This design comes from an exercise in tuning for small area, a short achievable clock period and few clock cycles per item on the open sky130 flow, not from production work.
RTL that was checked went through simulation tests only; none was proved equivalent to the original.
The series may have gaps, and a smaller design here may also do less where the tests do not look.
No functional check of the RTL was part of runs 5, 6, 17 and 18.

### Logic cells by family, run 1

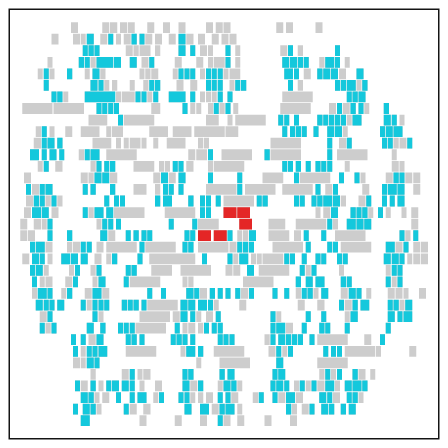
### Cell classes on the final placement, run 1

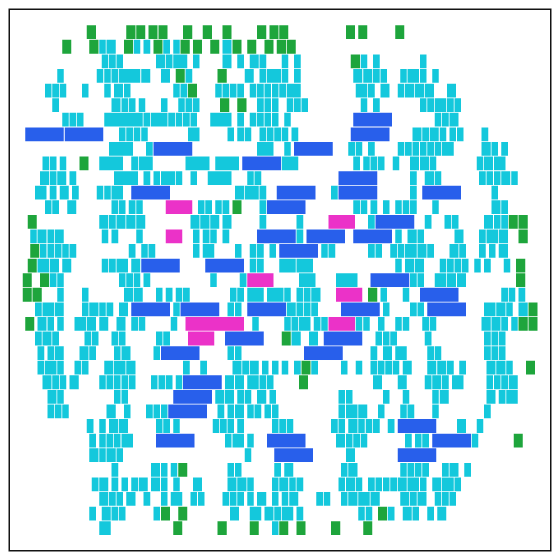
### Clock tree branches, run 1

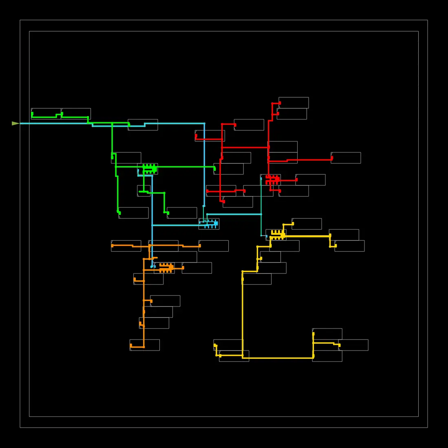
### Worst path highlighted, run 1

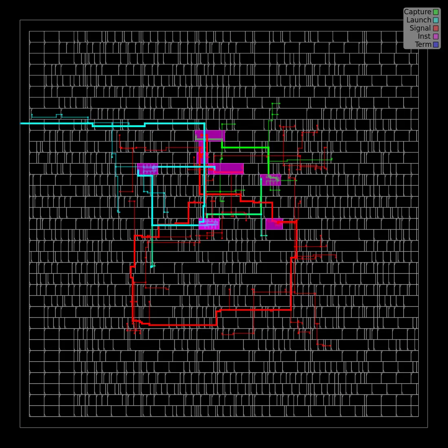
--- flow/design.v ---
module dd_cell (
        input  logic [3:0] s,
        output logic       c,
        output logic [2:0] m
    );
	assign c    = s[3] | (s[2] & (s[1] | s[0]));
	assign m[2] = (s[2] & ~s[1] & ~s[0]) | (s[3] & s[0]);
	assign m[1] = (s[1] & (~s[2] | s[0])) | (s[3] & ~s[0]);
	assign m[0] = (~s[3] & ~s[2] & s[0]) | (s[2] & s[1] & ~s[0]) | (s[3] & ~s[0]);
endmodule
module acc_bit (
        input  logic a,       
        input  logic st,      
        input  logic hold,    
        input  logic busy,    
        output logic d
    );
	assign d = (a & hold) | (st & busy);
endmodule
module unsigned_to_bcd (
        input  logic clk,
        input  logic reset,           
        input  logic trigger,         
        input  logic [31:0] in,       
        output logic idle,            
        output logic [31:0] bcd       
    );
	localparam int K  = 4;                  
	localparam int L  = 4;                  
	localparam int NS = (32 - L) / K;       
	localparam int CW = 3;                  
	logic [31:0]   acc;
	logic [K-1:0]  chunk;
	logic [CW-1:0] cnt;
	logic          idle_q;
	assign idle = idle_q;
	assign bcd  = acc;
	logic go, hold, busy;
	assign go   = trigger & idle_q;
	assign hold = idle_q & ~trigger;
	assign busy = ~idle_q;
	logic [3:0] s  [0:K][0:7];
	logic       cy [0:K-1][0:7];
	logic [2:0] mm [0:K-1][0:7];
	for (genvar d = 0; d < 8; d++) begin : g_in
		assign s[0][d] = acc[4*d +: 4];
	end
	for (genvar j = 0; j < K; j++) begin : g_step
		for (genvar d = 0; d < 8; d++) begin : g_dig
			dd_cell u_cell (.s(s[j][d]), .c(cy[j][d]), .m(mm[j][d]));
			if (d == 0) begin : g_lsd
				assign s[j+1][d] = {mm[j][d], chunk[K-1-j]};
			end else begin : g_msd
				assign s[j+1][d] = {mm[j][d], cy[j][d-1]};
			end
		end
	end
	logic [31:0] st;
	for (genvar d = 0; d < 8; d++) begin : g_st
		assign st[4*d +: 4] = s[K][d];
	end
	logic       ld_c;
	logic [2:0] ld_m;
	dd_cell u_load (.s({1'b0, in[31:29]}), .c(ld_c), .m(ld_m));
	logic [7:0] ld;
	assign ld = {3'b000, ld_c, ld_m, in[28]};
	logic [31:0] acc_d;
	for (genvar b = 0; b < 32; b++) begin : g_acc
		logic t;
		acc_bit u_bit (.a(acc[b]), .st(st[b]), .hold(hold), .busy(busy), .d(t));
		if (b < 8) begin : g_ld
			assign acc_d[b] = t | (go & ld[b]);
		end else begin : g_nold
			assign acc_d[b] = t;
		end
	end
	logic [K-1:0] chunk_sel;
	always_comb begin
		chunk_sel = in[K-1:0];
		for (int j = 0; j < NS; j++)
			if (cnt == CW'(j)) chunk_sel = in[31 - L - K*j -: K];
	end
	always_ff @(posedge clk) begin
		acc   <= acc_d;
		chunk <= chunk_sel;
		if (reset) begin
			idle_q <= 1'b1;
			cnt    <= '0;
		end else begin
			if (go)
				idle_q <= 1'b0;
			else if (busy && cnt == CW'(NS))
				idle_q <= 1'b1;
			if (go || busy)
				cnt <= (cnt == CW'(NS)) ? '0 : cnt + CW'(1);
		end
	end
endmodule
--- flow/config.mk ---
export PLATFORM = sky130hd
export DESIGN_NAME = unsigned_to_bcd
export DESIGN_NICKNAME = unsigned_to_bcd
export VERILOG_FILES = /design/flow/design.v
export SDC_FILE = /design/flow/constraint.sdc
export NUM_CORES = 4
export LEC_CHECK = 0
export ABC_AREA = 1
export CAP_MARGIN = 20
export CORE_MARGIN = 2
export CORE_UTILIZATION = 40
export SLEW_MARGIN = 20
export SYNTH_HIERARCHICAL = 1
export SYNTH_MINIMUM_KEEP_SIZE = 0
--- flow/standard.sh ---
#!/bin/bash
# synth_recipe.tcl (not shown) runs the flow's synth.tcl, then flattens the netlist and writes it again
# the make line also repeats each setting of config.mk as NAME=value (left out here)
make -C /OpenROAD-flow-scripts/flow DESIGN_CONFIG=/design/flow/config.mk WORK_HOME=/design/flow/orfs CLKGATE_MAP_FILE= SYNTH_SCRIPT=/design/flow/synth_recipe.tcl "${@:-finish}"
--- flow/constraint.sdc ---
create_clock -name core_clock -period 5.0 [get_ports {clk}]
set_input_delay 1.0000 -clock core_clock [delete_from_list [all_inputs] [get_ports {clk}]]
set_output_delay 1.0000 -clock core_clock [all_outputs]
set_load 0.01 [all_outputs]
--- flow/flow/run.sh ---
#!/bin/bash
# Standard ORFS layout, with plain buffers (instead of the default delay
# buffers) on the input and output ports.
export BUFFER_PORTS_ARGS="-buffer_cell sky130_fd_sc_hd__buf_2"
bash standard.sh > standard.log 2>&1
==> reports/qor.yml, run 1 <==
clock_tree:
  ctsHoldBuffers: 0
  post_cts_resized: 0
  post_cts_buffers: 0
  clk_pin_slew_ns: 0.08
  clk_latency_ns: 0.29
  cts_buffer_depth: 2
  cts_tree: "done"
  htreeDepth: 2
critical_path:
  critPathTopFamily: "simple AND/OR/NAND/NOR gates"
  timing.rr.start: "idle_q$_SDFFE_PP1P_"
  worst_ep_required_time_ns: 5.21
  crit-reg2reg-capture: "cnt[2]$_SDFFE_PP0P_"
  cp_slowest_cell: "nor2_4"
  cp_num_buf_inv: 2
  path_cells: "inv_1 -> nor2_4 -> inv_1 -> a211oi_1"
  worstSetupPathType: "reg2reg"
  critPathCapture: "cnt[2]$_SDFFE_PP0P_"
  crit_arrival_ns: 2.45
  crit_start: "idle_q$_SDFFE_PP1P_"
  crit_top_cell: "inv_1"
  crit_fanout: 37
  r2r_slack_ns: 2.76
  max_stage_delay_ns: 0.81
  startpoint_type: "flop"
  crit_path_end_kind: "flop"
  rr_worst_depth: 4
  cp.depth: 4
placement:
  placed_area_um2: 4230
  pre_cts_ws_ns: 2.69
  gp_congestion: 0.823
  dp_cells: 894
  port_buffers: 67
  place_hpwl_mm: 7.56
routing:
  viasPerCell: 4.91
  wl_per_cell_um: 10.3
  totalWireLength_mm: 9.33
  wl_met1_mm: 4.46
  first_iter_violations: 129
  final_antenna_net_count: 0
  drc: 0
  wl_met3_um: 332
  vias: 4433
  top_layer_used: "met4"
  first_pass_iters: 4
grt:
  grt_pass1_vias: 3786
  grt_pass1_wl_mm: 15.9
  globalRouteMet1Util: 0.247
  grtUsageMet3: 0.0270
  track_usage: 0.186
  grt.busiest_layer: "met2"
  grt_use_met2: 0.322
  antenna_found_initial: 0
  grt.overflow.total: 0
  grt_max_degree: 38
sta:
  layout_setup_ws_ns: 2.76
  fin_crit_sh: 0.447
  fmax_mhz: 447
  hold_ws_ns: 0.510
  rsz0062_at_grt: "no"
  worst_pin_slew_ns: 1.00
  drv_slew: 0
  setup_viol: 0
  final_hold_viol_count: 0
  skew_ns: 0.00788
  slew_headroom: 0.330
  layout_min_cycle_time_ns: 2.24
finish:
  sh_seq_area: 0.184
  bufAreaShareNonClock: 0.0771
  fillers: 1005
  clockBufferCount: 6
  largest_reg_flops: 32
  mostFrequentLayoutCells: "336 x nand2_1, 73 x nand3_1, 67 x buf_2, 53 x inv_1, 53 x nor2_1"
  multi_input_cells: 589
  fin_area_um2: 4350
  drive_gt1_frac: 0.195
  buffers: 67
  clockNetworkAreaShare: 0.0279
  areaGrowthSynthToFinish_pct: 16.2
  dominant_cells: "multi-input gates"
  regArea_um2: 801
  flops_and_latches: 40
  multiInputGateArea_um2: 2620
  regMostFlops: "acc"
  reg.largest.list: "acc x32, chunk x4, cnt x3"
  inverters: 87
  layout.nets: 831
  diodes: 0
floorplanning:
  initial_core_util: 0.409
  die_area_um2: 10100
  coreArea_um2: 9150
  dieWidth_um: 101
  io_pins: 68
  well_tap_count: 111
  num_rows: 35
  die_y_um: 101
yosys:
  synthCells: 713
  syn_avg_cell_area_um2: 5.25
  syn_area_um2: 3740
  ys_warn_count: 11
status:
  status: "timing/DRC/antenna clean"
worst_hold_path:
  min_from: "acc[29]$_DFF_P_"
  hold_end: "acc[29]$_DFF_P_"
  whs_path_depth: 2
  hold_path_class: "reg2reg"
run:
  drv_cap: 0
Testbench counts for the RTL of run 1, summed over its fixed seeds: cycles 128,008, items 16,000.
Notes on 'Logic cells by family' above:
[cyan] nand cells | cells: 445 | most used: nand2_1 | where: spread over the die
[red] non-inverting ao/oa cells | cells: 5 | most used: a31o_2 | where: centre
multi-input gate share of total cell area: 0.603
most common cell after layout, fill and taps aside: nand2_1
Finished Layout Cells: 902

Notes on 'Cell classes on the final placement' above:
[cyan] combinational and other logic | cells: 676 | share of their area: 70%
[blue] sequential cells | cells: 40 | share of their area: 19%
[green] remaining buffers and delay cells | cells: 67 | share of their area: 8.0%
[magenta] clock drivers and dummy loads | cells: 8 | share of their area: 2.9%

Notes on 'Clock tree branches' above:
Root Buffer: clkbuf_8
Clock Sinks: 40
CTS Buf Count: 5

Notes on 'Worst path highlighted' above:
fin util: 0.475
setup total negative slack: 0 ns

==> run 1 -> run 2 <==
--- a/flow/config.mk
+++ b/flow/config.mk
@@ -9,6 +9,7 @@
 export CAP_MARGIN = 20
 export CORE_MARGIN = 2
 export CORE_UTILIZATION = 40
+export SETUP_SLACK_MARGIN = 2.7
 export SLEW_MARGIN = 20
 export SYNTH_HIERARCHICAL = 1
 export SYNTH_MINIMUM_KEEP_SIZE = 0
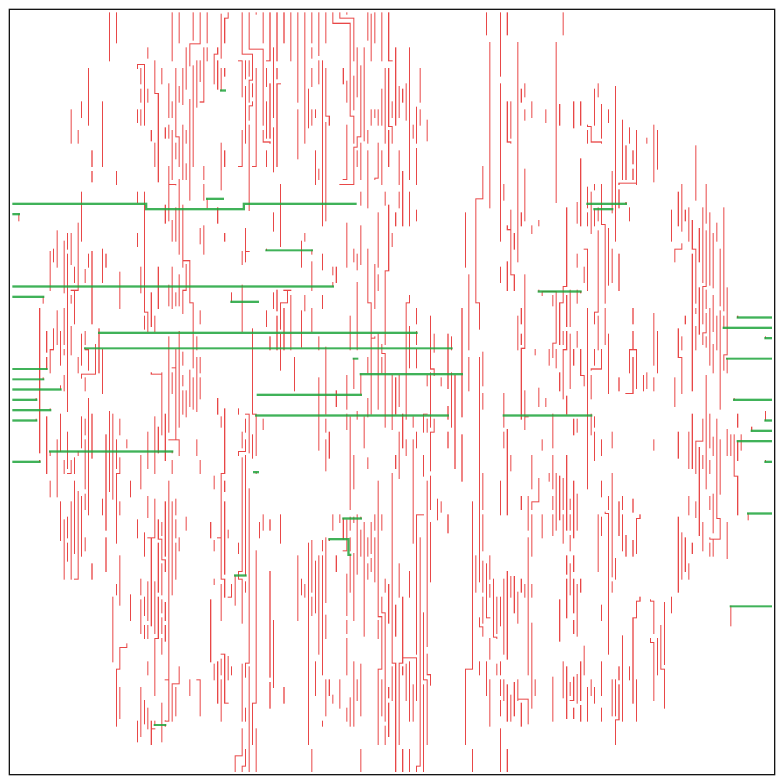
*Signal wires by layer, run 2*
Only two layers are drawn.
[green] metal 3 | wire length: 365 um
[red] metal 2 | wire length: 4,480 um
via count: 4,417
gr usage total: 0.186
total wire length: 9.47 mm
WL/cell: 10.5 um

==> reports/qor.yml, run 2 <==
finish:
  inverters: 87
  clockNetworkAreaShare: 0.0278
  buffers: 67
  areaGrowthSynthToFinish_pct: 16.6
  flops_and_latches: 40
  clockBufferCount: 6
  dominant_cells: "multi-input gates"
  sh_seq_area: 0.184
  layout.nets: 832
  fillers: 1006
  fin_area_um2: 4360
  multi_input_cells: 590
  largest_reg_flops: 32
  diodes: 0
  multi_input_area_share: 0.604
  final_common_cell: "nand2_1"
  mostFrequentLayoutCells: "336 x nand2_1, 73 x nand3_1, 67 x buf_2, 53 x inv_1, 53 x nor2_1"
  regArea_um2: 802
  multiInputGateArea_um2: 2640
  regMostFlops: "acc"
  drive_gt1_frac: 0.199
  reg.largest.list: "acc x32, chunk x4, cnt x3"
  bufAreaShareNonClock: 0.0769
routing:
  first_pass_iters: 5
  first_iter_violations: 163
  final_antenna_net_count: 0
  wl_met3_um: 365
  wl_met2_mm: 4.48
  viasPerCell: 4.89
  wl_met1_mm: 4.56
  top_layer_used: "met4"
  drc: 0
placement:
  pre_cts_ws_ns: 2.69
  place_hpwl_mm: 7.56
  gp_congestion: 0.823
  placed_area_um2: 4230
  dp_cells: 894
  port_buffers: 67
yosys:
  ys_warn_count: 11
  synthCells: 713
  syn_avg_cell_area_um2: 5.25
  syn_area_um2: 3740
run:
  drv_cap: 0
critical_path:
  crit_path_end_kind: "flop"
  timing.rr.start: "idle_q$_SDFFE_PP1P_"
  worstSetupPathType: "reg2reg"
  r2r_slack_ns: 2.90
  critPathCapture: "acc[26]$_DFF_P_"
  max_stage_delay_ns: 0.85
  cp_num_buf_inv: 1
  path_cells: "inv_1 -> nor2_2 -> nand2_1 -> nand2_1"
  crit_fanout: 35
  worst_ep_required_time_ns: 5.24
  cp.depth: 4
  rr_worst_depth: 4
  crit_top_cell: "nand2_1"
  crit_start: "idle_q$_SDFFE_PP1P_"
  crit_arrival_ns: 2.33
  cp_slowest_cell: "nor2_2"
  startpoint_type: "flop"
  crit-reg2reg-capture: "acc[26]$_DFF_P_"
  critPathTopFamily: "simple AND/OR/NAND/NOR gates"
floorplanning:
  initial_core_util: 0.409
  dieWidth_um: 101
  well_tap_count: 111
  num_rows: 35
  die_area_um2: 10100
  io_pins: 68
  die_y_um: 101
  coreArea_um2: 9150
sta:
  hold_ws_ns: 0.510
  setup_viol: 0
  rsz0062_at_grt: "no"
  worst_pin_slew_ns: 1.07
  finalSetupTns_ns: 0
  fin_crit_sh: 0.419
  skew_ns: 0.0104
  slew_headroom: 0.285
  drv_slew: 0
  final_hold_viol_count: 0
  fmax_mhz: 477
worst_hold_path:
  min_from: "acc[29]$_DFF_P_"
  hold_path_class: "reg2reg"
  whs_path_depth: 2
  hold_end: "acc[29]$_DFF_P_"
grt:
  grt_use_met2: 0.322
  globalRouteMet1Util: 0.247
  antenna_found_initial: 0
  grtUsageMet3: 0.0270
  grt_pass1_wl_mm: 15.9
  grt_max_degree: 38
  grt.busiest_layer: "met2"
  grt.overflow.total: 0
  grt_pass1_vias: 3786
clock_tree:
  cts.sinks: 40
  post_cts_resized: 0
  clk_latency_ns: 0.29
  htreeDepth: 2
  root_buffer: "clkbuf_8"
  cts_made_buffers: 5
  cts_tree: "done"
  clk_pin_slew_ns: 0.08
  ctsHoldBuffers: 0
  cts_buffer_depth: 2
  post_cts_buffers: 0
status:
  status: "timing/DRC/antenna clean"
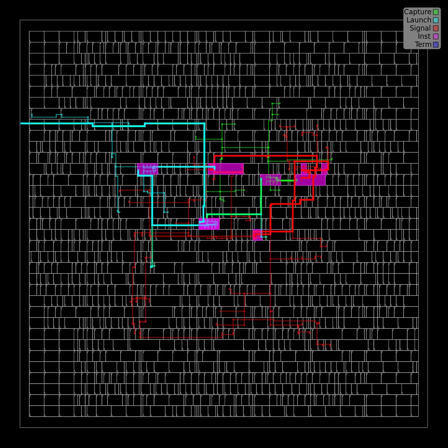
*Worst path highlighted, run 2*
post-layout min period: 2.10 ns
fin util: 0.477
Finished Layout Cells: 903
Worst Slack Setup Final: 2.90 ns

==> run 2 -> run 3 <==
--- a/flow/config.mk
+++ b/flow/config.mk
@@ -9,7 +9,7 @@
 export CAP_MARGIN = 20
 export CORE_MARGIN = 2
 export CORE_UTILIZATION = 40
-export SETUP_SLACK_MARGIN = 2.7
+export SETUP_SLACK_MARGIN = 2.9
 export SLEW_MARGIN = 20
 export SYNTH_HIERARCHICAL = 1
 export SYNTH_MINIMUM_KEEP_SIZE = 0
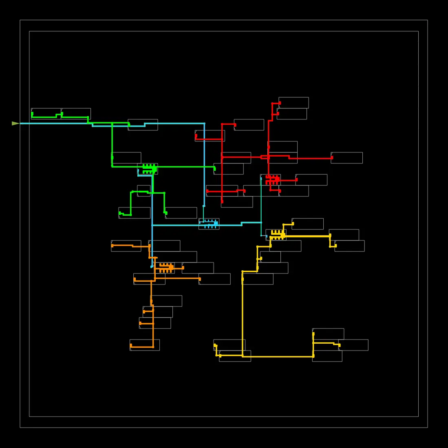
*Clock tree branches, run 3*
num sequential: 40
htree depth: 2

==> reports/qor.yml, run 3 <==
status:
  status: "timing/DRC/antenna clean"
floorplanning:
  die_y_um: 101
  die_area_um2: 10100
  initial_core_util: 0.409
  well_tap_count: 111
  num_rows: 35
  io_pins: 68
routing:
  wl_met3_um: 337
  top_layer_used: "met4"
  wl_met2_mm: 4.64
  totalWireLength_mm: 9.69
  wl_per_cell_um: 10.7
  viasPerCell: 4.94
  final_antenna_net_count: 0
  vias: 4482
  drc: 0
grt:
  grt.busiest_layer: "met2"
  grt_max_degree: 36
  grtUsageMet3: 0.0270
  grt_use_met2: 0.325
  grt.overflow.total: 0
  track_usage: 0.189
  antenna_found_initial: 0
  grt_pass1_wl_mm: 16.1
  globalRouteMet1Util: 0.250
finish:
  multiInputGateArea_um2: 2690
  final_cells: 907
  dominant_cells: "multi-input gates"
  drive_gt1_frac: 0.245
  inverters: 88
  reg.largest.list: "acc x32, chunk x4, cnt x3"
  areaGrowthSynthToFinish_pct: 20.0
  fin_area_um2: 4490
  final_util: 0.490
  buffers: 70
  mostFrequentLayoutCells: "336 x nand2_1, 72 x nand3_1, 67 x buf_2, 53 x nor2_1, 52 x inv_1"
  diodes: 0
  layout.nets: 836
  final_common_cell: "nand2_1"
  regArea_um2: 828
  multi_input_area_share: 0.600
  fillers: 994
  largest_reg_flops: 32
  regMostFlops: "acc"
  clockNetworkAreaShare: 0.0270
critical_path:
  worstSetupPathType: "reg2out"
  crit_path_end_kind: "primary output"
  crit-reg2reg-capture: "acc[17]$_DFF_P_"
  cp_num_buf_inv: 1
  crit_arrival_ns: 1.03
  worst_ep_required_time_ns: 4.00
  startpoint_type: "flop"
  timing.rr.start: "acc[12]$_DFF_P_"
  cp.depth: 1
  crit_start: "idle_q$_SDFFE_PP1P_"
  cp_slowest_cell: "dfxtp_1"
  rr_worst_depth: 13
  r2r_slack_ns: 3.10
  critPathTopFamily: "flip-flops"
  path_cells: "buf_2"
  max_stage_delay_ns: 0.52
clock_tree:
  post_cts_buffers: 0
  ctsHoldBuffers: 0
  clk_latency_ns: 0.29
  cts_buffer_depth: 2
  post_cts_resized: 1
  clk_pin_slew_ns: 0.08
yosys:
  ys_warn_count: 11
  syn_area_um2: 3740
  syn_avg_cell_area_um2: 5.25
  synthCells: 713
placement:
  port_buffers: 67
  place_hpwl_mm: 7.56
  dp_cells: 894
  placed_area_um2: 4230
sta:
  rsz0062_at_grt: "yes"
  fmax_mhz: 493
  layout_setup_ws_ns: 2.97
  worst_pin_slew_ns: 0.647
  drv_slew: 0
  fin_crit_sh: 0.406
  hold_ws_ns: 0.495
worst_hold_path:
  hold_path_class: "reg2reg"
  hold_end: "acc[27]$_DFF_P_"
  whs_path_depth: 2
  min_from: "acc[27]$_DFF_P_"
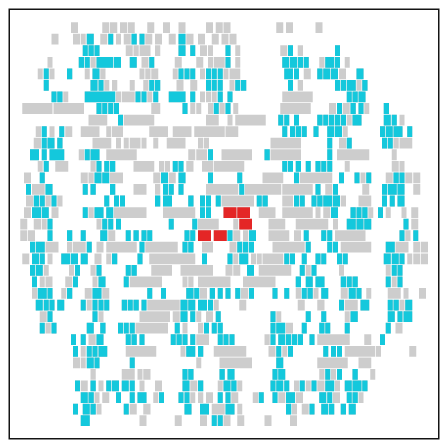
*Logic cells by family, run 3*
[cyan] nand cells | cells: 445 | most used: nand2_1 | where: spread over the die
[red] non-inverting ao/oa cells | cells: 5 | most used: a31o_2 | where: centre

==> run 3 -> run 4 <==
--- a/flow/config.mk
+++ b/flow/config.mk
@@ -9,7 +9,7 @@
 export CAP_MARGIN = 20
 export CORE_MARGIN = 2
 export CORE_UTILIZATION = 40
-export SETUP_SLACK_MARGIN = 2.9
+export SETUP_SLACK_MARGIN = 3.1
 export SLEW_MARGIN = 20
 export SYNTH_HIERARCHICAL = 1
 export SYNTH_MINIMUM_KEEP_SIZE = 0
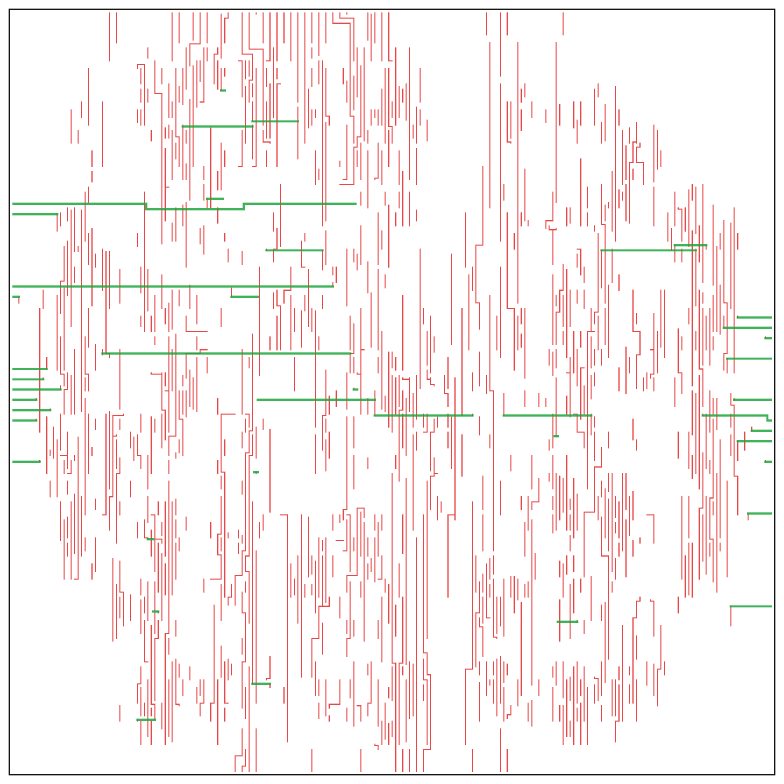
*Signal wires by layer, run 4*
Only two layers are drawn.
[green] metal 3 | wire length: 298 um
[red] metal 2 | wire length: 4,940 um

==> reports/qor.yml, run 4 <==
sta:
  rsz0062_at_grt: "yes"
  skew_ns: 0.00670
  layout_setup_ws_ns: 3.13
  setup_viol: 0
  layout_min_cycle_time_ns: 1.87
  drv_slew: 0
  hold_ws_ns: 0.485
  fmax_mhz: 536
  finalSetupTns_ns: 0
  fin_crit_sh: 0.373
  final_hold_viol_count: 0
finish:
  reg.largest.list: "acc x32, chunk x4, cnt x3"
  fillers: 958
  clockBufferCount: 6
  layout.nets: 839
  regArea_um2: 872
  final_cells: 910
  regMostFlops: "acc"
  multiInputGateArea_um2: 2950
  mostFrequentLayoutCells: "317 x nand2_1, 67 x buf_2, 61 x nand3_1, 53 x nor2_1, 52 x inv_1"
  final_common_cell: "nand2_1"
  largest_reg_flops: 32
  inverters: 87
  final_util: 0.526
  multi_input_area_share: 0.612
  drive_gt1_frac: 0.317
  diodes: 0
  multi_input_cells: 590
  fin_area_um2: 4820
  bufAreaShareNonClock: 0.0847
  sh_seq_area: 0.181
  dominant_cells: "multi-input gates"
  areaGrowthSynthToFinish_pct: 28.8
  buffers: 74
  flops_and_latches: 40
  clockNetworkAreaShare: 0.0252
grt:
  grt_max_degree: 36
  grtUsageMet3: 0.0270
  track_usage: 0.191
  grt.busiest_layer: "met2"
  grt.overflow.total: 0
  grt_pass1_wl_mm: 16.3
  grt_pass1_vias: 3868
  globalRouteMet1Util: 0.250
  antenna_found_initial: 0
  grt_use_met2: 0.332
critical_path:
  crit_fanout: 6
  cp.depth: 1
  timing.rr.start: "acc[17]$_DFF_P_"
  cp_slowest_cell: "dfxtp_2"
  crit_arrival_ns: 0.87
  critPathCapture: "bcd[25]"
  crit_start: "acc[25]$_DFF_P_"
  critPathTopFamily: "flip-flops"
  worst_ep_required_time_ns: 4.00
  startpoint_type: "flop"
  rr_worst_depth: 12
  crit_path_end_kind: "primary output"
  worstSetupPathType: "reg2out"
  r2r_slack_ns: 3.23
  crit-reg2reg-capture: "acc[24]$_DFF_P_"
  cp_num_buf_inv: 1
  max_stage_delay_ns: 0.42
  path_cells: "buf_2"
routing:
  first_pass_iters: 4
  wl_met2_mm: 4.94
  final_antenna_net_count: 0
  drc: 0
  wl_met3_um: 297
  wl_met1_mm: 4.59
  wl_per_cell_um: 10.9
  first_iter_violations: 144
  totalWireLength_mm: 9.92
  top_layer_used: "met4"
  viasPerCell: 4.98
  vias: 4529
worst_hold_path:
  hold_path_class: "reg2reg"
  hold_end: "acc[29]$_DFF_P_"
  min_from: "acc[29]$_DFF_P_"
  whs_path_depth: 2
status:
  status: "timing/DRC/antenna clean"
clock_tree:
  cts_tree: "done"
  htreeDepth: 2
  cts_made_buffers: 5
  cts_buffer_depth: 2
  cts.sinks: 40
  post_cts_buffers: 2
  post_cts_resized: 30
  clk_pin_slew_ns: 0.08
  clk_latency_ns: 0.29
  root_buffer: "clkbuf_8"
  ctsHoldBuffers: 0
placement:
  pre_cts_ws_ns: 2.69
  gp_congestion: 0.823
  port_buffers: 67
  dp_cells: 894
  placed_area_um2: 4230
  place_hpwl_mm: 7.56
run:
  drv_cap: 0
floorplanning:
  io_pins: 68
  coreArea_um2: 9150
  num_rows: 35
  well_tap_count: 111
  die_y_um: 101
  die_area_um2: 10100
  dieWidth_um: 101
  initial_core_util: 0.409
yosys:
  syn_area_um2: 3740
  syn_avg_cell_area_um2: 5.25
  synthCells: 713
  ys_warn_count: 11
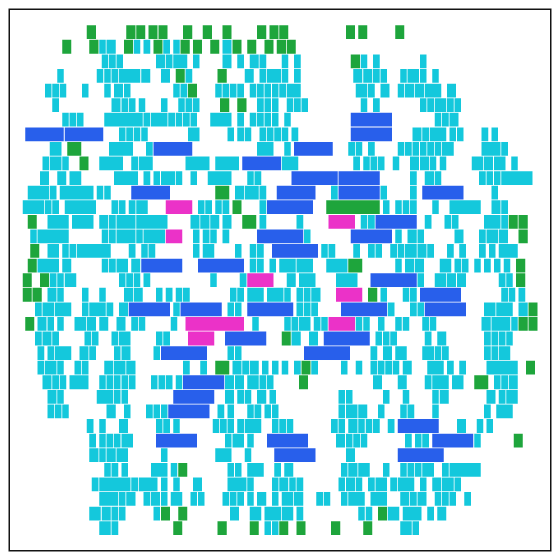
*Cell classes on the final placement, run 4*
[magenta] clock drivers and dummy loads | cells: 8 | share of their area: 2.6%
[green] remaining buffers and delay cells | cells: 74 | share of their area: 8.7%
[blue] sequential cells | cells: 40 | share of their area: 19%
[cyan] combinational and other logic | cells: 677 | share of their area: 70%

==> run 4 -> run 5 <==
--- a/flow/design.v
+++ b/flow/design.v
@@ -25,10 +25,10 @@
         output logic idle,            
         output logic [31:0] bcd       
     );
-	localparam int K  = 4;                  
-	localparam int L  = 4;                  
+	localparam int K  = 3;                  
+	localparam int L  = 5;                  
 	localparam int NS = (32 - L) / K;       
-	localparam int CW = 3;                  
+	localparam int CW = 4;                  
 	logic [31:0]   acc;
 	logic [K-1:0]  chunk;
 	logic [CW-1:0] cnt;
@@ -59,11 +59,20 @@
 	for (genvar d = 0; d < 8; d++) begin : g_st
 		assign st[4*d +: 4] = s[K][d];
 	end
-	logic       ld_c;
-	logic [2:0] ld_m;
-	dd_cell u_load (.s({1'b0, in[31:29]}), .c(ld_c), .m(ld_m));
+	logic [3:0] ld_s [3:L];
+	logic       ld_c [3:L-1];
+	logic [2:0] ld_m [3:L-1];
+	assign ld_s[3] = {1'b0, in[31:29]};
+	for (genvar j = 3; j < L; j++) begin : g_ld
+		dd_cell u_load (.s(ld_s[j]), .c(ld_c[j]), .m(ld_m[j]));
+		assign ld_s[j+1] = {ld_m[j], in[31-j]};
+	end
 	logic [7:0] ld;
-	assign ld = {3'b000, ld_c, ld_m, in[28]};
+	always_comb begin
+		ld = {4'b0000, ld_s[L]};
+		for (int j = 3; j < L; j++)
+			ld[4 + L - 1 - j] = ld_c[j];
+	end
 	logic [31:0] acc_d;
 	for (genvar b = 0; b < 32; b++) begin : g_acc
 		logic t;
--- a/flow/config.mk
+++ b/flow/config.mk
@@ -9,7 +9,6 @@
 export CAP_MARGIN = 20
 export CORE_MARGIN = 2
 export CORE_UTILIZATION = 40
-export SETUP_SLACK_MARGIN = 3.1
 export SLEW_MARGIN = 20
 export SYNTH_HIERARCHICAL = 1
 export SYNTH_MINIMUM_KEEP_SIZE = 0
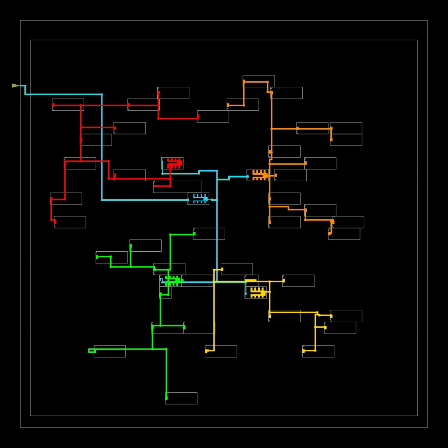
*Clock tree branches, run 5*

==> reports/qor.yml, run 5 <==
clock_tree:
  cts_tree: "done"
  root_buffer: "clkbuf_8"
  ctsHoldBuffers: 0
  cts_made_buffers: 5
  post_cts_buffers: 0
  cts_buffer_depth: 2
  cts.sinks: 40
  clk_pin_slew_ns: 0.09
  post_cts_resized: 0
run:
  drv_cap: 0
finish:
  dominant_cells: "multi-input gates"
  sh_seq_area: 0.207
  flops_and_latches: 40
  mostFrequentLayoutCells: "292 x nand2_1, 71 x nand3_1, 67 x buf_2, 40 x dfxtp_1, 38 x inv_1"
  regArea_um2: 801
  areaGrowthSynthToFinish_pct: 18.4
  largest_reg_flops: 32
  bufAreaShareNonClock: 0.0926
  final_common_cell: "nand2_1"
  reg.largest.list: "acc x32, cnt x4, chunk x3"
  multi_input_cells: 503
  fillers: 836
  inverters: 72
  final_util: 0.495
  buffers: 69
  final_cells: 794
  clockBufferCount: 5
  clockNetworkAreaShare: 0.0298
worst_hold_path:
  hold_path_class: "reg2reg"
  min_from: "acc[31]$_DFF_P_"
sta:
  rsz0062_at_grt: "no"
  layout_min_cycle_time_ns: 2.14
  setup_viol: 0
  slew_headroom: 0.541
  hold_ws_ns: 0.513
  skew_ns: 0.00882
grt:
  grt_pass1_vias: 3384
  grt_use_met2: 0.336
  grtUsageMet3: 0.0297
  grt_max_degree: 35
  grt.overflow.total: 0
  antenna_found_initial: 0
floorplanning:
  num_rows: 32
  die_y_um: 94.3
  die_area_um2: 8900
  coreArea_um2: 7810
  dieWidth_um: 94.3
yosys:
  syn_avg_cell_area_um2: 5.32
  ys_warn_count: 15
  syn_area_um2: 3260
routing:
  top_layer_used: "met4"
  wl_met3_um: 282
  final_antenna_net_count: 0
  viasPerCell: 4.79
  wl_met2_mm: 3.60
critical_path:
  max_stage_delay_ns: 0.64
  timing.rr.start: "idle_q$_SDFFE_PP1P_"
  crit_path_end_kind: "flop"
  crit_arrival_ns: 2.39
  crit_top_cell: "nand2_1"
  crit_fanout: 21
  r2r_slack_ns: 2.86
  crit-reg2reg-capture: "acc[2]$_DFF_P_"
placement:
  gp_congestion: 0.815
  dp_cells: 785
  pre_cts_ws_ns: 2.60
  place_hpwl_mm: 6.06
status:
  status: "timing/DRC/antenna clean"
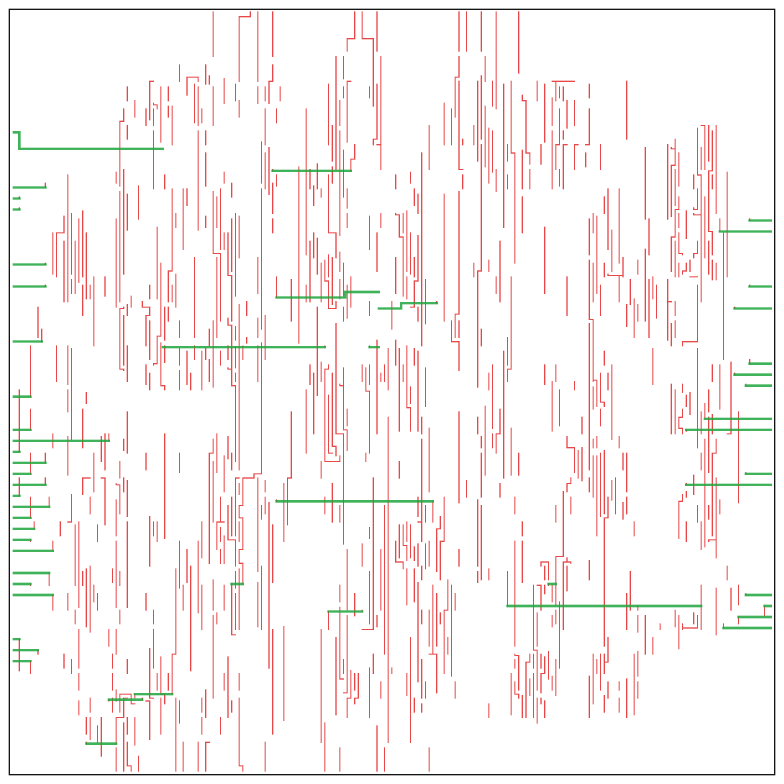
*Signal wires by layer, run 5*
Only two layers are drawn.
[green] metal 3 | wire length: 283 um
[red] metal 2 | wire length: 3,600 um
gr usage total: 0.184
via count: 3,803

==> run 5 -> run 6 <==
--- a/flow/config.mk
+++ b/flow/config.mk
@@ -9,6 +9,7 @@
 export CAP_MARGIN = 20
 export CORE_MARGIN = 2
 export CORE_UTILIZATION = 40
+export SETUP_SLACK_MARGIN = 3.0
 export SLEW_MARGIN = 20
 export SYNTH_HIERARCHICAL = 1
 export SYNTH_MINIMUM_KEEP_SIZE = 0
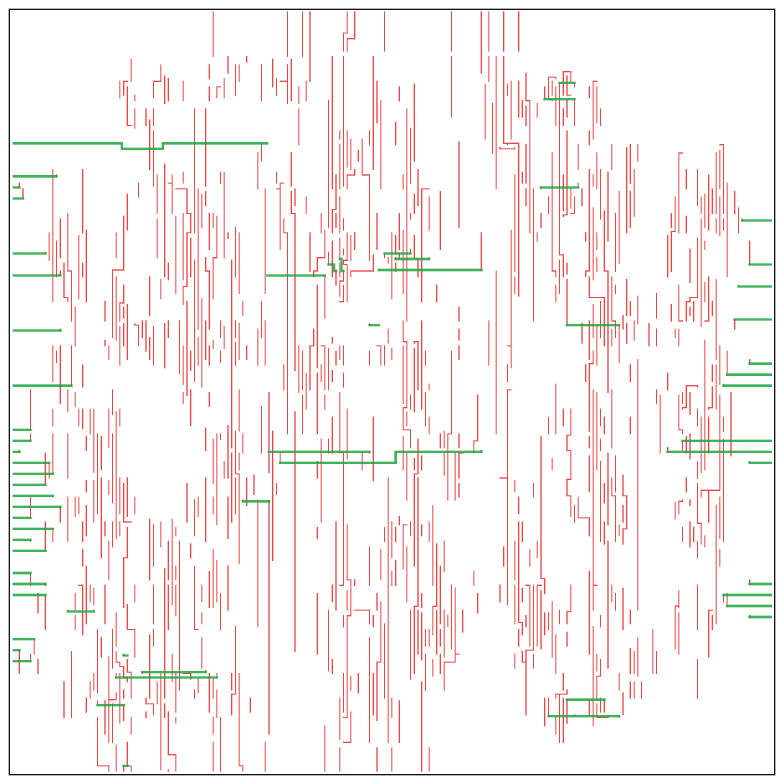
*Signal wires by layer, run 6*
Only two layers are drawn.
[green] metal 3 | wire length: 321 um
[red] metal 2 | wire length: 3,840 um

==> reports/qor.yml, run 6 <==
clock_tree:
  post_cts_resized: 1
  root_buffer: "clkbuf_8"
  ctsHoldBuffers: 0
  cts_tree: "done"
  post_cts_buffers: 4
  clk_latency_ns: 0.29
  htreeDepth: 2
  cts_made_buffers: 5
sta:
  hold_ws_ns: 0.512
  fmax_mhz: 519
  rsz0062_at_grt: "no"
  layout_setup_ws_ns: 3.07
  layout_min_cycle_time_ns: 1.93
  fin_crit_sh: 0.385
  final_hold_viol_count: 0
  setup_viol: 0
  drv_slew: 0
  finalSetupTns_ns: 0
  slew_headroom: 0.590
  worst_pin_slew_ns: 0.614
critical_path:
  crit-reg2reg-capture: "acc[1]$_DFF_P_"
  max_stage_delay_ns: 0.46
  startpoint_type: "flop"
  crit_start: "acc[24]$_DFF_P_"
  cp_num_buf_inv: 1
  crit_arrival_ns: 0.93
  cp_slowest_cell: "dfxtp_1"
  r2r_slack_ns: 3.26
  timing.rr.start: "acc[0]$_DFF_P_"
  worstSetupPathType: "reg2out"
  crit_path_end_kind: "primary output"
  rr_worst_depth: 12
status:
  status: "timing/DRC/antenna clean"
finish:
  flops_and_latches: 40
  fillers: 834
  multi_input_area_share: 0.564
  final_cells: 797
  buffers: 71
  inverters: 72
  drive_gt1_frac: 0.222
  mostFrequentLayoutCells: "292 x nand2_1, 71 x nand3_1, 67 x buf_2, 39 x dfxtp_1, 37 x inv_1"
  layout.nets: 729
  areaGrowthSynthToFinish_pct: 19.9
  dominant_cells: "multi-input gates"
  multiInputGateArea_um2: 2210
  clockBufferCount: 7
  regArea_um2: 802
  fin_area_um2: 3910
  largest_reg_flops: 32
  clockNetworkAreaShare: 0.0323
placement:
  pre_cts_ws_ns: 2.55
  place_hpwl_mm: 6.02
  dp_cells: 784
  port_buffers: 67
routing:
  vias: 3898
  viasPerCell: 4.89
  drc: 0
  totalWireLength_mm: 7.88
  wl_met1_mm: 3.67
  top_layer_used: "met4"
  wl_per_cell_um: 9.88
  first_pass_iters: 5
  final_antenna_net_count: 0
grt:
  grtUsageMet3: 0.0377
  grt.overflow.total: 0
  grt_max_degree: 36
  grt.busiest_layer: "met2"
  grt_use_met2: 0.343
  antenna_found_initial: 0
  grt_pass1_vias: 3437
  globalRouteMet1Util: 0.226
  track_usage: 0.186
yosys:
  synthCells: 613
  syn_area_um2: 3260
run:
  drv_cap: 0
floorplanning:
  io_pins: 68
  die_area_um2: 8900
  die_y_um: 94.3
  num_rows: 32
  dieWidth_um: 94.3
worst_hold_path:
  hold_path_class: "reg2reg"
  hold_end: "acc[31]$_DFF_P_"
  min_from: "acc[31]$_DFF_P_"
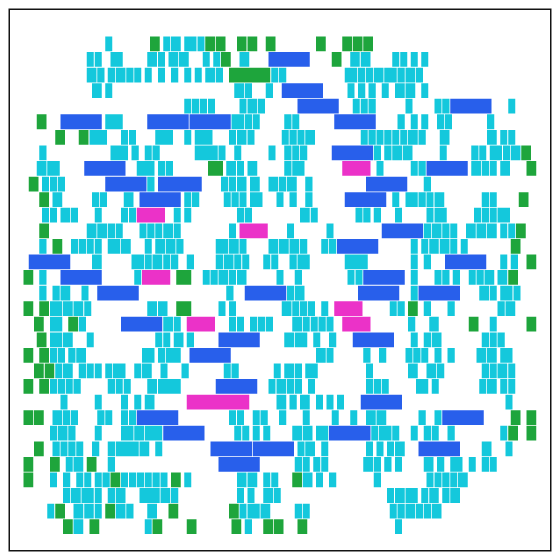
*Cell classes on the final placement, run 6*
[green] remaining buffers and delay cells | cells: 71 | share of their area: 10%
[blue] sequential cells | cells: 40 | share of their area: 21%
[magenta] clock drivers and dummy loads | cells: 8 | share of their area: 3.3%
[cyan] combinational and other logic | cells: 576 | share of their area: 65%
fin util: 0.501
core outline area: 7810 um2
sequential share of cell area: 0.205

==> run 6 -> run 7 <==
--- a/flow/design.v
+++ b/flow/design.v
@@ -25,10 +25,10 @@
         output logic idle,            
         output logic [31:0] bcd       
     );
-	localparam int K  = 3;                  
-	localparam int L  = 5;                  
+	localparam int K  = 4;                  
+	localparam int L  = 4;                  
 	localparam int NS = (32 - L) / K;       
-	localparam int CW = 4;                  
+	localparam int CW = 3;                  
 	logic [31:0]   acc;
 	logic [K-1:0]  chunk;
 	logic [CW-1:0] cnt;
@@ -59,20 +59,11 @@
 	for (genvar d = 0; d < 8; d++) begin : g_st
 		assign st[4*d +: 4] = s[K][d];
 	end
-	logic [3:0] ld_s [3:L];
-	logic       ld_c [3:L-1];
-	logic [2:0] ld_m [3:L-1];
-	assign ld_s[3] = {1'b0, in[31:29]};
-	for (genvar j = 3; j < L; j++) begin : g_ld
-		dd_cell u_load (.s(ld_s[j]), .c(ld_c[j]), .m(ld_m[j]));
-		assign ld_s[j+1] = {ld_m[j], in[31-j]};
-	end
+	logic       ld_c;
+	logic [2:0] ld_m;
+	dd_cell u_load (.s({1'b0, in[31:29]}), .c(ld_c), .m(ld_m));
 	logic [7:0] ld;
-	always_comb begin
-		ld = {4'b0000, ld_s[L]};
-		for (int j = 3; j < L; j++)
-			ld[4 + L - 1 - j] = ld_c[j];
-	end
+	assign ld = {3'b000, ld_c, ld_m, in[28]};
 	logic [31:0] acc_d;
 	for (genvar b = 0; b < 32; b++) begin : g_acc
 		logic t;
==> flow/flow/run.sh (replaced) <==
#!/bin/bash
# Standard ORFS layout with two changes to how the layout is made:
#  - plain buffers (buf_2) instead of the default delay buffers on the ports;
#  - an area-oriented ABC mapping script (flow/abc_area.script) for synthesis.
# Each tool's output goes to standard.log in this folder.
set -e
rm -rf scripts_mod
cp -r "$FLOW_HOME/scripts" scripts_mod
cp flow/abc_area.script scripts_mod/abc_area.script
export SCRIPTS_DIR="$PWD/scripts_mod"
export BUFFER_PORTS_ARGS="-buffer_cell sky130_fd_sc_hd__buf_2"
bash standard.sh > standard.log 2>&1
==> flow/flow/abc_area.script (new file) <==
strash
&get -n
&dch -f
&nf -R 1000
&put
--- a/flow/config.mk
+++ b/flow/config.mk
@@ -9,7 +9,7 @@
 export CAP_MARGIN = 20
 export CORE_MARGIN = 2
 export CORE_UTILIZATION = 40
-export SETUP_SLACK_MARGIN = 3.0
+export SETUP_SLACK_MARGIN = 2.9
 export SLEW_MARGIN = 20
 export SYNTH_HIERARCHICAL = 1
 export SYNTH_MINIMUM_KEEP_SIZE = 0
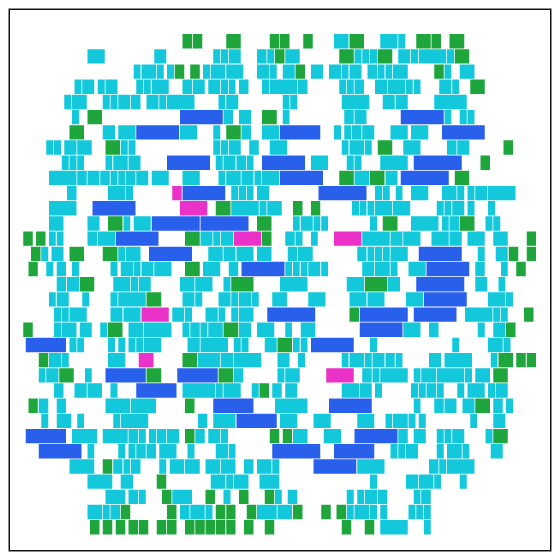
*Cell classes on the final placement, run 7*
[blue] sequential cells | cells: 40 | share of their area: 19%
[cyan] combinational and other logic | cells: 499 | share of their area: 65%
[magenta] clock drivers and dummy loads | cells: 7 | share of their area: 1.8%
[green] remaining buffers and delay cells | cells: 108 | share of their area: 14%

==> reports/qor.yml, run 7 <==
clock_tree:
  post_cts_resized: 48
  cts_buffer_depth: 2
  htreeDepth: 2
  clk_latency_ns: 0.29
  ctsHoldBuffers: 0
  post_cts_buffers: 18
  cts_tree: "done"
  root_buffer: "clkbuf_8"
  cts_made_buffers: 5
  cts.sinks: 40
  clk_pin_slew_ns: 0.08
yosys:
  synthCells: 536
  syn_avg_cell_area_um2: 6.41
  syn_area_um2: 3440
  ys_warn_count: 11
routing:
  wl_per_cell_um: 11.8
  wl_met2_mm: 4.62
  wl_met3_um: 180
  final_antenna_net_count: 0
  vias: 3901
  first_iter_violations: 114
  drc: 0
  top_layer_used: "met4"
  viasPerCell: 5.14
  totalWireLength_mm: 8.94
  first_pass_iters: 4
  wl_met1_mm: 4.03
critical_path:
  cp.depth: 14
  crit-reg2reg-capture: "acc[2]$_DFF_P_"
  rr_worst_depth: 14
  critPathCapture: "acc[2]$_DFF_P_"
  worstSetupPathType: "reg2reg"
  crit_path_end_kind: "flop"
  worst_ep_required_time_ns: 5.19
  max_stage_delay_ns: 0.36
  cp_num_buf_inv: 3
  crit_start: "acc[0]$_DFF_P_"
  r2r_slack_ns: 2.88
  critPathTopFamily: "compound AO/OA/AOI/OAI gates"
  cp_slowest_cell: "dfxtp_4"
  crit_arrival_ns: 2.31
  path_cells: "nand2b_4 -> o211ai_1 -> buf_4 -> nand2_4 -> nand2_4 -> nor2_2 -> nand2_1 -> o211ai_1 -> buf_4 -> buf_6 -> nand2_2 -> nand2_1 -> a22o_1 -> a21o_1"
  timing.rr.start: "acc[0]$_DFF_P_"
  startpoint_type: "flop"
  crit_fanout: 6
floorplanning:
  coreArea_um2: 8260
  num_rows: 33
  dieWidth_um: 96.7
  initial_core_util: 0.416
  die_y_um: 96.7
  die_area_um2: 9350
  well_tap_count: 105
run:
  drv_cap: 0
finish:
  largest_reg_flops: 32
  diodes: 0
  dominant_cells: "multi-input gates"
  final_common_cell: "nand2_1"
  clockNetworkAreaShare: 0.0173
  buffers: 108
  final_util: 0.570
  multi_input_area_share: 0.602
  areaGrowthSynthToFinish_pct: 36.8
  reg.largest.list: "acc x32, chunk x4, cnt x3"
  regMostFlops: "acc"
  fin_area_um2: 4700
  fillers: 808
  sh_seq_area: 0.183
  mostFrequentLayoutCells: "136 x nand2_1, 72 x nand2b_1, 67 x buf_2, 43 x o211ai_1, 39 x buf_4"
  bufAreaShareNonClock: 0.138
  multi_input_cells: 461
  inverters: 38
  flops_and_latches: 40
  drive_gt1_frac: 0.333
  layout.nets: 695
  multiInputGateArea_um2: 2830
  clockBufferCount: 5
  regArea_um2: 862
grt:
  grt.busiest_layer: "met2"
  grt_use_met2: 0.323
  grtUsageMet3: 0.0246
  track_usage: 0.172
  globalRouteMet1Util: 0.206
  grt.overflow.total: 0
  antenna_found_initial: 0
  grt_pass1_vias: 3386
  grt_max_degree: 35
  grt_pass1_wl_mm: 14.0
sta:
  hold_ws_ns: 0.522
  setup_viol: 0
  worst_pin_slew_ns: 0.940
  rsz0062_at_grt: "yes"
  drv_slew: 0
  layout_min_cycle_time_ns: 2.12
  fin_crit_sh: 0.424
  fmax_mhz: 472
  finalSetupTns_ns: 0
  skew_ns: 0.00916
  final_hold_viol_count: 0
  slew_headroom: 0.369
worst_hold_path:
  hold_path_class: "reg2reg"
  hold_end: "acc[0]$_DFF_P_"
  min_from: "chunk[0]$_DFF_P_"
  whs_path_depth: 2
placement:
  pre_cts_ws_ns: 2.66
  gp_congestion: 0.845
  placed_area_um2: 3920
  dp_cells: 711
  port_buffers: 67
  place_hpwl_mm: 6.38
status:
  status: "timing/DRC/antenna clean"
Testbench counts for the RTL of run 7, summed over its fixed seeds: cycles 128,008, items 16,000.
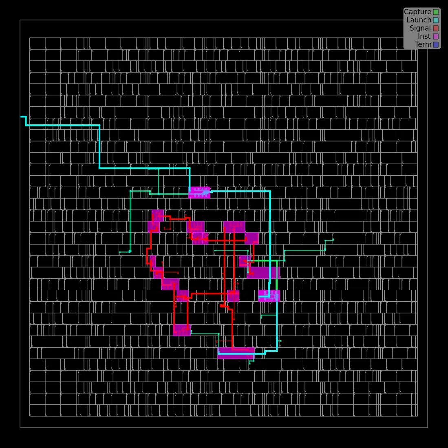
*Worst path highlighted, run 7*
Worst Slack Setup Final: 2.88 ns
Finished Layout Cells: 759

==> run 7 -> run 8 <==
--- a/flow/config.mk
+++ b/flow/config.mk
@@ -11,5 +11,3 @@
 export CORE_UTILIZATION = 40
 export SETUP_SLACK_MARGIN = 2.9
 export SLEW_MARGIN = 20
-export SYNTH_HIERARCHICAL = 1
-export SYNTH_MINIMUM_KEEP_SIZE = 0
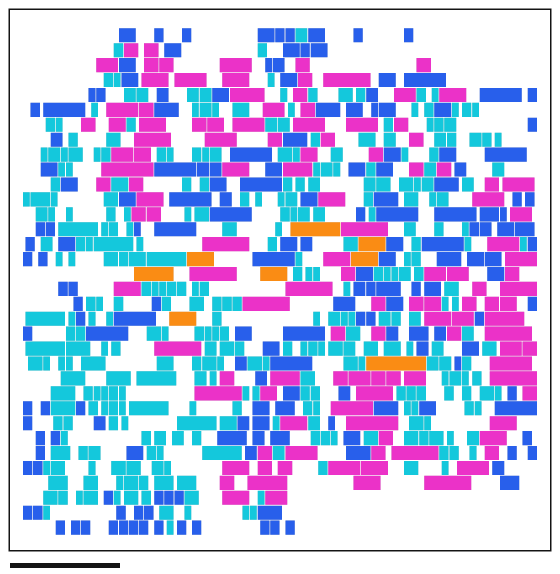
*Cells by drive strength, run 8*
Scale bar: 20 um.
[cyan] _0 and _1 cells | cells: 325 | share: 51%
[orange] _6 and larger | cells: 8 | share: 1.3%
[magenta] _3 and _4 cells | cells: 121 | share: 19%
[blue] _2 cells | cells: 178 | share: 28%

==> reports/qor.yml, run 8 <==
grt:
  globalRouteMet1Util: 0.242
  grtUsageMet3: 0.0277
  grt.overflow.total: 0
  grt_pass1_wl_mm: 15.5
  grt_use_met2: 0.333
  antenna_found_initial: 0
  grt.busiest_layer: "met2"
  grt_pass1_vias: 3531
  grt_max_degree: 40
  track_usage: 0.187
yosys:
  synth_top_family_by_area: "compound AO/OA/AOI/OAI gates"
  yosysMostFrequentCell: "a21oi_1"
  synth-compound-area-share: 0.351
  synth.area.top_cells: "dfxtp_1 22%, a21oi_1 9.8%, o21ai_0 7.3%"
  synthSimpleGateAreaFrac: 0.300
  synthAdderAreaFrac: 0.0210
  synth_top_area_frac: 0.224
  synth_common_cells: "70 x a21oi_1, 65 x nand2_1, 65 x nor2_1, 52 x o21ai_0, 40 x dfxtp_1"
  synth_edf_count: 0
  syn_area_um2: 3570
  async_flop_share: 0
  synthMuxAreaShare: 0.0112
  syn_avg_cell_area_um2: 6.62
  synth_cell_types: 36
  synthCells: 539
  synth_seq_cells: 40
  synth_top_cell_by_area: "dfxtp_1"
  ys_warn_count: 5
  synth-xor-area-share: 0
  synth_ff_type: "dfxtp_1"
  ys_seq_area_frac: 0.224
finish:
  regMostFlops: "acc"
  buffers: 116
  drive_gt1_frac: 0.486
  sh_seq_area: 0.167
  dominant_cells: "multi-input gates"
  flops_and_latches: 40
  multi_input_area_share: 0.627
  layout.nets: 672
  regArea_um2: 870
  inverters: 24
  mostFrequentLayoutCells: "67 x buf_2, 60 x nand2_1, 47 x buf_4, 38 x nor2_1, 37 x a21oi_1"
  areaGrowthSynthToFinish_pct: 45.6
  bufAreaShareNonClock: 0.141
  multiInputGateArea_um2: 3260
  clockNetworkAreaShare: 0.0207
  multi_input_cells: 444
  diodes: 0
  fin_area_um2: 5190
  clockBufferCount: 6
  final_util: 0.599
  fillers: 824
  final_cells: 740
  final_common_cell: "buf_2"
  reg.largest.list: "acc x32, chunk x4, cnt x3"
  largest_reg_flops: 32
clock_tree:
  root_buffer: "clkbuf_8"
  clk_pin_slew_ns: 0.08
  htreeDepth: 2
  cts_buffer_depth: 2
  clk_latency_ns: 0.29
  post_cts_resized: 82
  ctsHoldBuffers: 0
  cts_made_buffers: 5
  post_cts_buffers: 18
  cts_tree: "done"
  cts.sinks: 40
sta:
  drv_slew: 0
  fmax_mhz: 448
  skew_ns: 0.00441
  rsz0062_at_grt: "yes"
  layout_setup_ws_ns: 2.77
  fin_crit_sh: 0.447
  layout_min_cycle_time_ns: 2.23
  hold_ws_ns: 0.494
  setup_viol: 0
  finalSetupTns_ns: 0
  slew_headroom: 0.328
  worst_pin_slew_ns: 1.00
  final_hold_viol_count: 0
critical_path:
  critPathTopFamily: "simple AND/OR/NAND/NOR gates"
  cp_slowest_cell: "dfxtp_4"
  crit_fanout: 8
  cp_num_buf_inv: 2
  crit_arrival_ns: 2.45
  r2r_slack_ns: 2.77
  critPathCapture: "acc[21]$_DFF_P_"
  crit_start: "acc[16]$_DFF_P_"
  worstSetupPathType: "reg2reg"
  crit-reg2reg-capture: "acc[21]$_DFF_P_"
  rr_worst_depth: 12
  path_cells: "nor2_2 -> o21ba_4 -> nor2b_1 -> nor2b_2 -> a211oi_2 -> buf_4 -> buf_4 -> a22oi_2 -> nand2_1 -> o22ai_1 -> nor2_1 -> o21ai_0"
  max_stage_delay_ns: 0.39
  startpoint_type: "flop"
  crit_path_end_kind: "flop"
  cp.depth: 12
  timing.rr.start: "acc[16]$_DFF_P_"
  crit_top_cell: "buf_4"
  worst_ep_required_time_ns: 5.21
placement:
  pre_cts_ws_ns: 2.58
  port_buffers: 67
  gp_congestion: 0.861
  dp_cells: 683
  place_hpwl_mm: 6.64
  placed_area_um2: 3850
status:
  status: "timing/DRC/antenna clean"
floorplanning:
  well_tap_count: 108
  initial_core_util: 0.411
  coreArea_um2: 8680
  num_rows: 34
  die_area_um2: 9690
  die_y_um: 98.5
  dieWidth_um: 98.5
  io_pins: 68
routing:
  final_antenna_net_count: 0
  viasPerCell: 5.53
  wl_per_cell_um: 14.7
  first_pass_iters: 6
  drc: 0
  wl_met3_um: 293
  top_layer_used: "met4"
  totalWireLength_mm: 10.9
  wl_met2_mm: 5.60
  vias: 4095
  first_iter_violations: 158
  wl_met1_mm: 4.94
worst_hold_path:
  min_from: "acc[25]$_DFF_P_"
  hold_path_class: "reg2reg"
  whs_path_depth: 2
  hold_end: "acc[25]$_DFF_P_"
run:
  drv_cap: 0
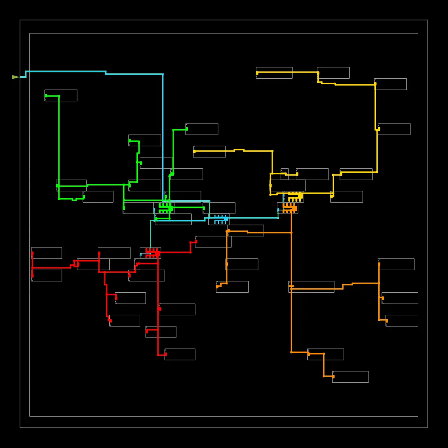
*Clock tree branches, run 8*

==> run 8 -> run 9 <==
--- a/flow/design.v
+++ b/flow/design.v
@@ -28,10 +28,9 @@
 	localparam int K  = 4;                  
 	localparam int L  = 4;                  
 	localparam int NS = (32 - L) / K;       
-	localparam int CW = 3;                  
 	logic [31:0]   acc;
 	logic [K-1:0]  chunk;
-	logic [CW-1:0] cnt;
+	logic [2:0]    cnt;             
 	logic          idle_q;
 	assign idle = idle_q;
 	assign bcd  = acc;
@@ -74,25 +73,36 @@
 			assign acc_d[b] = t;
 		end
 	end
+	localparam logic [2:0] S_IDLE = 3'b001;
+	logic [2:0] st_next;
+	logic       last;
+	assign st_next = {cnt[1:0], cnt[2] ^ cnt[1]};
+	assign last    = (cnt == S_IDLE);
 	logic [K-1:0] chunk_sel;
 	always_comb begin
-		chunk_sel = in[K-1:0];
-		for (int j = 0; j < NS; j++)
-			if (cnt == CW'(j)) chunk_sel = in[31 - L - K*j -: K];
+		case (cnt)
+			3'b001:  chunk_sel = in[27:24];
+			3'b010:  chunk_sel = in[23:20];
+			3'b101:  chunk_sel = in[19:16];
+			3'b011:  chunk_sel = in[15:12];
+			3'b111:  chunk_sel = in[11:8];
+			3'b110:  chunk_sel = in[7:4];
+			default: chunk_sel = in[3:0];
+		endcase
 	end
 	always_ff @(posedge clk) begin
 		acc   <= acc_d;
 		chunk <= chunk_sel;
 		if (reset) begin
 			idle_q <= 1'b1;
-			cnt    <= '0;
+			cnt    <= S_IDLE;
 		end else begin
 			if (go)
 				idle_q <= 1'b0;
-			else if (busy && cnt == CW'(NS))
+			else if (busy && last)
 				idle_q <= 1'b1;
-			if (go || busy)
-				cnt <= (cnt == CW'(NS)) ? '0 : cnt + CW'(1);
+			if (go || (busy && !last))
+				cnt <= st_next;
 		end
 	end
 endmodule
==> flow/flow/run.sh (replaced) <==
#!/bin/bash
# Standard ORFS layout, with plain buffers (instead of the default delay
# buffers) on the input and output ports.
export BUFFER_PORTS_ARGS="-buffer_cell sky130_fd_sc_hd__buf_2"
bash standard.sh > standard.log 2>&1
--- a/flow/config.mk
+++ b/flow/config.mk
@@ -9,5 +9,7 @@
 export CAP_MARGIN = 20
 export CORE_MARGIN = 2
 export CORE_UTILIZATION = 40
-export SETUP_SLACK_MARGIN = 2.9
+export SETUP_SLACK_MARGIN = 3.1
 export SLEW_MARGIN = 20
+export SYNTH_HIERARCHICAL = 1
+export SYNTH_MINIMUM_KEEP_SIZE = 0
removed: flow/flow/abc_area.script
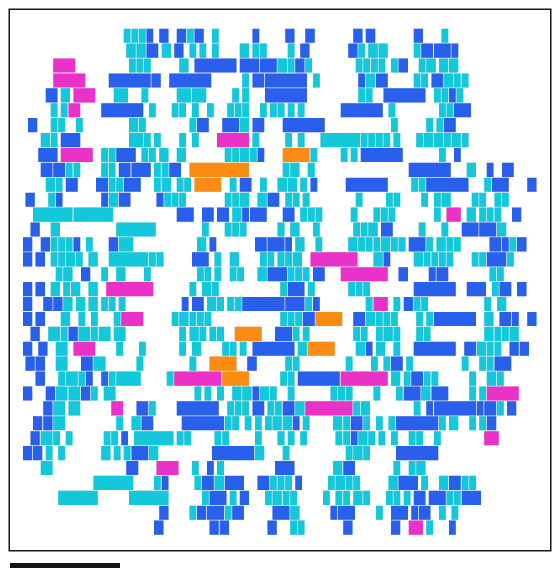
*Cells by drive strength, run 9*
Scale bar: 20 um.
[blue] _2 cells | cells: 217 | share: 29%
[cyan] _0 and _1 cells | cells: 511 | share: 68%
[magenta] _3 and _4 cells | cells: 21 | share: 2.8%
[orange] _6 and larger | cells: 8 | share: 1.1%

==> reports/qor.yml, run 9 <==
clock_tree:
  clk_latency_ns: 0.29
  ctsHoldBuffers: 0
  root_buffer: "clkbuf_8"
  post_cts_resized: 19
  cts_buffer_depth: 2
  cts_tree: "done"
  post_cts_buffers: 0
finish:
  regMostFlops: "acc"
  layout.nets: 792
  multiInputGateArea_um2: 2740
  flops_and_latches: 40
  multi_input_area_share: 0.610
  reg.largest.list: "acc x32, chunk x4, cnt x3"
  inverters: 71
  drive_gt1_frac: 0.325
  fillers: 973
  final_cells: 865
  bufAreaShareNonClock: 0.0813
  final_common_cell: "nand2_1"
  clockNetworkAreaShare: 0.0281
  mostFrequentLayoutCells: "295 x nand2_1, 67 x buf_2, 64 x nand3_1, 48 x nand2_2, 47 x nor2_1"
  multi_input_cells: 567
  areaGrowthSynthToFinish_pct: 25.8
  clockBufferCount: 7
  diodes: 0
  final_util: 0.518
  sh_seq_area: 0.190
  regArea_um2: 855
routing:
  first_pass_iters: 5
  wl_met2_mm: 4.78
  viasPerCell: 4.97
  final_antenna_net_count: 0
  wl_per_cell_um: 10.9
  top_layer_used: "met4"
  wl_met3_um: 352
  totalWireLength_mm: 9.47
  drc: 0
  vias: 4300
floorplanning:
  num_rows: 34
  dieWidth_um: 98.5
  initial_core_util: 0.412
  well_tap_count: 108
  die_y_um: 98.5
  io_pins: 68
  die_area_um2: 9710
critical_path:
  critPathTopFamily: "flip-flops"
  path_cells: "buf_2"
  cp_slowest_cell: "dfxtp_2"
  crit-reg2reg-capture: "acc[5]$_DFF_P_"
  crit_path_end_kind: "primary output"
  crit_fanout: 6
  cp.depth: 1
  worstSetupPathType: "reg2out"
  rr_worst_depth: 13
  critPathCapture: "bcd[1]"
  cp_num_buf_inv: 1
  r2r_slack_ns: 3.23
  max_stage_delay_ns: 0.41
grt:
  grt_pass1_wl_mm: 15.7
  grt_pass1_vias: 3737
  grt.busiest_layer: "met2"
  grt.overflow.total: 0
  grt_use_met2: 0.352
  grtUsageMet3: 0.0312
sta:
  final_hold_viol_count: 0
  layout_setup_ws_ns: 3.14
  layout_min_cycle_time_ns: 1.86
  fmax_mhz: 539
  finalSetupTns_ns: 0
  fin_crit_sh: 0.371
  hold_ws_ns: 0.487
  slew_headroom: 0.505
  rsz0062_at_grt: "yes"
  drv_slew: 0
placement:
  place_hpwl_mm: 6.93
  dp_cells: 852
  placed_area_um2: 4030
  gp_congestion: 0.774
status:
  status: "timing/DRC/antenna clean"
worst_hold_path:
  hold_path_class: "reg2reg"
  min_from: "acc[30]$_DFF_P_"
  hold_end: "acc[30]$_DFF_P_"
yosys:
  syn_area_um2: 3570
run:
  drv_cap: 0
Testbench counts for the RTL of run 9, summed over its fixed seeds: cycles 128,008, items 16,000.
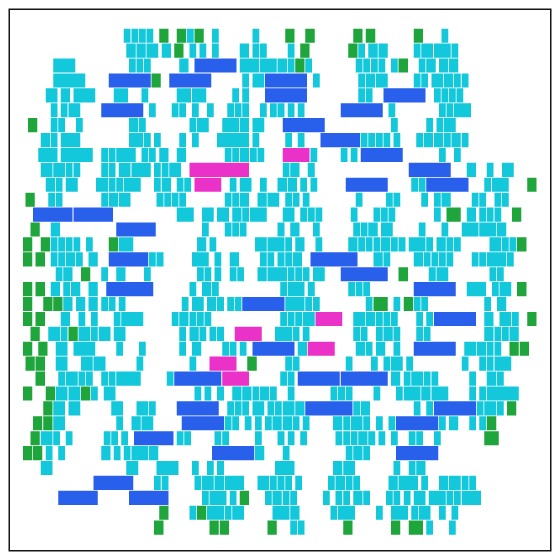
*Cell classes on the final placement, run 9*
[magenta] clock drivers and dummy loads | cells: 8 | share of their area: 2.9%
[cyan] combinational and other logic | cells: 638 | share of their area: 69%
[green] remaining buffers and delay cells | cells: 71 | share of their area: 8.4%
[blue] sequential cells | cells: 40 | share of their area: 20%
core outline area: 8680 um2
Final Cell Area: 4500 um2

==> run 9 -> run 10 <==
--- a/flow/config.mk
+++ b/flow/config.mk
@@ -9,7 +9,7 @@
 export CAP_MARGIN = 20
 export CORE_MARGIN = 2
 export CORE_UTILIZATION = 40
-export SETUP_SLACK_MARGIN = 3.1
+export SETUP_SLACK_MARGIN = 2.9
 export SLEW_MARGIN = 20
 export SYNTH_HIERARCHICAL = 1
 export SYNTH_MINIMUM_KEEP_SIZE = 0
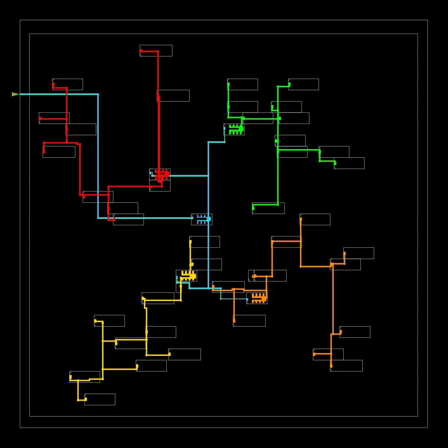
*Clock tree branches, run 10*

==> reports/qor.yml, run 10 <==
worst_hold_path:
  min_from: "acc[15]$_DFF_P_"
  hold_end: "acc[15]$_DFF_P_"
  hold_path_class: "reg2reg"
  whs_path_depth: 2
floorplanning:
  num_rows: 34
  coreArea_um2: 8680
  well_tap_count: 108
  die_y_um: 98.5
  io_pins: 68
  dieWidth_um: 98.5
critical_path:
  critPathTopFamily: "flip-flops"
  r2r_slack_ns: 3.11
  cp_num_buf_inv: 1
  crit_path_end_kind: "primary output"
  crit_fanout: 6
  path_cells: "buf_2"
  critPathCapture: "bcd[24]"
  rr_worst_depth: 13
  timing.rr.start: "acc[24]$_DFF_P_"
  worstSetupPathType: "reg2out"
sta:
  drv_slew: 0
  final_hold_viol_count: 0
  worst_pin_slew_ns: 0.588
  setup_viol: 0
  slew_headroom: 0.608
  fmax_mhz: 518
  hold_ws_ns: 0.491
  rsz0062_at_grt: "yes"
finish:
  clockBufferCount: 8
  multi_input_area_share: 0.605
  final_cells: 861
  fillers: 963
  multi_input_cells: 566
  diodes: 0
  drive_gt1_frac: 0.231
  bufAreaShareNonClock: 0.0821
  clockNetworkAreaShare: 0.0216
  final_util: 0.481
  sh_seq_area: 0.195
  dominant_cells: "multi-input gates"
  final_common_cell: "nand2_1"
  mostFrequentLayoutCells: "309 x nand2_1, 77 x nand3_1, 67 x buf_2, 47 x nor2_1, 38 x inv_2"
  areaGrowthSynthToFinish_pct: 16.8
clock_tree:
  cts.sinks: 40
  cts_made_buffers: 5
  htreeDepth: 2
  cts_buffer_depth: 2
  ctsHoldBuffers: 0
  clk_latency_ns: 0.29
placement:
  place_hpwl_mm: 6.84
  dp_cells: 853
  port_buffers: 67
routing:
  drc: 0
  viasPerCell: 4.95
  top_layer_used: "met4"
  final_antenna_net_count: 0
  wl_per_cell_um: 10.2
  wl_met2_mm: 4.23
  totalWireLength_mm: 8.76
  wl_met1_mm: 4.07
grt:
  antenna_found_initial: 0
  grt.overflow.total: 0
  grtUsageMet3: 0.0234
  grt_pass1_wl_mm: 15.4
  grt_max_degree: 35
  grt_use_met2: 0.334
run:
  drv_cap: 0
yosys:
  ys_warn_count: 11
  synthCells: 678
  syn_avg_cell_area_um2: 5.27
  syn_area_um2: 3570
status:
  status: "timing/DRC/antenna clean"
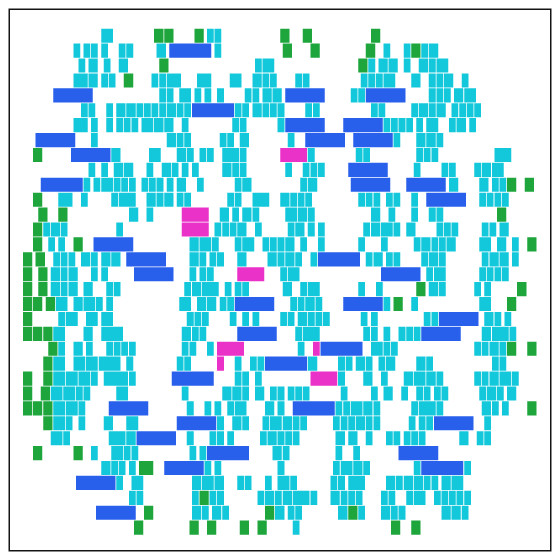
*Cell classes on the final placement, run 10*
[green] remaining buffers and delay cells | cells: 68 | share of their area: 8.5%
[blue] sequential cells | cells: 40 | share of their area: 20%
[cyan] combinational and other logic | cells: 637 | share of their area: 69%
[magenta] clock drivers and dummy loads | cells: 8 | share of their area: 2.2%

==> run 10 -> run 11 <==
--- a/flow/config.mk
+++ b/flow/config.mk
@@ -9,6 +9,9 @@
 export CAP_MARGIN = 20
 export CORE_MARGIN = 2
 export CORE_UTILIZATION = 40
+export CTS_BUF_LIST = sky130_fd_sc_hd__clkbuf_16
+export CTS_CLUSTER_DIAMETER = 500
+export CTS_CLUSTER_SIZE = 50
 export SETUP_SLACK_MARGIN = 2.9
 export SLEW_MARGIN = 20
 export SYNTH_HIERARCHICAL = 1
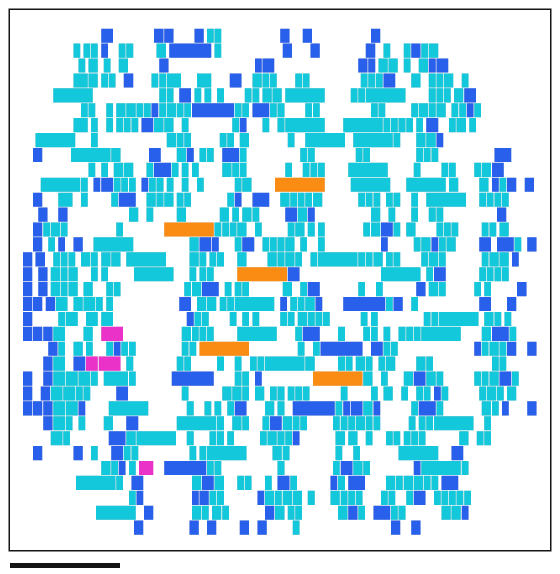
*Cells by drive strength, run 11*
Scale bar: 20 um.
[blue] _2 cells | cells: 165 | share: 22%
[cyan] _0 and _1 cells | cells: 579 | share: 77%
[orange] _6 and larger | cells: 5 | share: 0.66%
[magenta] _3 and _4 cells | cells: 4 | share: 0.53%

==> reports/qor.yml, run 11 <==
grt:
  globalRouteMet1Util: 0.225
  grt_max_degree: 35
  grt_pass1_wl_mm: 15.6
  grt_pass1_vias: 3791
  antenna_found_initial: 0
  grtUsageMet3: 0.0255
  grt.overflow.total: 0
  grt.busiest_layer: "met2"
  track_usage: 0.184
  grt_use_met2: 0.340
worst_hold_path:
  min_from: "acc[14]$_DFF_P_"
  whs_path_depth: 2
  hold_path_class: "reg2reg"
  hold_end: "acc[14]$_DFF_P_"
critical_path:
  crit_path_end_kind: "primary output"
  cp.depth: 1
  worstSetupPathType: "reg2out"
  rr_worst_depth: 13
  critPathCapture: "bcd[9]"
  worst_ep_required_time_ns: 4.00
  startpoint_type: "flop"
  timing.rr.start: "acc[8]$_DFF_P_"
  crit_start: "acc[9]$_DFF_P_"
  max_stage_delay_ns: 0.45
  critPathTopFamily: "flip-flops"
  crit_fanout: 6
  crit-reg2reg-capture: "acc[13]$_DFF_P_"
  crit_arrival_ns: 0.91
  path_cells: "buf_2"
  cp_slowest_cell: "dfxtp_1"
  cp_num_buf_inv: 1
  r2r_slack_ns: 3.12
routing:
  viasPerCell: 4.92
  final_antenna_net_count: 0
  wl_met1_mm: 4.05
  wl_met3_um: 304
  drc: 0
  first_iter_violations: 134
  first_pass_iters: 4
  wl_met2_mm: 4.32
  totalWireLength_mm: 8.78
  top_layer_used: "met4"
  wl_per_cell_um: 10.2
  vias: 4234
finish:
  drive_gt1_frac: 0.231
  bufAreaShareNonClock: 0.0810
  reg.largest.list: "acc x32, chunk x4, cnt x3"
  sh_seq_area: 0.191
  clockBufferCount: 5
  layout.nets: 788
  multi_input_area_share: 0.600
  multiInputGateArea_um2: 2540
  diodes: 0
  clockNetworkAreaShare: 0.0322
  final_common_cell: "nand2_1"
  inverters: 71
  largest_reg_flops: 32
  buffers: 68
  multi_input_cells: 566
  fillers: 949
  dominant_cells: "multi-input gates"
  areaGrowthSynthToFinish_pct: 18.4
  mostFrequentLayoutCells: "309 x nand2_1, 77 x nand3_1, 67 x buf_2, 47 x nor2_1, 38 x inv_2"
  fin_area_um2: 4230
  flops_and_latches: 40
  regMostFlops: "acc"
  regArea_um2: 810
  final_util: 0.488
floorplanning:
  die_area_um2: 9710
  io_pins: 68
  die_y_um: 98.5
  initial_core_util: 0.412
  num_rows: 34
  well_tap_count: 108
  dieWidth_um: 98.5
  coreArea_um2: 8680
yosys:
  ys_warn_count: 11
  syn_avg_cell_area_um2: 5.27
  syn_area_um2: 3570
  synthCells: 678
placement:
  gp_congestion: 0.781
  port_buffers: 67
  pre_cts_ws_ns: 3.05
  place_hpwl_mm: 6.84
  placed_area_um2: 4030
  dp_cells: 853
status:
  status: "timing/DRC/antenna clean"
clock_tree:
  root_buffer: "clkbuf_16"
  htreeDepth: 2
  post_cts_resized: 0
  cts_made_buffers: 5
  ctsHoldBuffers: 0
  clk_pin_slew_ns: 0.06
  cts_tree: "done"
  post_cts_buffers: 0
  clk_latency_ns: 0.28
  cts.sinks: 40
  cts_buffer_depth: 2
sta:
  skew_ns: 0.00518
  final_hold_viol_count: 0
  fin_crit_sh: 0.381
  setup_viol: 0
  finalSetupTns_ns: 0
  hold_ws_ns: 0.493
  worst_pin_slew_ns: 0.596
  rsz0062_at_grt: "yes"
  fmax_mhz: 524
  slew_headroom: 0.602
  drv_slew: 0
run:
  drv_cap: 0
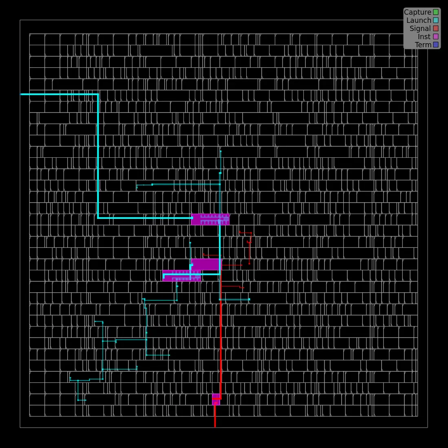
*Worst path highlighted, run 11*
Finished Layout Cells: 861
post-layout min period: 1.91 ns
Worst Slack Setup Final: 3.09 ns

==> run 11 -> run 12 <==
--- a/flow/design.v
+++ b/flow/design.v
@@ -7,6 +7,24 @@
 	assign m[2] = (s[2] & ~s[1] & ~s[0]) | (s[3] & s[0]);
 	assign m[1] = (s[1] & (~s[2] | s[0])) | (s[3] & ~s[0]);
 	assign m[0] = (~s[3] & ~s[2] & s[0]) | (s[2] & s[1] & ~s[0]) | (s[3] & ~s[0]);
+endmodule
+module dd_cell_top (
+        input  logic [3:0] s,
+        output logic [2:0] m
+    );
+	assign m[2] = (s[2] & ~s[1] & ~s[0]) | (s[3] & s[0]);
+	assign m[1] = (s[1] & (~s[2] | s[0])) | (s[3] & ~s[0]);
+	assign m[0] = (~s[3] & ~s[2] & s[0]) | (s[2] & s[1] & ~s[0]) | (s[3] & ~s[0]);
+endmodule
+module dd_cell_3 (
+        input  logic [2:0] s,
+        output logic       c,
+        output logic [2:0] m
+    );
+	assign c    = s[2] & (s[1] | s[0]);
+	assign m[2] = s[2] & ~s[1] & ~s[0];
+	assign m[1] = s[1] & (~s[2] | s[0]);
+	assign m[0] = (~s[2] & s[0]) | (s[2] & s[1] & ~s[0]);
 endmodule
 module acc_bit (
         input  logic a,       
@@ -46,7 +64,12 @@
 	end
 	for (genvar j = 0; j < K; j++) begin : g_step
 		for (genvar d = 0; d < 8; d++) begin : g_dig
-			dd_cell u_cell (.s(s[j][d]), .c(cy[j][d]), .m(mm[j][d]));
+			if (d == 7) begin : g_top
+				dd_cell_top u_cell (.s(s[j][d]), .m(mm[j][d]));
+				assign cy[j][d] = 1'b0;    
+			end else begin : g_cell
+				dd_cell u_cell (.s(s[j][d]), .c(cy[j][d]), .m(mm[j][d]));
+			end
 			if (d == 0) begin : g_lsd
 				assign s[j+1][d] = {mm[j][d], chunk[K-1-j]};
 			end else begin : g_msd
@@ -60,7 +83,7 @@
 	end
 	logic       ld_c;
 	logic [2:0] ld_m;
-	dd_cell u_load (.s({1'b0, in[31:29]}), .c(ld_c), .m(ld_m));
+	dd_cell_3 u_load (.s(in[31:29]), .c(ld_c), .m(ld_m));
 	logic [7:0] ld;
 	assign ld = {3'b000, ld_c, ld_m, in[28]};
 	logic [31:0] acc_d;
--- a/flow/config.mk
+++ b/flow/config.mk
@@ -9,9 +9,6 @@
 export CAP_MARGIN = 20
 export CORE_MARGIN = 2
 export CORE_UTILIZATION = 40
-export CTS_BUF_LIST = sky130_fd_sc_hd__clkbuf_16
-export CTS_CLUSTER_DIAMETER = 500
-export CTS_CLUSTER_SIZE = 50
 export SETUP_SLACK_MARGIN = 2.9
 export SLEW_MARGIN = 20
 export SYNTH_HIERARCHICAL = 1
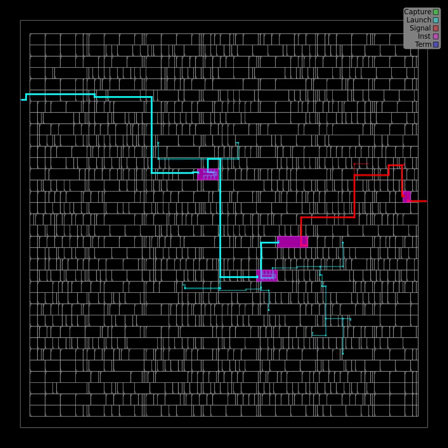
*Worst path highlighted, run 12*
Worst Slack Setup Final: 3.09 ns
Finished Layout Cells: 853
fin util: 0.480
post-layout min period: 1.91 ns

==> reports/qor.yml, run 12 <==
status:
  status: "timing/DRC/antenna clean"
floorplanning:
  io_pins: 68
  die_area_um2: 9690
  num_rows: 34
  initial_core_util: 0.411
  coreArea_um2: 8680
  well_tap_count: 108
  die_y_um: 98.4
  dieWidth_um: 98.4
routing:
  wl_met1_mm: 4.18
  vias: 4200
  totalWireLength_mm: 8.75
  first_pass_iters: 5
  wl_met3_um: 363
  wl_met2_mm: 4.16
  drc: 0
  viasPerCell: 4.92
  first_iter_violations: 173
  final_antenna_net_count: 0
  top_layer_used: "met4"
finish:
  fillers: 961
  areaGrowthSynthToFinish_pct: 16.9
  fin_area_um2: 4170
  multi_input_area_share: 0.601
  clockNetworkAreaShare: 0.0216
  mostFrequentLayoutCells: "305 x nand2_1, 76 x nand3_1, 67 x buf_2, 48 x nor2_1, 36 x inv_2"
  buffers: 69
  reg.largest.list: "acc x32, chunk x4, cnt x3"
  clockBufferCount: 8
  multi_input_cells: 557
  diodes: 0
  multiInputGateArea_um2: 2500
  final_common_cell: "nand2_1"
  bufAreaShareNonClock: 0.0841
  dominant_cells: "multi-input gates"
  drive_gt1_frac: 0.240
  layout.nets: 780
  regArea_um2: 816
  inverters: 71
  largest_reg_flops: 32
  regMostFlops: "acc"
  sh_seq_area: 0.196
  flops_and_latches: 40
critical_path:
  cp_num_buf_inv: 1
  critPathCapture: "bcd[24]"
  timing.rr.start: "acc[6]$_DFF_P_"
  r2r_slack_ns: 3.09
  cp.depth: 1
  rr_worst_depth: 12
  worstSetupPathType: "reg2out"
  crit_path_end_kind: "primary output"
  crit_start: "acc[24]$_DFF_P_"
  cp_slowest_cell: "dfxtp_1"
  critPathTopFamily: "flip-flops"
  crit-reg2reg-capture: "acc[11]$_DFF_P_"
  max_stage_delay_ns: 0.45
  crit_arrival_ns: 0.91
  worst_ep_required_time_ns: 4.00
  path_cells: "buf_2"
  startpoint_type: "flop"
  crit_fanout: 6
yosys:
  syn_area_um2: 3570
  synth_common_cells: "305 x nand2_1, 76 x nand3_1, 49 x nor2_1, 40 x dfxtp_1, 36 x inv_2"
  synthSimpleGateAreaFrac: 0.578
  synth_top_area_frac: 0.321
  synth_edf_count: 0
  synthMuxAreaShare: 0
  synthAdderAreaFrac: 0.00351
  synth_top_family_by_area: "simple AND/OR/NAND/NOR gates"
  synth-compound-area-share: 0.109
  ys_warn_count: 12
  synth_ff_type: "dfxtp_1"
  synth.area.top_cells: "nand2_1 32%, dfxtp_1 22%, nand3_1 11%"
  ys_seq_area_frac: 0.225
  yosysMostFrequentCell: "nand2_1"
  synth_cell_types: 21
  synth-xor-area-share: 0
  synth_top_cell_by_area: "nand2_1"
  syn_avg_cell_area_um2: 5.31
  synthCells: 672
  synth_seq_cells: 40
  async_flop_share: 0
clock_tree:
  cts_buffer_depth: 2
  cts_tree: "done"
  clk_pin_slew_ns: 0.08
  clk_latency_ns: 0.29
  post_cts_resized: 0
  cts_made_buffers: 5
  root_buffer: "clkbuf_8"
  htreeDepth: 2
  ctsHoldBuffers: 0
  cts.sinks: 40
  post_cts_buffers: 0
sta:
  finalSetupTns_ns: 0
  hold_ws_ns: 0.491
  fmax_mhz: 523
  final_hold_viol_count: 0
  worst_pin_slew_ns: 0.601
  slew_headroom: 0.599
  skew_ns: 0.00410
  drv_slew: 0
  fin_crit_sh: 0.382
  setup_viol: 0
  rsz0062_at_grt: "yes"
grt:
  grt_max_degree: 35
  grt_pass1_wl_mm: 15.7
  grt.busiest_layer: "met2"
  grt_use_met2: 0.340
  globalRouteMet1Util: 0.235
  grt_pass1_vias: 3779
  grtUsageMet3: 0.0305
  antenna_found_initial: 0
  grt.overflow.total: 0
run:
  drv_cap: 0
worst_hold_path:
  min_from: "acc[15]$_DFF_P_"
  hold_path_class: "reg2reg"
  hold_end: "acc[15]$_DFF_P_"
  whs_path_depth: 2
placement:
  placed_area_um2: 4010
  port_buffers: 67
  dp_cells: 844
  place_hpwl_mm: 6.86
  gp_congestion: 0.803
  pre_cts_ws_ns: 2.99
Testbench counts for the RTL of run 12, summed over its fixed seeds: cycles 128,008, items 16,000.
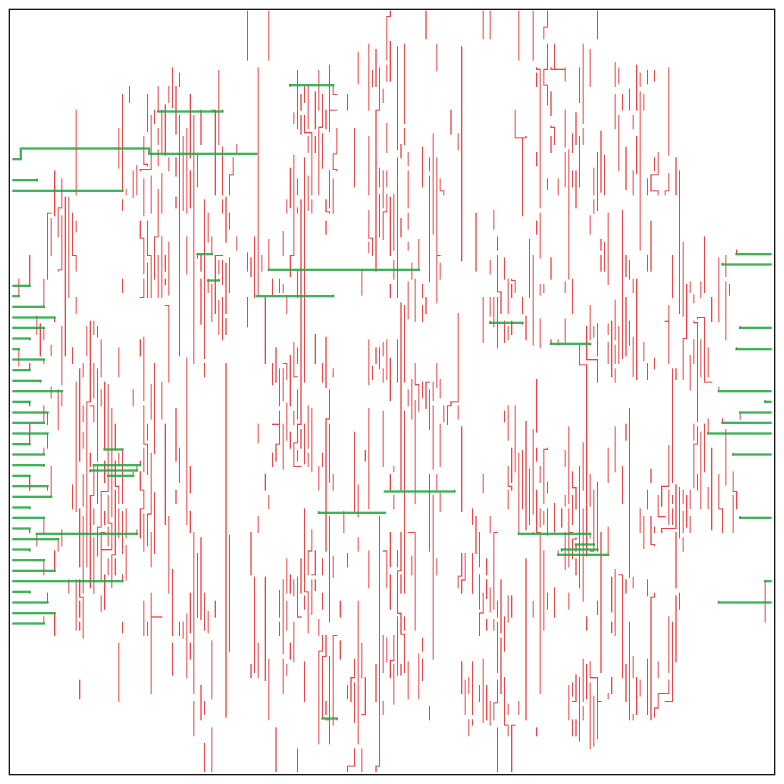
*Signal wires by layer, run 12*
Only two layers are drawn.
[green] metal 3 | wire length: 363 um
[red] metal 2 | wire length: 4,160 um
gr usage total: 0.187
WL/cell: 10.3 um

==> run 12 -> run 13 <==
--- a/flow/config.mk
+++ b/flow/config.mk
@@ -8,7 +8,7 @@
 export ABC_AREA = 1
 export CAP_MARGIN = 20
 export CORE_MARGIN = 2
-export CORE_UTILIZATION = 40
+export CORE_UTILIZATION = 60
 export SETUP_SLACK_MARGIN = 2.9
 export SLEW_MARGIN = 20
 export SYNTH_HIERARCHICAL = 1
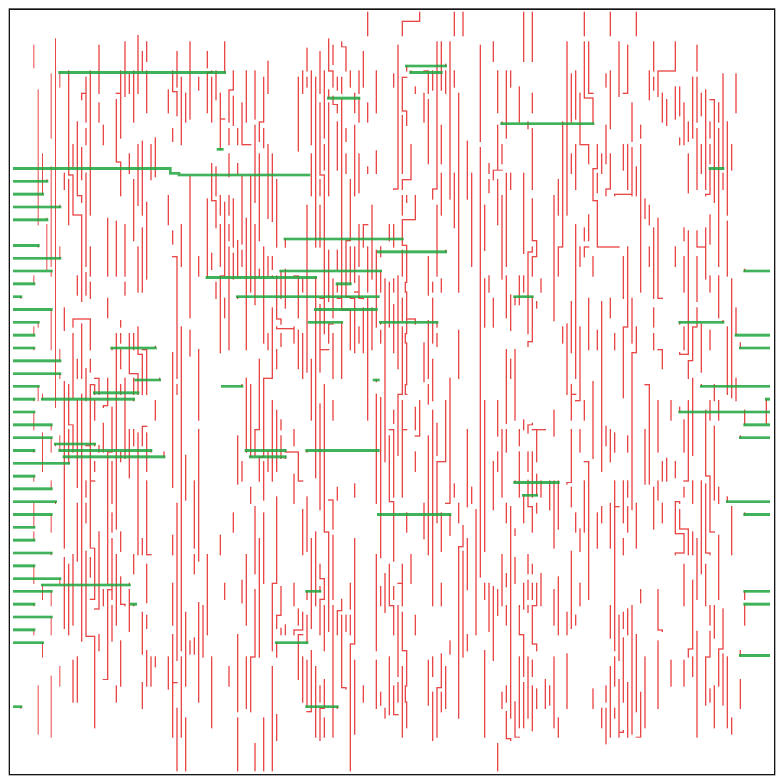
*Signal wires by layer, run 13*
Only two layers are drawn.
[red] metal 2 | wire length: 4,170 um
[green] metal 3 | wire length: 408 um

==> reports/qor.yml, run 13 <==
floorplanning:
  well_tap_count: 75
  die_area_um2: 6580
  coreArea_um2: 5820
  io_pins: 68
  die_y_um: 81.1
  initial_core_util: 0.613
  dieWidth_um: 81.1
  num_rows: 28
critical_path:
  crit_arrival_ns: 0.94
  worst_ep_required_time_ns: 4.00
  crit_start: "acc[27]$_DFF_P_"
  crit_path_end_kind: "primary output"
  rr_worst_depth: 14
  timing.rr.start: "acc[0]$_DFF_P_"
  startpoint_type: "flop"
  critPathTopFamily: "flip-flops"
  crit_fanout: 6
  r2r_slack_ns: 3.08
  cp.depth: 1
  max_stage_delay_ns: 0.46
  critPathCapture: "bcd[27]"
  cp_num_buf_inv: 1
  path_cells: "buf_2"
  cp_slowest_cell: "dfxtp_1"
  crit-reg2reg-capture: "acc[4]$_DFF_P_"
routing:
  viasPerCell: 5.20
  first_pass_iters: 5
  first_iter_violations: 181
  final_antenna_net_count: 0
  top_layer_used: "met4"
  totalWireLength_mm: 8.53
  wl_met3_um: 408
  wl_met1_mm: 3.86
  wl_met2_mm: 4.17
  vias: 4260
  drc: 0
  wl_per_cell_um: 10.4
yosys:
  synth_top_cell_by_area: "nand2_1"
  synth.area.top_cells: "nand2_1 32%, dfxtp_1 22%, nand3_1 11%"
  ys_warn_count: 12
  synth-compound-area-share: 0.109
  synth_top_family_by_area: "simple AND/OR/NAND/NOR gates"
  synthCells: 672
  synthSimpleGateAreaFrac: 0.578
  synth_ff_type: "dfxtp_1"
  synth_common_cells: "305 x nand2_1, 76 x nand3_1, 49 x nor2_1, 40 x dfxtp_1, 36 x inv_2"
  yosysMostFrequentCell: "nand2_1"
  synth_seq_cells: 40
  synth_edf_count: 0
  async_flop_share: 0
  synth_cell_types: 21
  synth-xor-area-share: 0
  synth_top_area_frac: 0.321
  synthAdderAreaFrac: 0.00351
  synthMuxAreaShare: 0
placement:
  gp_congestion: 0.807
  placed_area_um2: 3970
  pre_cts_ws_ns: 3.03
  port_buffers: 67
  dp_cells: 811
sta:
  skew_ns: 0.00486
  finalSetupTns_ns: 0
  rsz0062_at_grt: "no"
  layout_setup_ws_ns: 3.06
  drv_slew: 0
  worst_pin_slew_ns: 0.591
  slew_headroom: 0.605
  layout_min_cycle_time_ns: 1.94
  final_hold_viol_count: 0
  fmax_mhz: 516
  fin_crit_sh: 0.388
finish:
  largest_reg_flops: 32
  sh_seq_area: 0.197
  mostFrequentLayoutCells: "305 x nand2_1, 76 x nand3_1, 67 x buf_2, 48 x nor2_1, 36 x inv_2"
  reg.largest.list: "acc x32, chunk x4, cnt x3"
  dominant_cells: "multi-input gates"
  drive_gt1_frac: 0.241
  final_common_cell: "nand2_1"
  diodes: 0
  final_cells: 819
  multi_input_cells: 557
  fin_area_um2: 4140
  final_util: 0.711
  clockNetworkAreaShare: 0.0269
  flops_and_latches: 40
  areaGrowthSynthToFinish_pct: 16.0
  multi_input_area_share: 0.604
  regArea_um2: 816
  buffers: 68
  bufAreaShareNonClock: 0.0829
  layout.nets: 779
  clockBufferCount: 5
  multiInputGateArea_um2: 2500
  inverters: 71
  regMostFlops: "acc"
grt:
  globalRouteMet1Util: 0.319
  track_usage: 0.257
  grt_use_met2: 0.465
  grt.overflow.total: 0
  grt_pass1_wl_mm: 14.0
  antenna_found_initial: 0
  grt_pass1_vias: 3507
  grt_max_degree: 35
  grtUsageMet3: 0.0356
  grt.busiest_layer: "met2"
clock_tree:
  clk_pin_slew_ns: 0.08
  cts_tree: "done"
  cts.sinks: 40
  post_cts_resized: 0
  post_cts_buffers: 0
  cts_made_buffers: 5
  htreeDepth: 2
  root_buffer: "clkbuf_8"
  cts_buffer_depth: 2
  ctsHoldBuffers: 0
  clk_latency_ns: 0.29
run:
  drv_cap: 0
status:
  status: "timing/DRC/antenna clean"
worst_hold_path:
  hold_path_class: "reg2reg"
  whs_path_depth: 2
  min_from: "acc[6]$_DFF_P_"
  hold_end: "acc[6]$_DFF_P_"
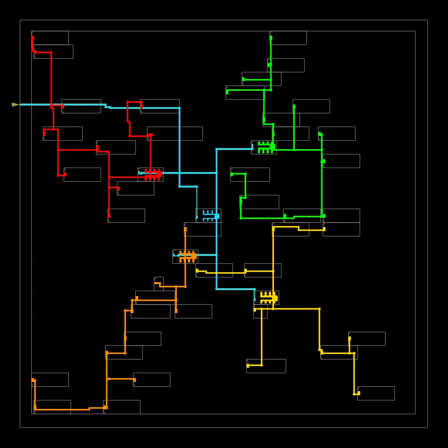
*Clock tree branches, run 13*

==> run 13 -> run 14 <==
==> flow/flow/run.sh (replaced) <==
#!/bin/bash
# Standard ORFS layout, with plain buffers (instead of the default delay
# buffers) on the input and output ports.
export BUFFER_PORTS_ARGS="-buffer_cell sky130_fd_sc_hd__buf_1"
bash standard.sh > standard.log 2>&1
--- a/flow/config.mk
+++ b/flow/config.mk
@@ -8,7 +8,7 @@
 export ABC_AREA = 1
 export CAP_MARGIN = 20
 export CORE_MARGIN = 2
-export CORE_UTILIZATION = 60
+export CORE_UTILIZATION = 40
 export SETUP_SLACK_MARGIN = 2.9
 export SLEW_MARGIN = 20
 export SYNTH_HIERARCHICAL = 1
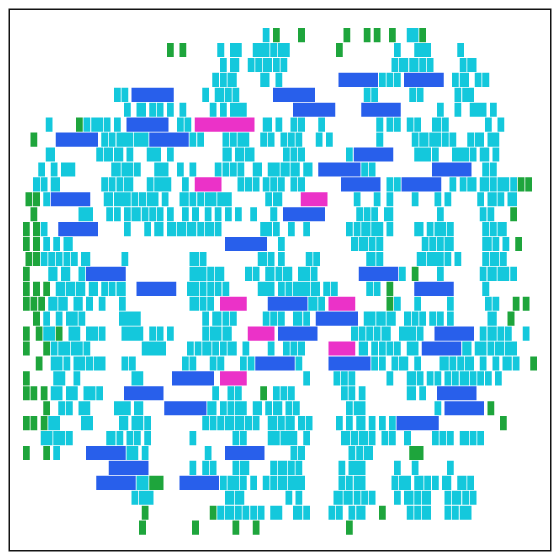
*Cell classes on the final placement, run 14*
[magenta] clock drivers and dummy loads | cells: 8 | share of their area: 3.2%
[cyan] combinational and other logic | cells: 628 | share of their area: 70%
[green] remaining buffers and delay cells | cells: 69 | share of their area: 6.7%
[blue] sequential cells | cells: 40 | share of their area: 20%

==> reports/qor.yml, run 14 <==
yosys:
  synthAdderAreaFrac: 0.00351
  synthSimpleGateAreaFrac: 0.578
  synth_ff_type: "dfxtp_1"
  synth_seq_cells: 40
  synth-compound-area-share: 0.109
  synthMuxAreaShare: 0
  synth-xor-area-share: 0
  syn_avg_cell_area_um2: 5.31
  synth_top_area_frac: 0.321
  async_flop_share: 0
  synth_top_family_by_area: "simple AND/OR/NAND/NOR gates"
  ys_seq_area_frac: 0.225
  synthCells: 672
  synth_edf_count: 0
  syn_area_um2: 3570
  yosysMostFrequentCell: "nand2_1"
  synth.area.top_cells: "nand2_1 32%, dfxtp_1 22%, nand3_1 11%"
routing:
  final_antenna_net_count: 0
  first_iter_violations: 180
  drc: 0
  wl_met3_um: 324
  vias: 4195
  wl_met1_mm: 4.13
  top_layer_used: "met4"
  first_pass_iters: 4
  wl_per_cell_um: 10.2
  totalWireLength_mm: 8.71
  viasPerCell: 4.92
grt:
  grt_max_degree: 35
  grt.overflow.total: 0
  grt_use_met2: 0.341
  grt_pass1_wl_mm: 15.9
  grt.busiest_layer: "met2"
  track_usage: 0.191
  grt_pass1_vias: 3830
  antenna_found_initial: 0
sta:
  fin_crit_sh: 0.388
  drv_slew: 0
  setup_viol: 0
  worst_pin_slew_ns: 0.600
  hold_ws_ns: 0.494
  fmax_mhz: 516
  layout_setup_ws_ns: 3.06
  skew_ns: 0.00482
  slew_headroom: 0.599
  final_hold_viol_count: 0
  rsz0062_at_grt: "yes"
  layout_min_cycle_time_ns: 1.94
clock_tree:
  cts_made_buffers: 5
  post_cts_resized: 0
  root_buffer: "clkbuf_8"
  ctsHoldBuffers: 0
  cts_tree: "done"
  cts_buffer_depth: 2
  post_cts_buffers: 0
  cts.sinks: 40
  clk_latency_ns: 0.29
  htreeDepth: 2
floorplanning:
  num_rows: 34
  dieWidth_um: 98.4
  die_area_um2: 9690
  initial_core_util: 0.411
  well_tap_count: 108
  die_y_um: 98.4
  io_pins: 68
worst_hold_path:
  min_from: "acc[6]$_DFF_P_"
  hold_path_class: "reg2reg"
critical_path:
  timing.rr.start: "acc[22]$_DFF_P_"
  cp_slowest_cell: "dfxtp_1"
  cp_num_buf_inv: 1
  cp.depth: 1
  crit_path_end_kind: "primary output"
  crit_start: "acc[9]$_DFF_P_"
  worstSetupPathType: "reg2out"
  critPathCapture: "bcd[9]"
  path_cells: "buf_1"
  crit-reg2reg-capture: "acc[28]$_DFF_P_"
  crit_arrival_ns: 0.94
  worst_ep_required_time_ns: 4.00
  crit_fanout: 6
placement:
  pre_cts_ws_ns: 3.08
  gp_congestion: 0.811
  place_hpwl_mm: 6.81
  port_buffers: 67
finish:
  bufAreaShareNonClock: 0.0645
  fin_area_um2: 4130
  reg.largest.list: "acc x32, chunk x4, cnt x3"
  dominant_cells: "multi-input gates"
  clockBufferCount: 7
  sh_seq_area: 0.198
  multi_input_area_share: 0.609
  regMostFlops: "acc"
  multiInputGateArea_um2: 2510
  largest_reg_flops: 32
  final_cells: 853
  buffers: 69
  layout.nets: 780
  clockNetworkAreaShare: 0.0306
  flops_and_latches: 40
  inverters: 71
status:
  status: "timing/DRC/antenna clean"
run:
  drv_cap: 0
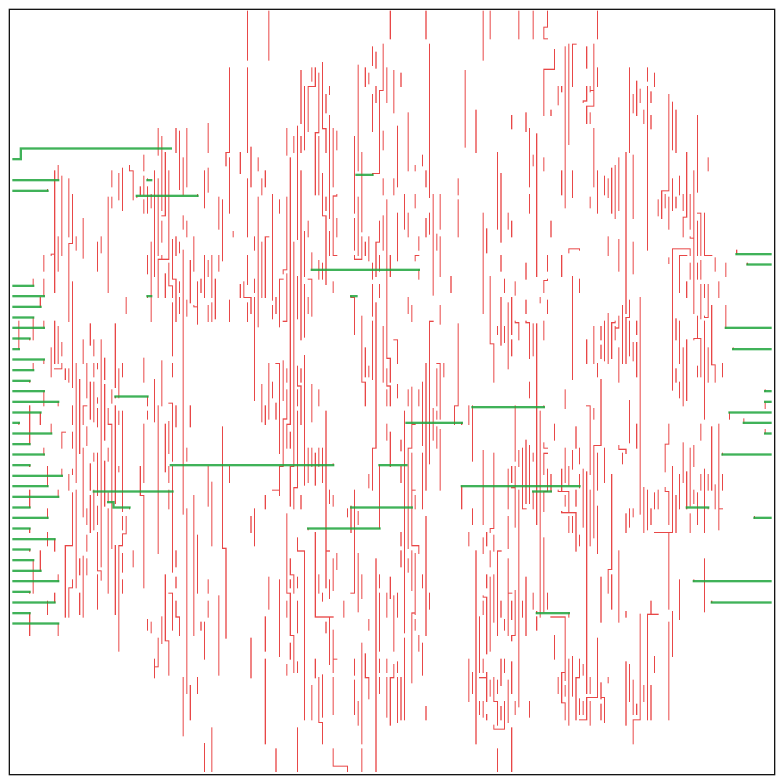
*Signal wires by layer, run 14*
Only two layers are drawn.
[red] metal 2 | wire length: 4,160 um
[green] metal 3 | wire length: 324 um

==> run 14 -> run 15 <==
--- a/flow/config.mk
+++ b/flow/config.mk
@@ -9,7 +9,7 @@
 export CAP_MARGIN = 20
 export CORE_MARGIN = 2
 export CORE_UTILIZATION = 40
-export SETUP_SLACK_MARGIN = 2.9
+export SETUP_SLACK_MARGIN = 3.0
 export SLEW_MARGIN = 20
 export SYNTH_HIERARCHICAL = 1
 export SYNTH_MINIMUM_KEEP_SIZE = 0
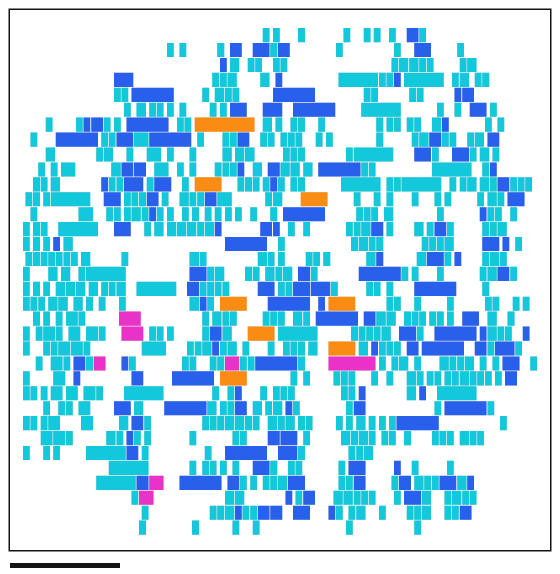
*Cells by drive strength, run 15*
Scale bar: 20 um.
[blue] _2 cells | cells: 131 | share: 18%
[orange] _6 and larger | cells: 8 | share: 1.1%
[magenta] _3 and _4 cells | cells: 7 | share: 0.94%
[cyan] _0 and _1 cells | cells: 599 | share: 80%

==> reports/qor.yml, run 15 <==
yosys:
  synth_ff_type: "dfxtp_1"
  synthMuxAreaShare: 0
  ys_seq_area_frac: 0.225
  synth_top_area_frac: 0.321
  async_flop_share: 0
  synth_cell_types: 21
  synth_top_family_by_area: "simple AND/OR/NAND/NOR gates"
  synth-compound-area-share: 0.109
  synth-xor-area-share: 0
  synth.area.top_cells: "nand2_1 32%, dfxtp_1 22%, nand3_1 11%"
  synthSimpleGateAreaFrac: 0.578
  synth_seq_cells: 40
  ys_warn_count: 12
  syn_avg_cell_area_um2: 5.31
  synth_common_cells: "305 x nand2_1, 76 x nand3_1, 49 x nor2_1, 40 x dfxtp_1, 36 x inv_2"
  synthAdderAreaFrac: 0.00351
  yosysMostFrequentCell: "nand2_1"
  synth_top_cell_by_area: "nand2_1"
  syn_area_um2: 3570
  synthCells: 672
  synth_edf_count: 0
worst_hold_path:
  whs_path_depth: 2
  min_from: "acc[15]$_DFF_P_"
  hold_path_class: "reg2reg"
  hold_end: "acc[15]$_DFF_P_"
run:
  drv_cap: 0
placement:
  placed_area_um2: 3930
  dp_cells: 844
  place_hpwl_mm: 6.81
  gp_congestion: 0.811
  port_buffers: 67
  pre_cts_ws_ns: 3.08
sta:
  layout_min_cycle_time_ns: 1.93
  slew_headroom: 0.595
  fmax_mhz: 518
  worst_pin_slew_ns: 0.605
  hold_ws_ns: 0.492
  skew_ns: 0.00522
  setup_viol: 0
  fin_crit_sh: 0.386
  layout_setup_ws_ns: 3.07
  rsz0062_at_grt: "yes"
  finalSetupTns_ns: 0
  drv_slew: 0
  final_hold_viol_count: 0
routing:
  first_iter_violations: 208
  final_antenna_net_count: 0
  totalWireLength_mm: 8.89
  wl_met3_um: 314
  wl_met1_mm: 4.17
  first_pass_iters: 5
  drc: 0
  top_layer_used: "met4"
  viasPerCell: 4.98
  vias: 4246
  wl_per_cell_um: 10.4
  wl_met2_mm: 4.31
critical_path:
  cp.depth: 1
  critPathCapture: "bcd[11]"
  cp_slowest_cell: "dfxtp_1"
  crit_path_end_kind: "primary output"
  critPathTopFamily: "flip-flops"
  crit_fanout: 6
  worstSetupPathType: "reg2out"
  max_stage_delay_ns: 0.43
  startpoint_type: "flop"
  rr_worst_depth: 14
  r2r_slack_ns: 3.15
  path_cells: "buf_1"
  crit_arrival_ns: 0.93
  crit_start: "acc[11]$_DFF_P_"
  worst_ep_required_time_ns: 4.00
  timing.rr.start: "acc[0]$_DFF_P_"
  crit-reg2reg-capture: "acc[4]$_DFF_P_"
  cp_num_buf_inv: 1
clock_tree:
  clk_latency_ns: 0.29
  post_cts_buffers: 0
  ctsHoldBuffers: 0
  clk_pin_slew_ns: 0.08
  cts_tree: "done"
  cts_buffer_depth: 2
  htreeDepth: 2
  post_cts_resized: 0
  cts.sinks: 40
  root_buffer: "clkbuf_8"
  cts_made_buffers: 5
finish:
  sh_seq_area: 0.197
  fin_area_um2: 4220
  final_util: 0.486
  reg.largest.list: "acc x32, chunk x4, cnt x3"
  bufAreaShareNonClock: 0.0632
  clockBufferCount: 7
  multiInputGateArea_um2: 2590
  areaGrowthSynthToFinish_pct: 18.3
  buffers: 69
  final_cells: 853
  drive_gt1_frac: 0.196
  fillers: 963
  flops_and_latches: 40
  clockNetworkAreaShare: 0.0300
  regMostFlops: "acc"
  dominant_cells: "multi-input gates"
  final_common_cell: "nand2_1"
  largest_reg_flops: 32
  mostFrequentLayoutCells: "302 x nand2_1, 70 x nand3_1, 67 x buf_1, 48 x nor2_1, 38 x nand2_2"
  diodes: 0
  multi_input_area_share: 0.613
  multi_input_cells: 557
  regArea_um2: 832
  layout.nets: 780
  inverters: 71
grt:
  grt_max_degree: 35
  grt.busiest_layer: "met2"
  grt_use_met2: 0.341
  globalRouteMet1Util: 0.241
  grt_pass1_wl_mm: 15.9
  antenna_found_initial: 0
  grtUsageMet3: 0.0291
  grt_pass1_vias: 3830
  track_usage: 0.191
  grt.overflow.total: 0
floorplanning:
  initial_core_util: 0.411
  coreArea_um2: 8680
  num_rows: 34
  dieWidth_um: 98.4
  io_pins: 68
  well_tap_count: 108
  die_y_um: 98.4
  die_area_um2: 9690
status:
  status: "timing/DRC/antenna clean"
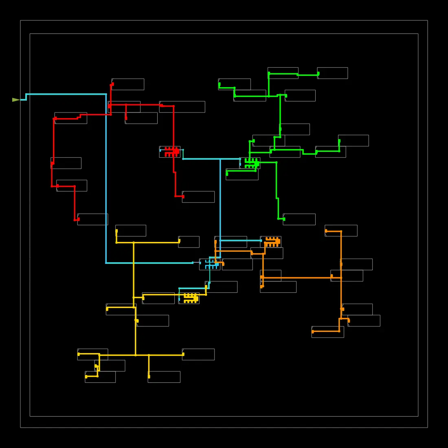
*Clock tree branches, run 15*

==> run 15 -> run 16 <==
--- a/flow/config.mk
+++ b/flow/config.mk
@@ -9,7 +9,7 @@
 export CAP_MARGIN = 20
 export CORE_MARGIN = 2
 export CORE_UTILIZATION = 40
-export SETUP_SLACK_MARGIN = 3.0
+export SETUP_SLACK_MARGIN = 2.8
 export SLEW_MARGIN = 20
 export SYNTH_HIERARCHICAL = 1
 export SYNTH_MINIMUM_KEEP_SIZE = 0
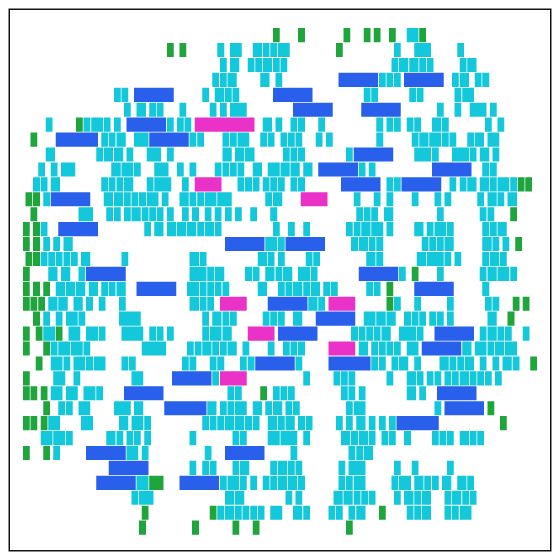
*Cell classes on the final placement, run 16*
[magenta] clock drivers and dummy loads | cells: 8 | share of their area: 3.2%
[blue] sequential cells | cells: 40 | share of their area: 20%
[green] remaining buffers and delay cells | cells: 68 | share of their area: 6.5%
[cyan] combinational and other logic | cells: 628 | share of their area: 70%
sequential share of cell area: 0.197
Final Cell Area: 4090 um2
fin util: 0.471
row cnt: 34

==> reports/qor.yml, run 16 <==
status:
  status: "timing/DRC/antenna clean"
finish:
  reg.largest.list: "acc x32, chunk x4, cnt x3"
  clockBufferCount: 7
  regMostFlops: "acc"
  regArea_um2: 806
  diodes: 0
  flops_and_latches: 40
  largest_reg_flops: 32
  areaGrowthSynthToFinish_pct: 14.7
  clockNetworkAreaShare: 0.0309
  final_cells: 852
  final_common_cell: "nand2_1"
  mostFrequentLayoutCells: "305 x nand2_1, 76 x nand3_1, 67 x buf_1, 48 x nor2_1"
  dominant_cells: "multi-input gates"
  bufAreaShareNonClock: 0.0633
  fillers: 959
  multi_input_cells: 557
  multiInputGateArea_um2: 2490
  multi_input_area_share: 0.609
  buffers: 68
  inverters: 71
  layout.nets: 779
floorplanning:
  coreArea_um2: 8680
  initial_core_util: 0.411
  io_pins: 68
  well_tap_count: 108
  die_y_um: 98.4
  dieWidth_um: 98.4
yosys:
  synth_top_cell_by_area: "nand2_1"
  async_flop_share: 0
  synthAdderAreaFrac: 0.00351
  synth_top_area_frac: 0.321
  synth_top_family_by_area: "simple AND/OR/NAND/NOR gates"
  synth_common_cells: "305 x nand2_1, 76 x nand3_1, 49 x nor2_1, 40 x dfxtp_1, 36 x inv_2"
  yosysMostFrequentCell: "nand2_1"
  synth_seq_cells: 40
  synth_edf_count: 0
  synthSimpleGateAreaFrac: 0.578
  syn_avg_cell_area_um2: 5.31
  ys_seq_area_frac: 0.225
  synth-xor-area-share: 0
  synth_ff_type: "dfxtp_1"
  ys_warn_count: 12
  synthCells: 672
  synth_cell_types: 21
  synth-compound-area-share: 0.109
  synth.area.top_cells: "nand2_1 32%, dfxtp_1 22%, nand3_1 11%"
  syn_area_um2: 3570
critical_path:
  cp_num_buf_inv: 0
  crit_top_cell: "nand2_1"
  crit_start: "acc[2]$_DFF_P_"
  cp_slowest_cell: "dfxtp_1"
  timing.rr.start: "acc[2]$_DFF_P_"
  path_cells: "nand2_2 -> o21ai_1 -> nor2_1 -> nand2_1 -> nand3_1 -> nand3_1 -> nand3_1 -> o21ai_0 -> nand2_1 -> nand2_1 -> nand2_1 -> a21o_1"
  cp.depth: 12
  r2r_slack_ns: 3.03
  critPathTopFamily: "simple AND/OR/NAND/NOR gates"
  startpoint_type: "flop"
  crit_path_end_kind: "flop"
  max_stage_delay_ns: 0.45
  rr_worst_depth: 12
  crit_fanout: 6
  worstSetupPathType: "reg2reg"
  critPathCapture: "acc[4]$_DFF_P_"
  crit-reg2reg-capture: "acc[4]$_DFF_P_"
sta:
  fmax_mhz: 508
  hold_ws_ns: 0.498
  slew_headroom: 0.597
  finalSetupTns_ns: 0
  drv_slew: 0
  skew_ns: 0.00362
  fin_crit_sh: 0.394
  layout_min_cycle_time_ns: 1.97
  layout_setup_ws_ns: 3.03
  setup_viol: 0
  worst_pin_slew_ns: 0.603
  rsz0062_at_grt: "yes"
  final_hold_viol_count: 0
routing:
  viasPerCell: 4.92
  drc: 0
  first_pass_iters: 4
  first_iter_violations: 196
  wl_met3_um: 392
  final_antenna_net_count: 0
  wl_met2_mm: 4.13
  wl_met1_mm: 4.03
  top_layer_used: "met4"
  totalWireLength_mm: 8.65
placement:
  pre_cts_ws_ns: 3.08
  placed_area_um2: 3930
  dp_cells: 844
  port_buffers: 67
  place_hpwl_mm: 6.81
worst_hold_path:
  min_from: "acc[13]$_DFF_P_"
  whs_path_depth: 2
  hold_end: "acc[13]$_DFF_P_"
  hold_path_class: "reg2reg"
clock_tree:
  cts_buffer_depth: 2
  htreeDepth: 2
  clk_pin_slew_ns: 0.08
  post_cts_resized: 0
  cts.sinks: 40
  clk_latency_ns: 0.29
  post_cts_buffers: 0
  cts_tree: "done"
  root_buffer: "clkbuf_8"
  cts_made_buffers: 5
  ctsHoldBuffers: 0
grt:
  globalRouteMet1Util: 0.241
  grt_use_met2: 0.341
  grt.overflow.total: 0
  grt_max_degree: 35
  grtUsageMet3: 0.0291
  grt.busiest_layer: "met2"
  grt_pass1_vias: 3830
  grt_pass1_wl_mm: 15.9
  antenna_found_initial: 0
run:
  drv_cap: 0
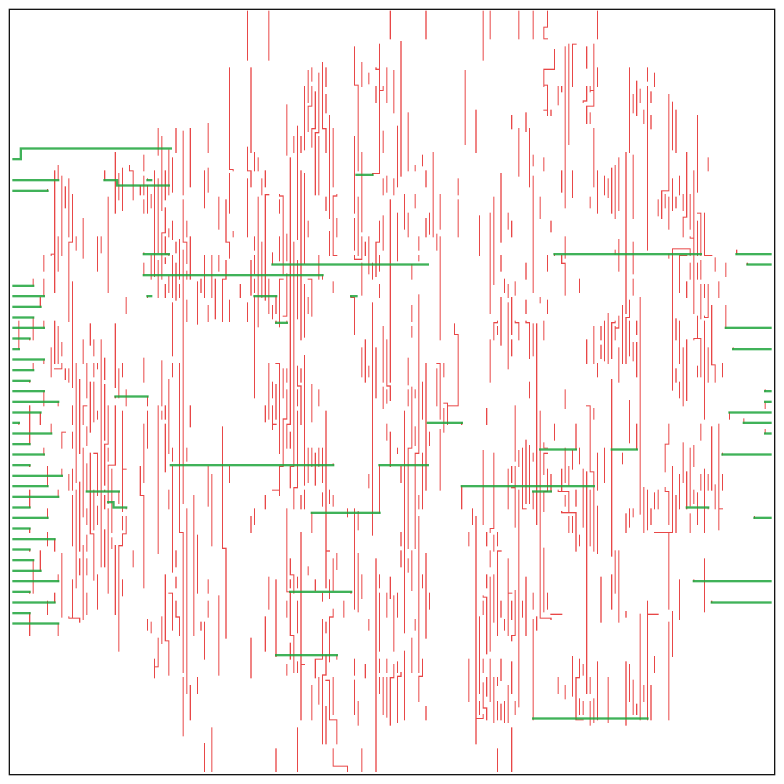
*Signal wires by layer, run 16*
Only two layers are drawn.
[red] metal 2 | wire length: 4,130 um
[green] metal 3 | wire length: 393 um
via count: 4,191
gr usage total: 0.191
WL/cell: 10.2 um

==> run 16 -> run 17 <==
--- a/flow/design.v
+++ b/flow/design.v
@@ -46,8 +46,10 @@
 	localparam int K  = 4;                  
 	localparam int L  = 4;                  
 	localparam int NS = (32 - L) / K;       
+	localparam int R  = 2;                  
 	logic [31:0]   acc;
-	logic [K-1:0]  chunk;
+	logic [K-1:R]  chunk_q;         
+	logic [K-1:0]  chunk;           
 	logic [2:0]    cnt;             
 	logic          idle_q;
 	assign idle = idle_q;
@@ -113,9 +115,22 @@
 			default: chunk_sel = in[3:0];
 		endcase
 	end
+	logic [K-1:0] chunk_cur;
+	always_comb begin
+		case (cnt)
+			3'b010:  chunk_cur = in[27:24];
+			3'b101:  chunk_cur = in[23:20];
+			3'b011:  chunk_cur = in[19:16];
+			3'b111:  chunk_cur = in[15:12];
+			3'b110:  chunk_cur = in[11:8];
+			3'b100:  chunk_cur = in[7:4];
+			default: chunk_cur = in[3:0];
+		endcase
+	end
+	assign chunk = {chunk_q, chunk_cur[R-1:0]};
 	always_ff @(posedge clk) begin
-		acc   <= acc_d;
-		chunk <= chunk_sel;
+		acc     <= acc_d;
+		chunk_q <= chunk_sel[K-1:R];
 		if (reset) begin
 			idle_q <= 1'b1;
 			cnt    <= S_IDLE;
--- a/flow/config.mk
+++ b/flow/config.mk
@@ -9,7 +9,7 @@
 export CAP_MARGIN = 20
 export CORE_MARGIN = 2
 export CORE_UTILIZATION = 40
-export SETUP_SLACK_MARGIN = 2.8
+export SETUP_SLACK_MARGIN = 2.9
 export SLEW_MARGIN = 20
 export SYNTH_HIERARCHICAL = 1
 export SYNTH_MINIMUM_KEEP_SIZE = 0
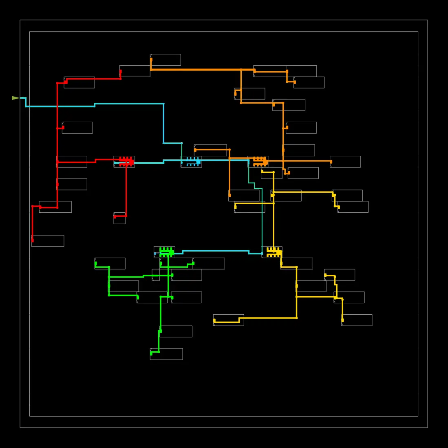
*Clock tree branches, run 17*
Clock Sinks: 38
num sequential: 38

==> reports/qor.yml, run 17 <==
finish:
  reg.largest.list: "acc x32, cnt x3, chunk_q x2"
  clockBufferCount: 6
  fillers: 960
  multiInputGateArea_um2: 2510
  regMostFlops: "acc"
  multi_input_area_share: 0.621
  drive_gt1_frac: 0.150
  final_cells: 854
  sh_seq_area: 0.192
  bufAreaShareNonClock: 0.0641
  layout.nets: 782
  dominant_cells: "multi-input gates"
  diodes: 0
critical_path:
  path_cells: "buf_1"
  crit_fanout: 6
  critPathCapture: "bcd[24]"
  crit_start: "acc[24]$_DFF_P_"
  crit_arrival_ns: 0.95
  r2r_slack_ns: 3.07
  max_stage_delay_ns: 0.47
  startpoint_type: "flop"
yosys:
  synth_top_cell_by_area: "nand2_1"
  synth-xor-area-share: 0
  syn_avg_cell_area_um2: 5.24
  synth_edf_count: 0
  ys_warn_count: 12
  synth_ff_type: "dfxtp_1"
  async_flop_share: 0
  synth_top_area_frac: 0.334
routing:
  wl_met2_mm: 4.26
  totalWireLength_mm: 8.89
  first_iter_violations: 91
  drc: 0
  wl_per_cell_um: 10.4
  vias: 4219
  viasPerCell: 4.94
sta:
  layout_setup_ws_ns: 3.05
  final_hold_viol_count: 0
  layout_min_cycle_time_ns: 1.95
  fmax_mhz: 512
  hold_ws_ns: 0.499
  rsz0062_at_grt: "yes"
  worst_pin_slew_ns: 0.671
  skew_ns: 0.0104
  fin_crit_sh: 0.391
floorplanning:
  initial_core_util: 0.409
  die_area_um2: 9600
worst_hold_path:
  min_from: "acc[11]$_DFF_P_"
  whs_path_depth: 2
clock_tree:
  post_cts_resized: 2
  htreeDepth: 2
  post_cts_buffers: 0
  root_buffer: "clkbuf_8"
  cts_tree: "done"
grt:
  antenna_found_initial: 0
  grt_pass1_wl_mm: 15.4
status:
  status: "timing/DRC/antenna clean"
placement:
  port_buffers: 67
run:
  drv_cap: 0
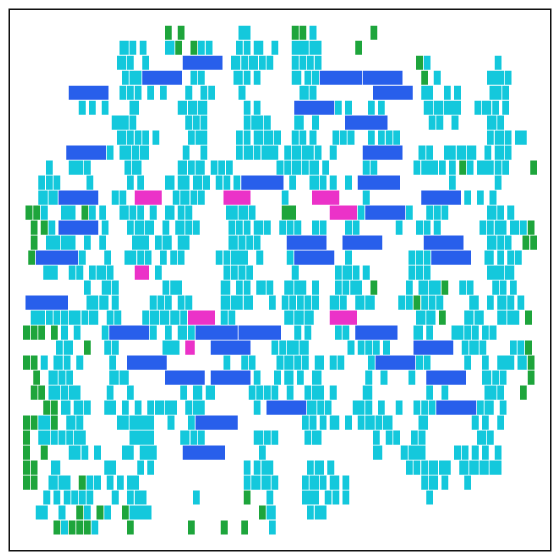
*Cell classes on the final placement, run 17*
[cyan] combinational and other logic | cells: 632 | share of their area: 71%
[blue] sequential cells | cells: 38 | share of their area: 20%
[magenta] clock drivers and dummy loads | cells: 8 | share of their area: 2.4%
[green] remaining buffers and delay cells | cells: 68 | share of their area: 6.6%

==> run 17 -> run 18 <==
--- a/flow/design.v
+++ b/flow/design.v
@@ -46,7 +46,7 @@
 	localparam int K  = 4;                  
 	localparam int L  = 4;                  
 	localparam int NS = (32 - L) / K;       
-	localparam int R  = 2;                  
+	localparam int R  = 1;                  
 	logic [31:0]   acc;
 	logic [K-1:R]  chunk_q;         
 	logic [K-1:0]  chunk;           
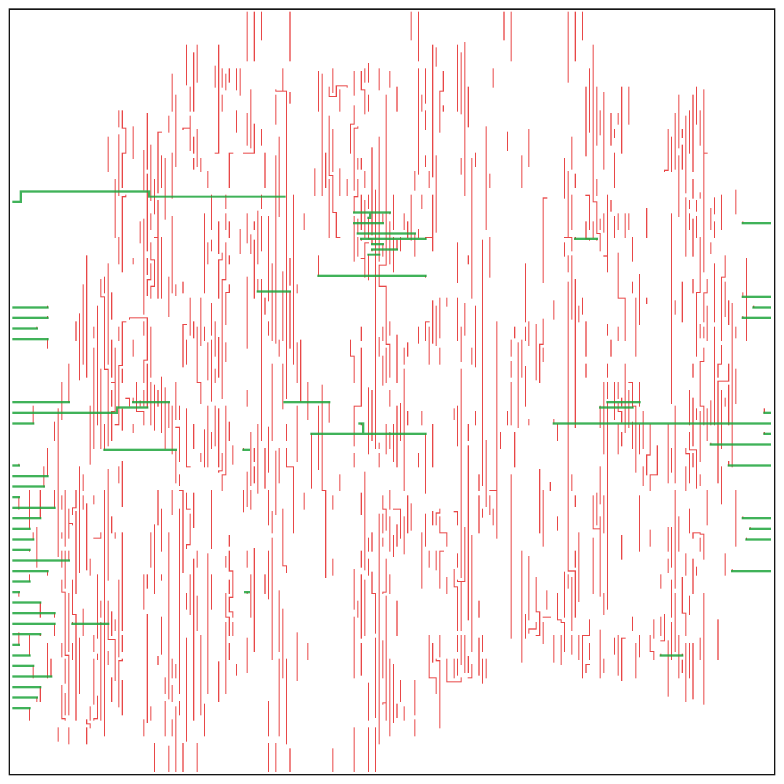
*Signal wires by layer, run 18*
Only two layers are drawn.
[green] metal 3 | wire length: 328 um
[red] metal 2 | wire length: 4,380 um

==> reports/qor.yml, run 18 <==
finish:
  multiInputGateArea_um2: 2530
  sh_seq_area: 0.194
  largest_reg_flops: 32
  buffers: 68
  diodes: 0
  clockNetworkAreaShare: 0.0200
  final_util: 0.469
  layout.nets: 785
  drive_gt1_frac: 0.144
  regArea_um2: 791
  fillers: 997
  reg.largest.list: "acc x32, chunk_q x3, cnt x3"
  final_common_cell: "nand2_1"
  clockBufferCount: 7
  dominant_cells: "multi-input gates"
  inverters: 72
  regMostFlops: "acc"
  bufAreaShareNonClock: 0.0636
  flops_and_latches: 39
  fin_area_um2: 4070
  multi_input_cells: 562
  areaGrowthSynthToFinish_pct: 13.9
  mostFrequentLayoutCells: "314 x nand2_1, 74 x nand3_1, 67 x buf_1, 51 x nor2_1, 36 x inv_2"
yosys:
  yosysMostFrequentCell: "nand2_1"
  ys_seq_area_frac: 0.218
  synth-compound-area-share: 0.112
  synthSimpleGateAreaFrac: 0.573
  synth.area.top_cells: "nand2_1 33%, dfxtp_1 22%, nand3_1 10%"
  synthCells: 677
  synth_top_family_by_area: "simple AND/OR/NAND/NOR gates"
  synth_edf_count: 0
  synth_top_area_frac: 0.330
  synth_cell_types: 24
  synth-xor-area-share: 0
  synth_ff_type: "dfxtp_1"
  ys_warn_count: 12
  synthAdderAreaFrac: 0.00700
  synth_common_cells: "314 x nand2_1, 74 x nand3_1, 52 x nor2_1, 39 x dfxtp_1, 36 x inv_2"
  syn_avg_cell_area_um2: 5.28
  synth_seq_cells: 39
  synthMuxAreaShare: 0
  synth_top_cell_by_area: "nand2_1"
  async_flop_share: 0
  syn_area_um2: 3570
critical_path:
  rr_worst_depth: 12
  critPathTopFamily: "simple AND/OR/NAND/NOR gates"
  crit_top_cell: "nand3_1"
  crit_path_end_kind: "flop"
  crit_arrival_ns: 2.13
  r2r_slack_ns: 3.06
  cp_num_buf_inv: 0
  worstSetupPathType: "reg2reg"
  crit_start: "acc[3]$_DFF_P_"
  crit_fanout: 6
  startpoint_type: "flop"
  max_stage_delay_ns: 0.46
  worst_ep_required_time_ns: 5.18
  cp.depth: 12
  crit-reg2reg-capture: "acc[4]$_DFF_P_"
  critPathCapture: "acc[4]$_DFF_P_"
  path_cells: "nor2_1 -> nand2_1 -> nand3_1 -> nand3_1 -> nand3_1 -> nand3_1 -> nand3_1 -> o21ai_0 -> nand2_1 -> nand2_1 -> nand2_1 -> a21o_1"
  timing.rr.start: "acc[3]$_DFF_P_"
  cp_slowest_cell: "dfxtp_1"
floorplanning:
  dieWidth_um: 98.5
  io_pins: 68
  well_tap_count: 108
  die_y_um: 98.5
  coreArea_um2: 8680
  num_rows: 34
  initial_core_util: 0.412
  die_area_um2: 9710
routing:
  wl_met3_um: 328
  drc: 0
  viasPerCell: 4.98
  wl_met1_mm: 4.11
  first_pass_iters: 5
  totalWireLength_mm: 8.88
  wl_per_cell_um: 10.4
  top_layer_used: "met4"
  first_iter_violations: 237
  wl_met2_mm: 4.38
  vias: 4272
  final_antenna_net_count: 0
clock_tree:
  ctsHoldBuffers: 0
  cts_tree: "done"
  post_cts_buffers: 0
  root_buffer: "clkbuf_8"
  clk_latency_ns: 0.29
  cts_buffer_depth: 2
  htreeDepth: 2
  clk_pin_slew_ns: 0.08
  cts_made_buffers: 5
  cts.sinks: 39
  post_cts_resized: 0
sta:
  skew_ns: 0.00535
  finalSetupTns_ns: 0
  fin_crit_sh: 0.389
  final_hold_viol_count: 0
  drv_slew: 0
  slew_headroom: 0.312
  hold_ws_ns: 0.495
  layout_min_cycle_time_ns: 1.94
  setup_viol: 0
  layout_setup_ws_ns: 3.06
  rsz0062_at_grt: "yes"
  worst_pin_slew_ns: 1.03
  fmax_mhz: 514
status:
  status: "timing/DRC/antenna clean"
placement:
  pre_cts_ws_ns: 3.04
  gp_congestion: 0.816
  dp_cells: 849
  placed_area_um2: 3930
  place_hpwl_mm: 6.94
  port_buffers: 67
worst_hold_path:
  whs_path_depth: 2
  hold_end: "acc[11]$_DFF_P_"
  hold_path_class: "reg2reg"
  min_from: "acc[11]$_DFF_P_"
grt:
  globalRouteMet1Util: 0.232
  antenna_found_initial: 0
  grt_max_degree: 35
  track_usage: 0.185
  grt.busiest_layer: "met2"
  grt.overflow.total: 0
  grtUsageMet3: 0.0255
  grt_pass1_wl_mm: 15.7
  grt_use_met2: 0.336
  grt_pass1_vias: 3833
run:
  drv_cap: 0
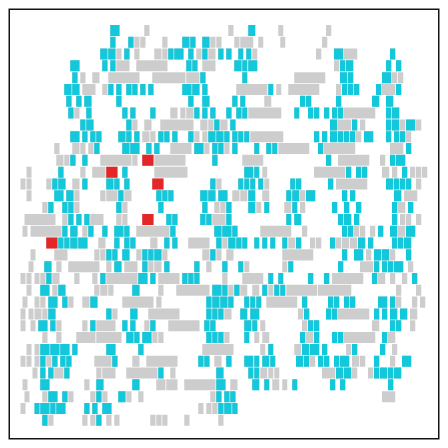
*Logic cells by family, run 18*
[cyan] nand cells | cells: 433 | most used: nand2_1 | where: spread over the die
[red] non-inverting ao/oa cells | cells: 5 | most used: a21o_1
multi-input gate share of total cell area: 0.621
Finished Layout Cells: 857

port drivers added, routing unchanged:
No port has a modelled driver above. Below, the same layouts with a new extraction and two added sets of constraints.
Step 1 (the two cells are an assumption about what drives the block):
set clk [get_ports {clk}]
set_driving_cell -lib_cell sky130_fd_sc_hd__clkbuf_16 $clk
set_driving_cell -lib_cell sky130_fd_sc_hd__buf_2 [delete_from_list [all_inputs] $clk]
Step 2 adds t to the input delays and takes it off the output delays; t is the mean of the earliest and latest rising clock arrival at the registers after step 1. Input paths then give back, and output paths get back, about the clock's delay inside the block.
a / b / c = no drivers / after step 1 / after step 2; a / b = the first two.
| run | shift t [ns] | slack for setup (ns) | cell pins on the clock port's net |
|---|---|---|---|
| run 1 | 0.316 | 2.763 / 2.763 / 2.699 | 1 |
| run 2 | 0.318 | 2.903 / 2.903 / 2.888 | 1 |
| run 3 | 0.317 | 2.971 / 2.941 / 3.095 | 1 |
| run 4 | 0.318 | 3.133 / 3.103 / 3.166 | 1 |
| run 5 | 0.322 | 2.865 / 2.865 / 2.608 | 1 |
| run 6 | 0.314 | 3.074 / 3.048 / 2.943 | 1 |
| run 7 | 0.315 | 2.882 / 2.882 / 2.882 | 1 |
| run 8 | 0.315 | 2.767 / 2.767 / 2.724 | 1 |
| run 9 | 0.320 | 3.145 / 3.113 / 3.007 | 1 |
| run 10 | 0.314 | 3.070 / 3.042 / 3.105 | 1 |
| run 11 | 0.308 | 3.093 / 3.060 / 3.118 | 1 |
| run 12 | 0.314 | 3.089 / 3.061 / 3.018 | 1 |
| run 13 | 0.318 | 3.061 / 3.034 / 3.079 | 1 |
| run 14 | 0.321 | 3.061 / 3.029 / 3.080 | 1 |
| run 15 | 0.323 | 3.070 / 3.038 / 3.082 | 1 |
| run 16 | 0.322 | 3.032 / 3.032 / 3.032 | 1 |
| run 17 | 0.315 | 3.046 / 3.020 / 2.741 | 1 |
| run 18 | 0.312 | 3.055 / 3.043 / 3.055 | 1 |
After both steps every run listed still meets setup and hold. For run 17, which loses most, drivers alone change the setup slack by -0.026 ns; drivers and shift together by -0.305 ns.
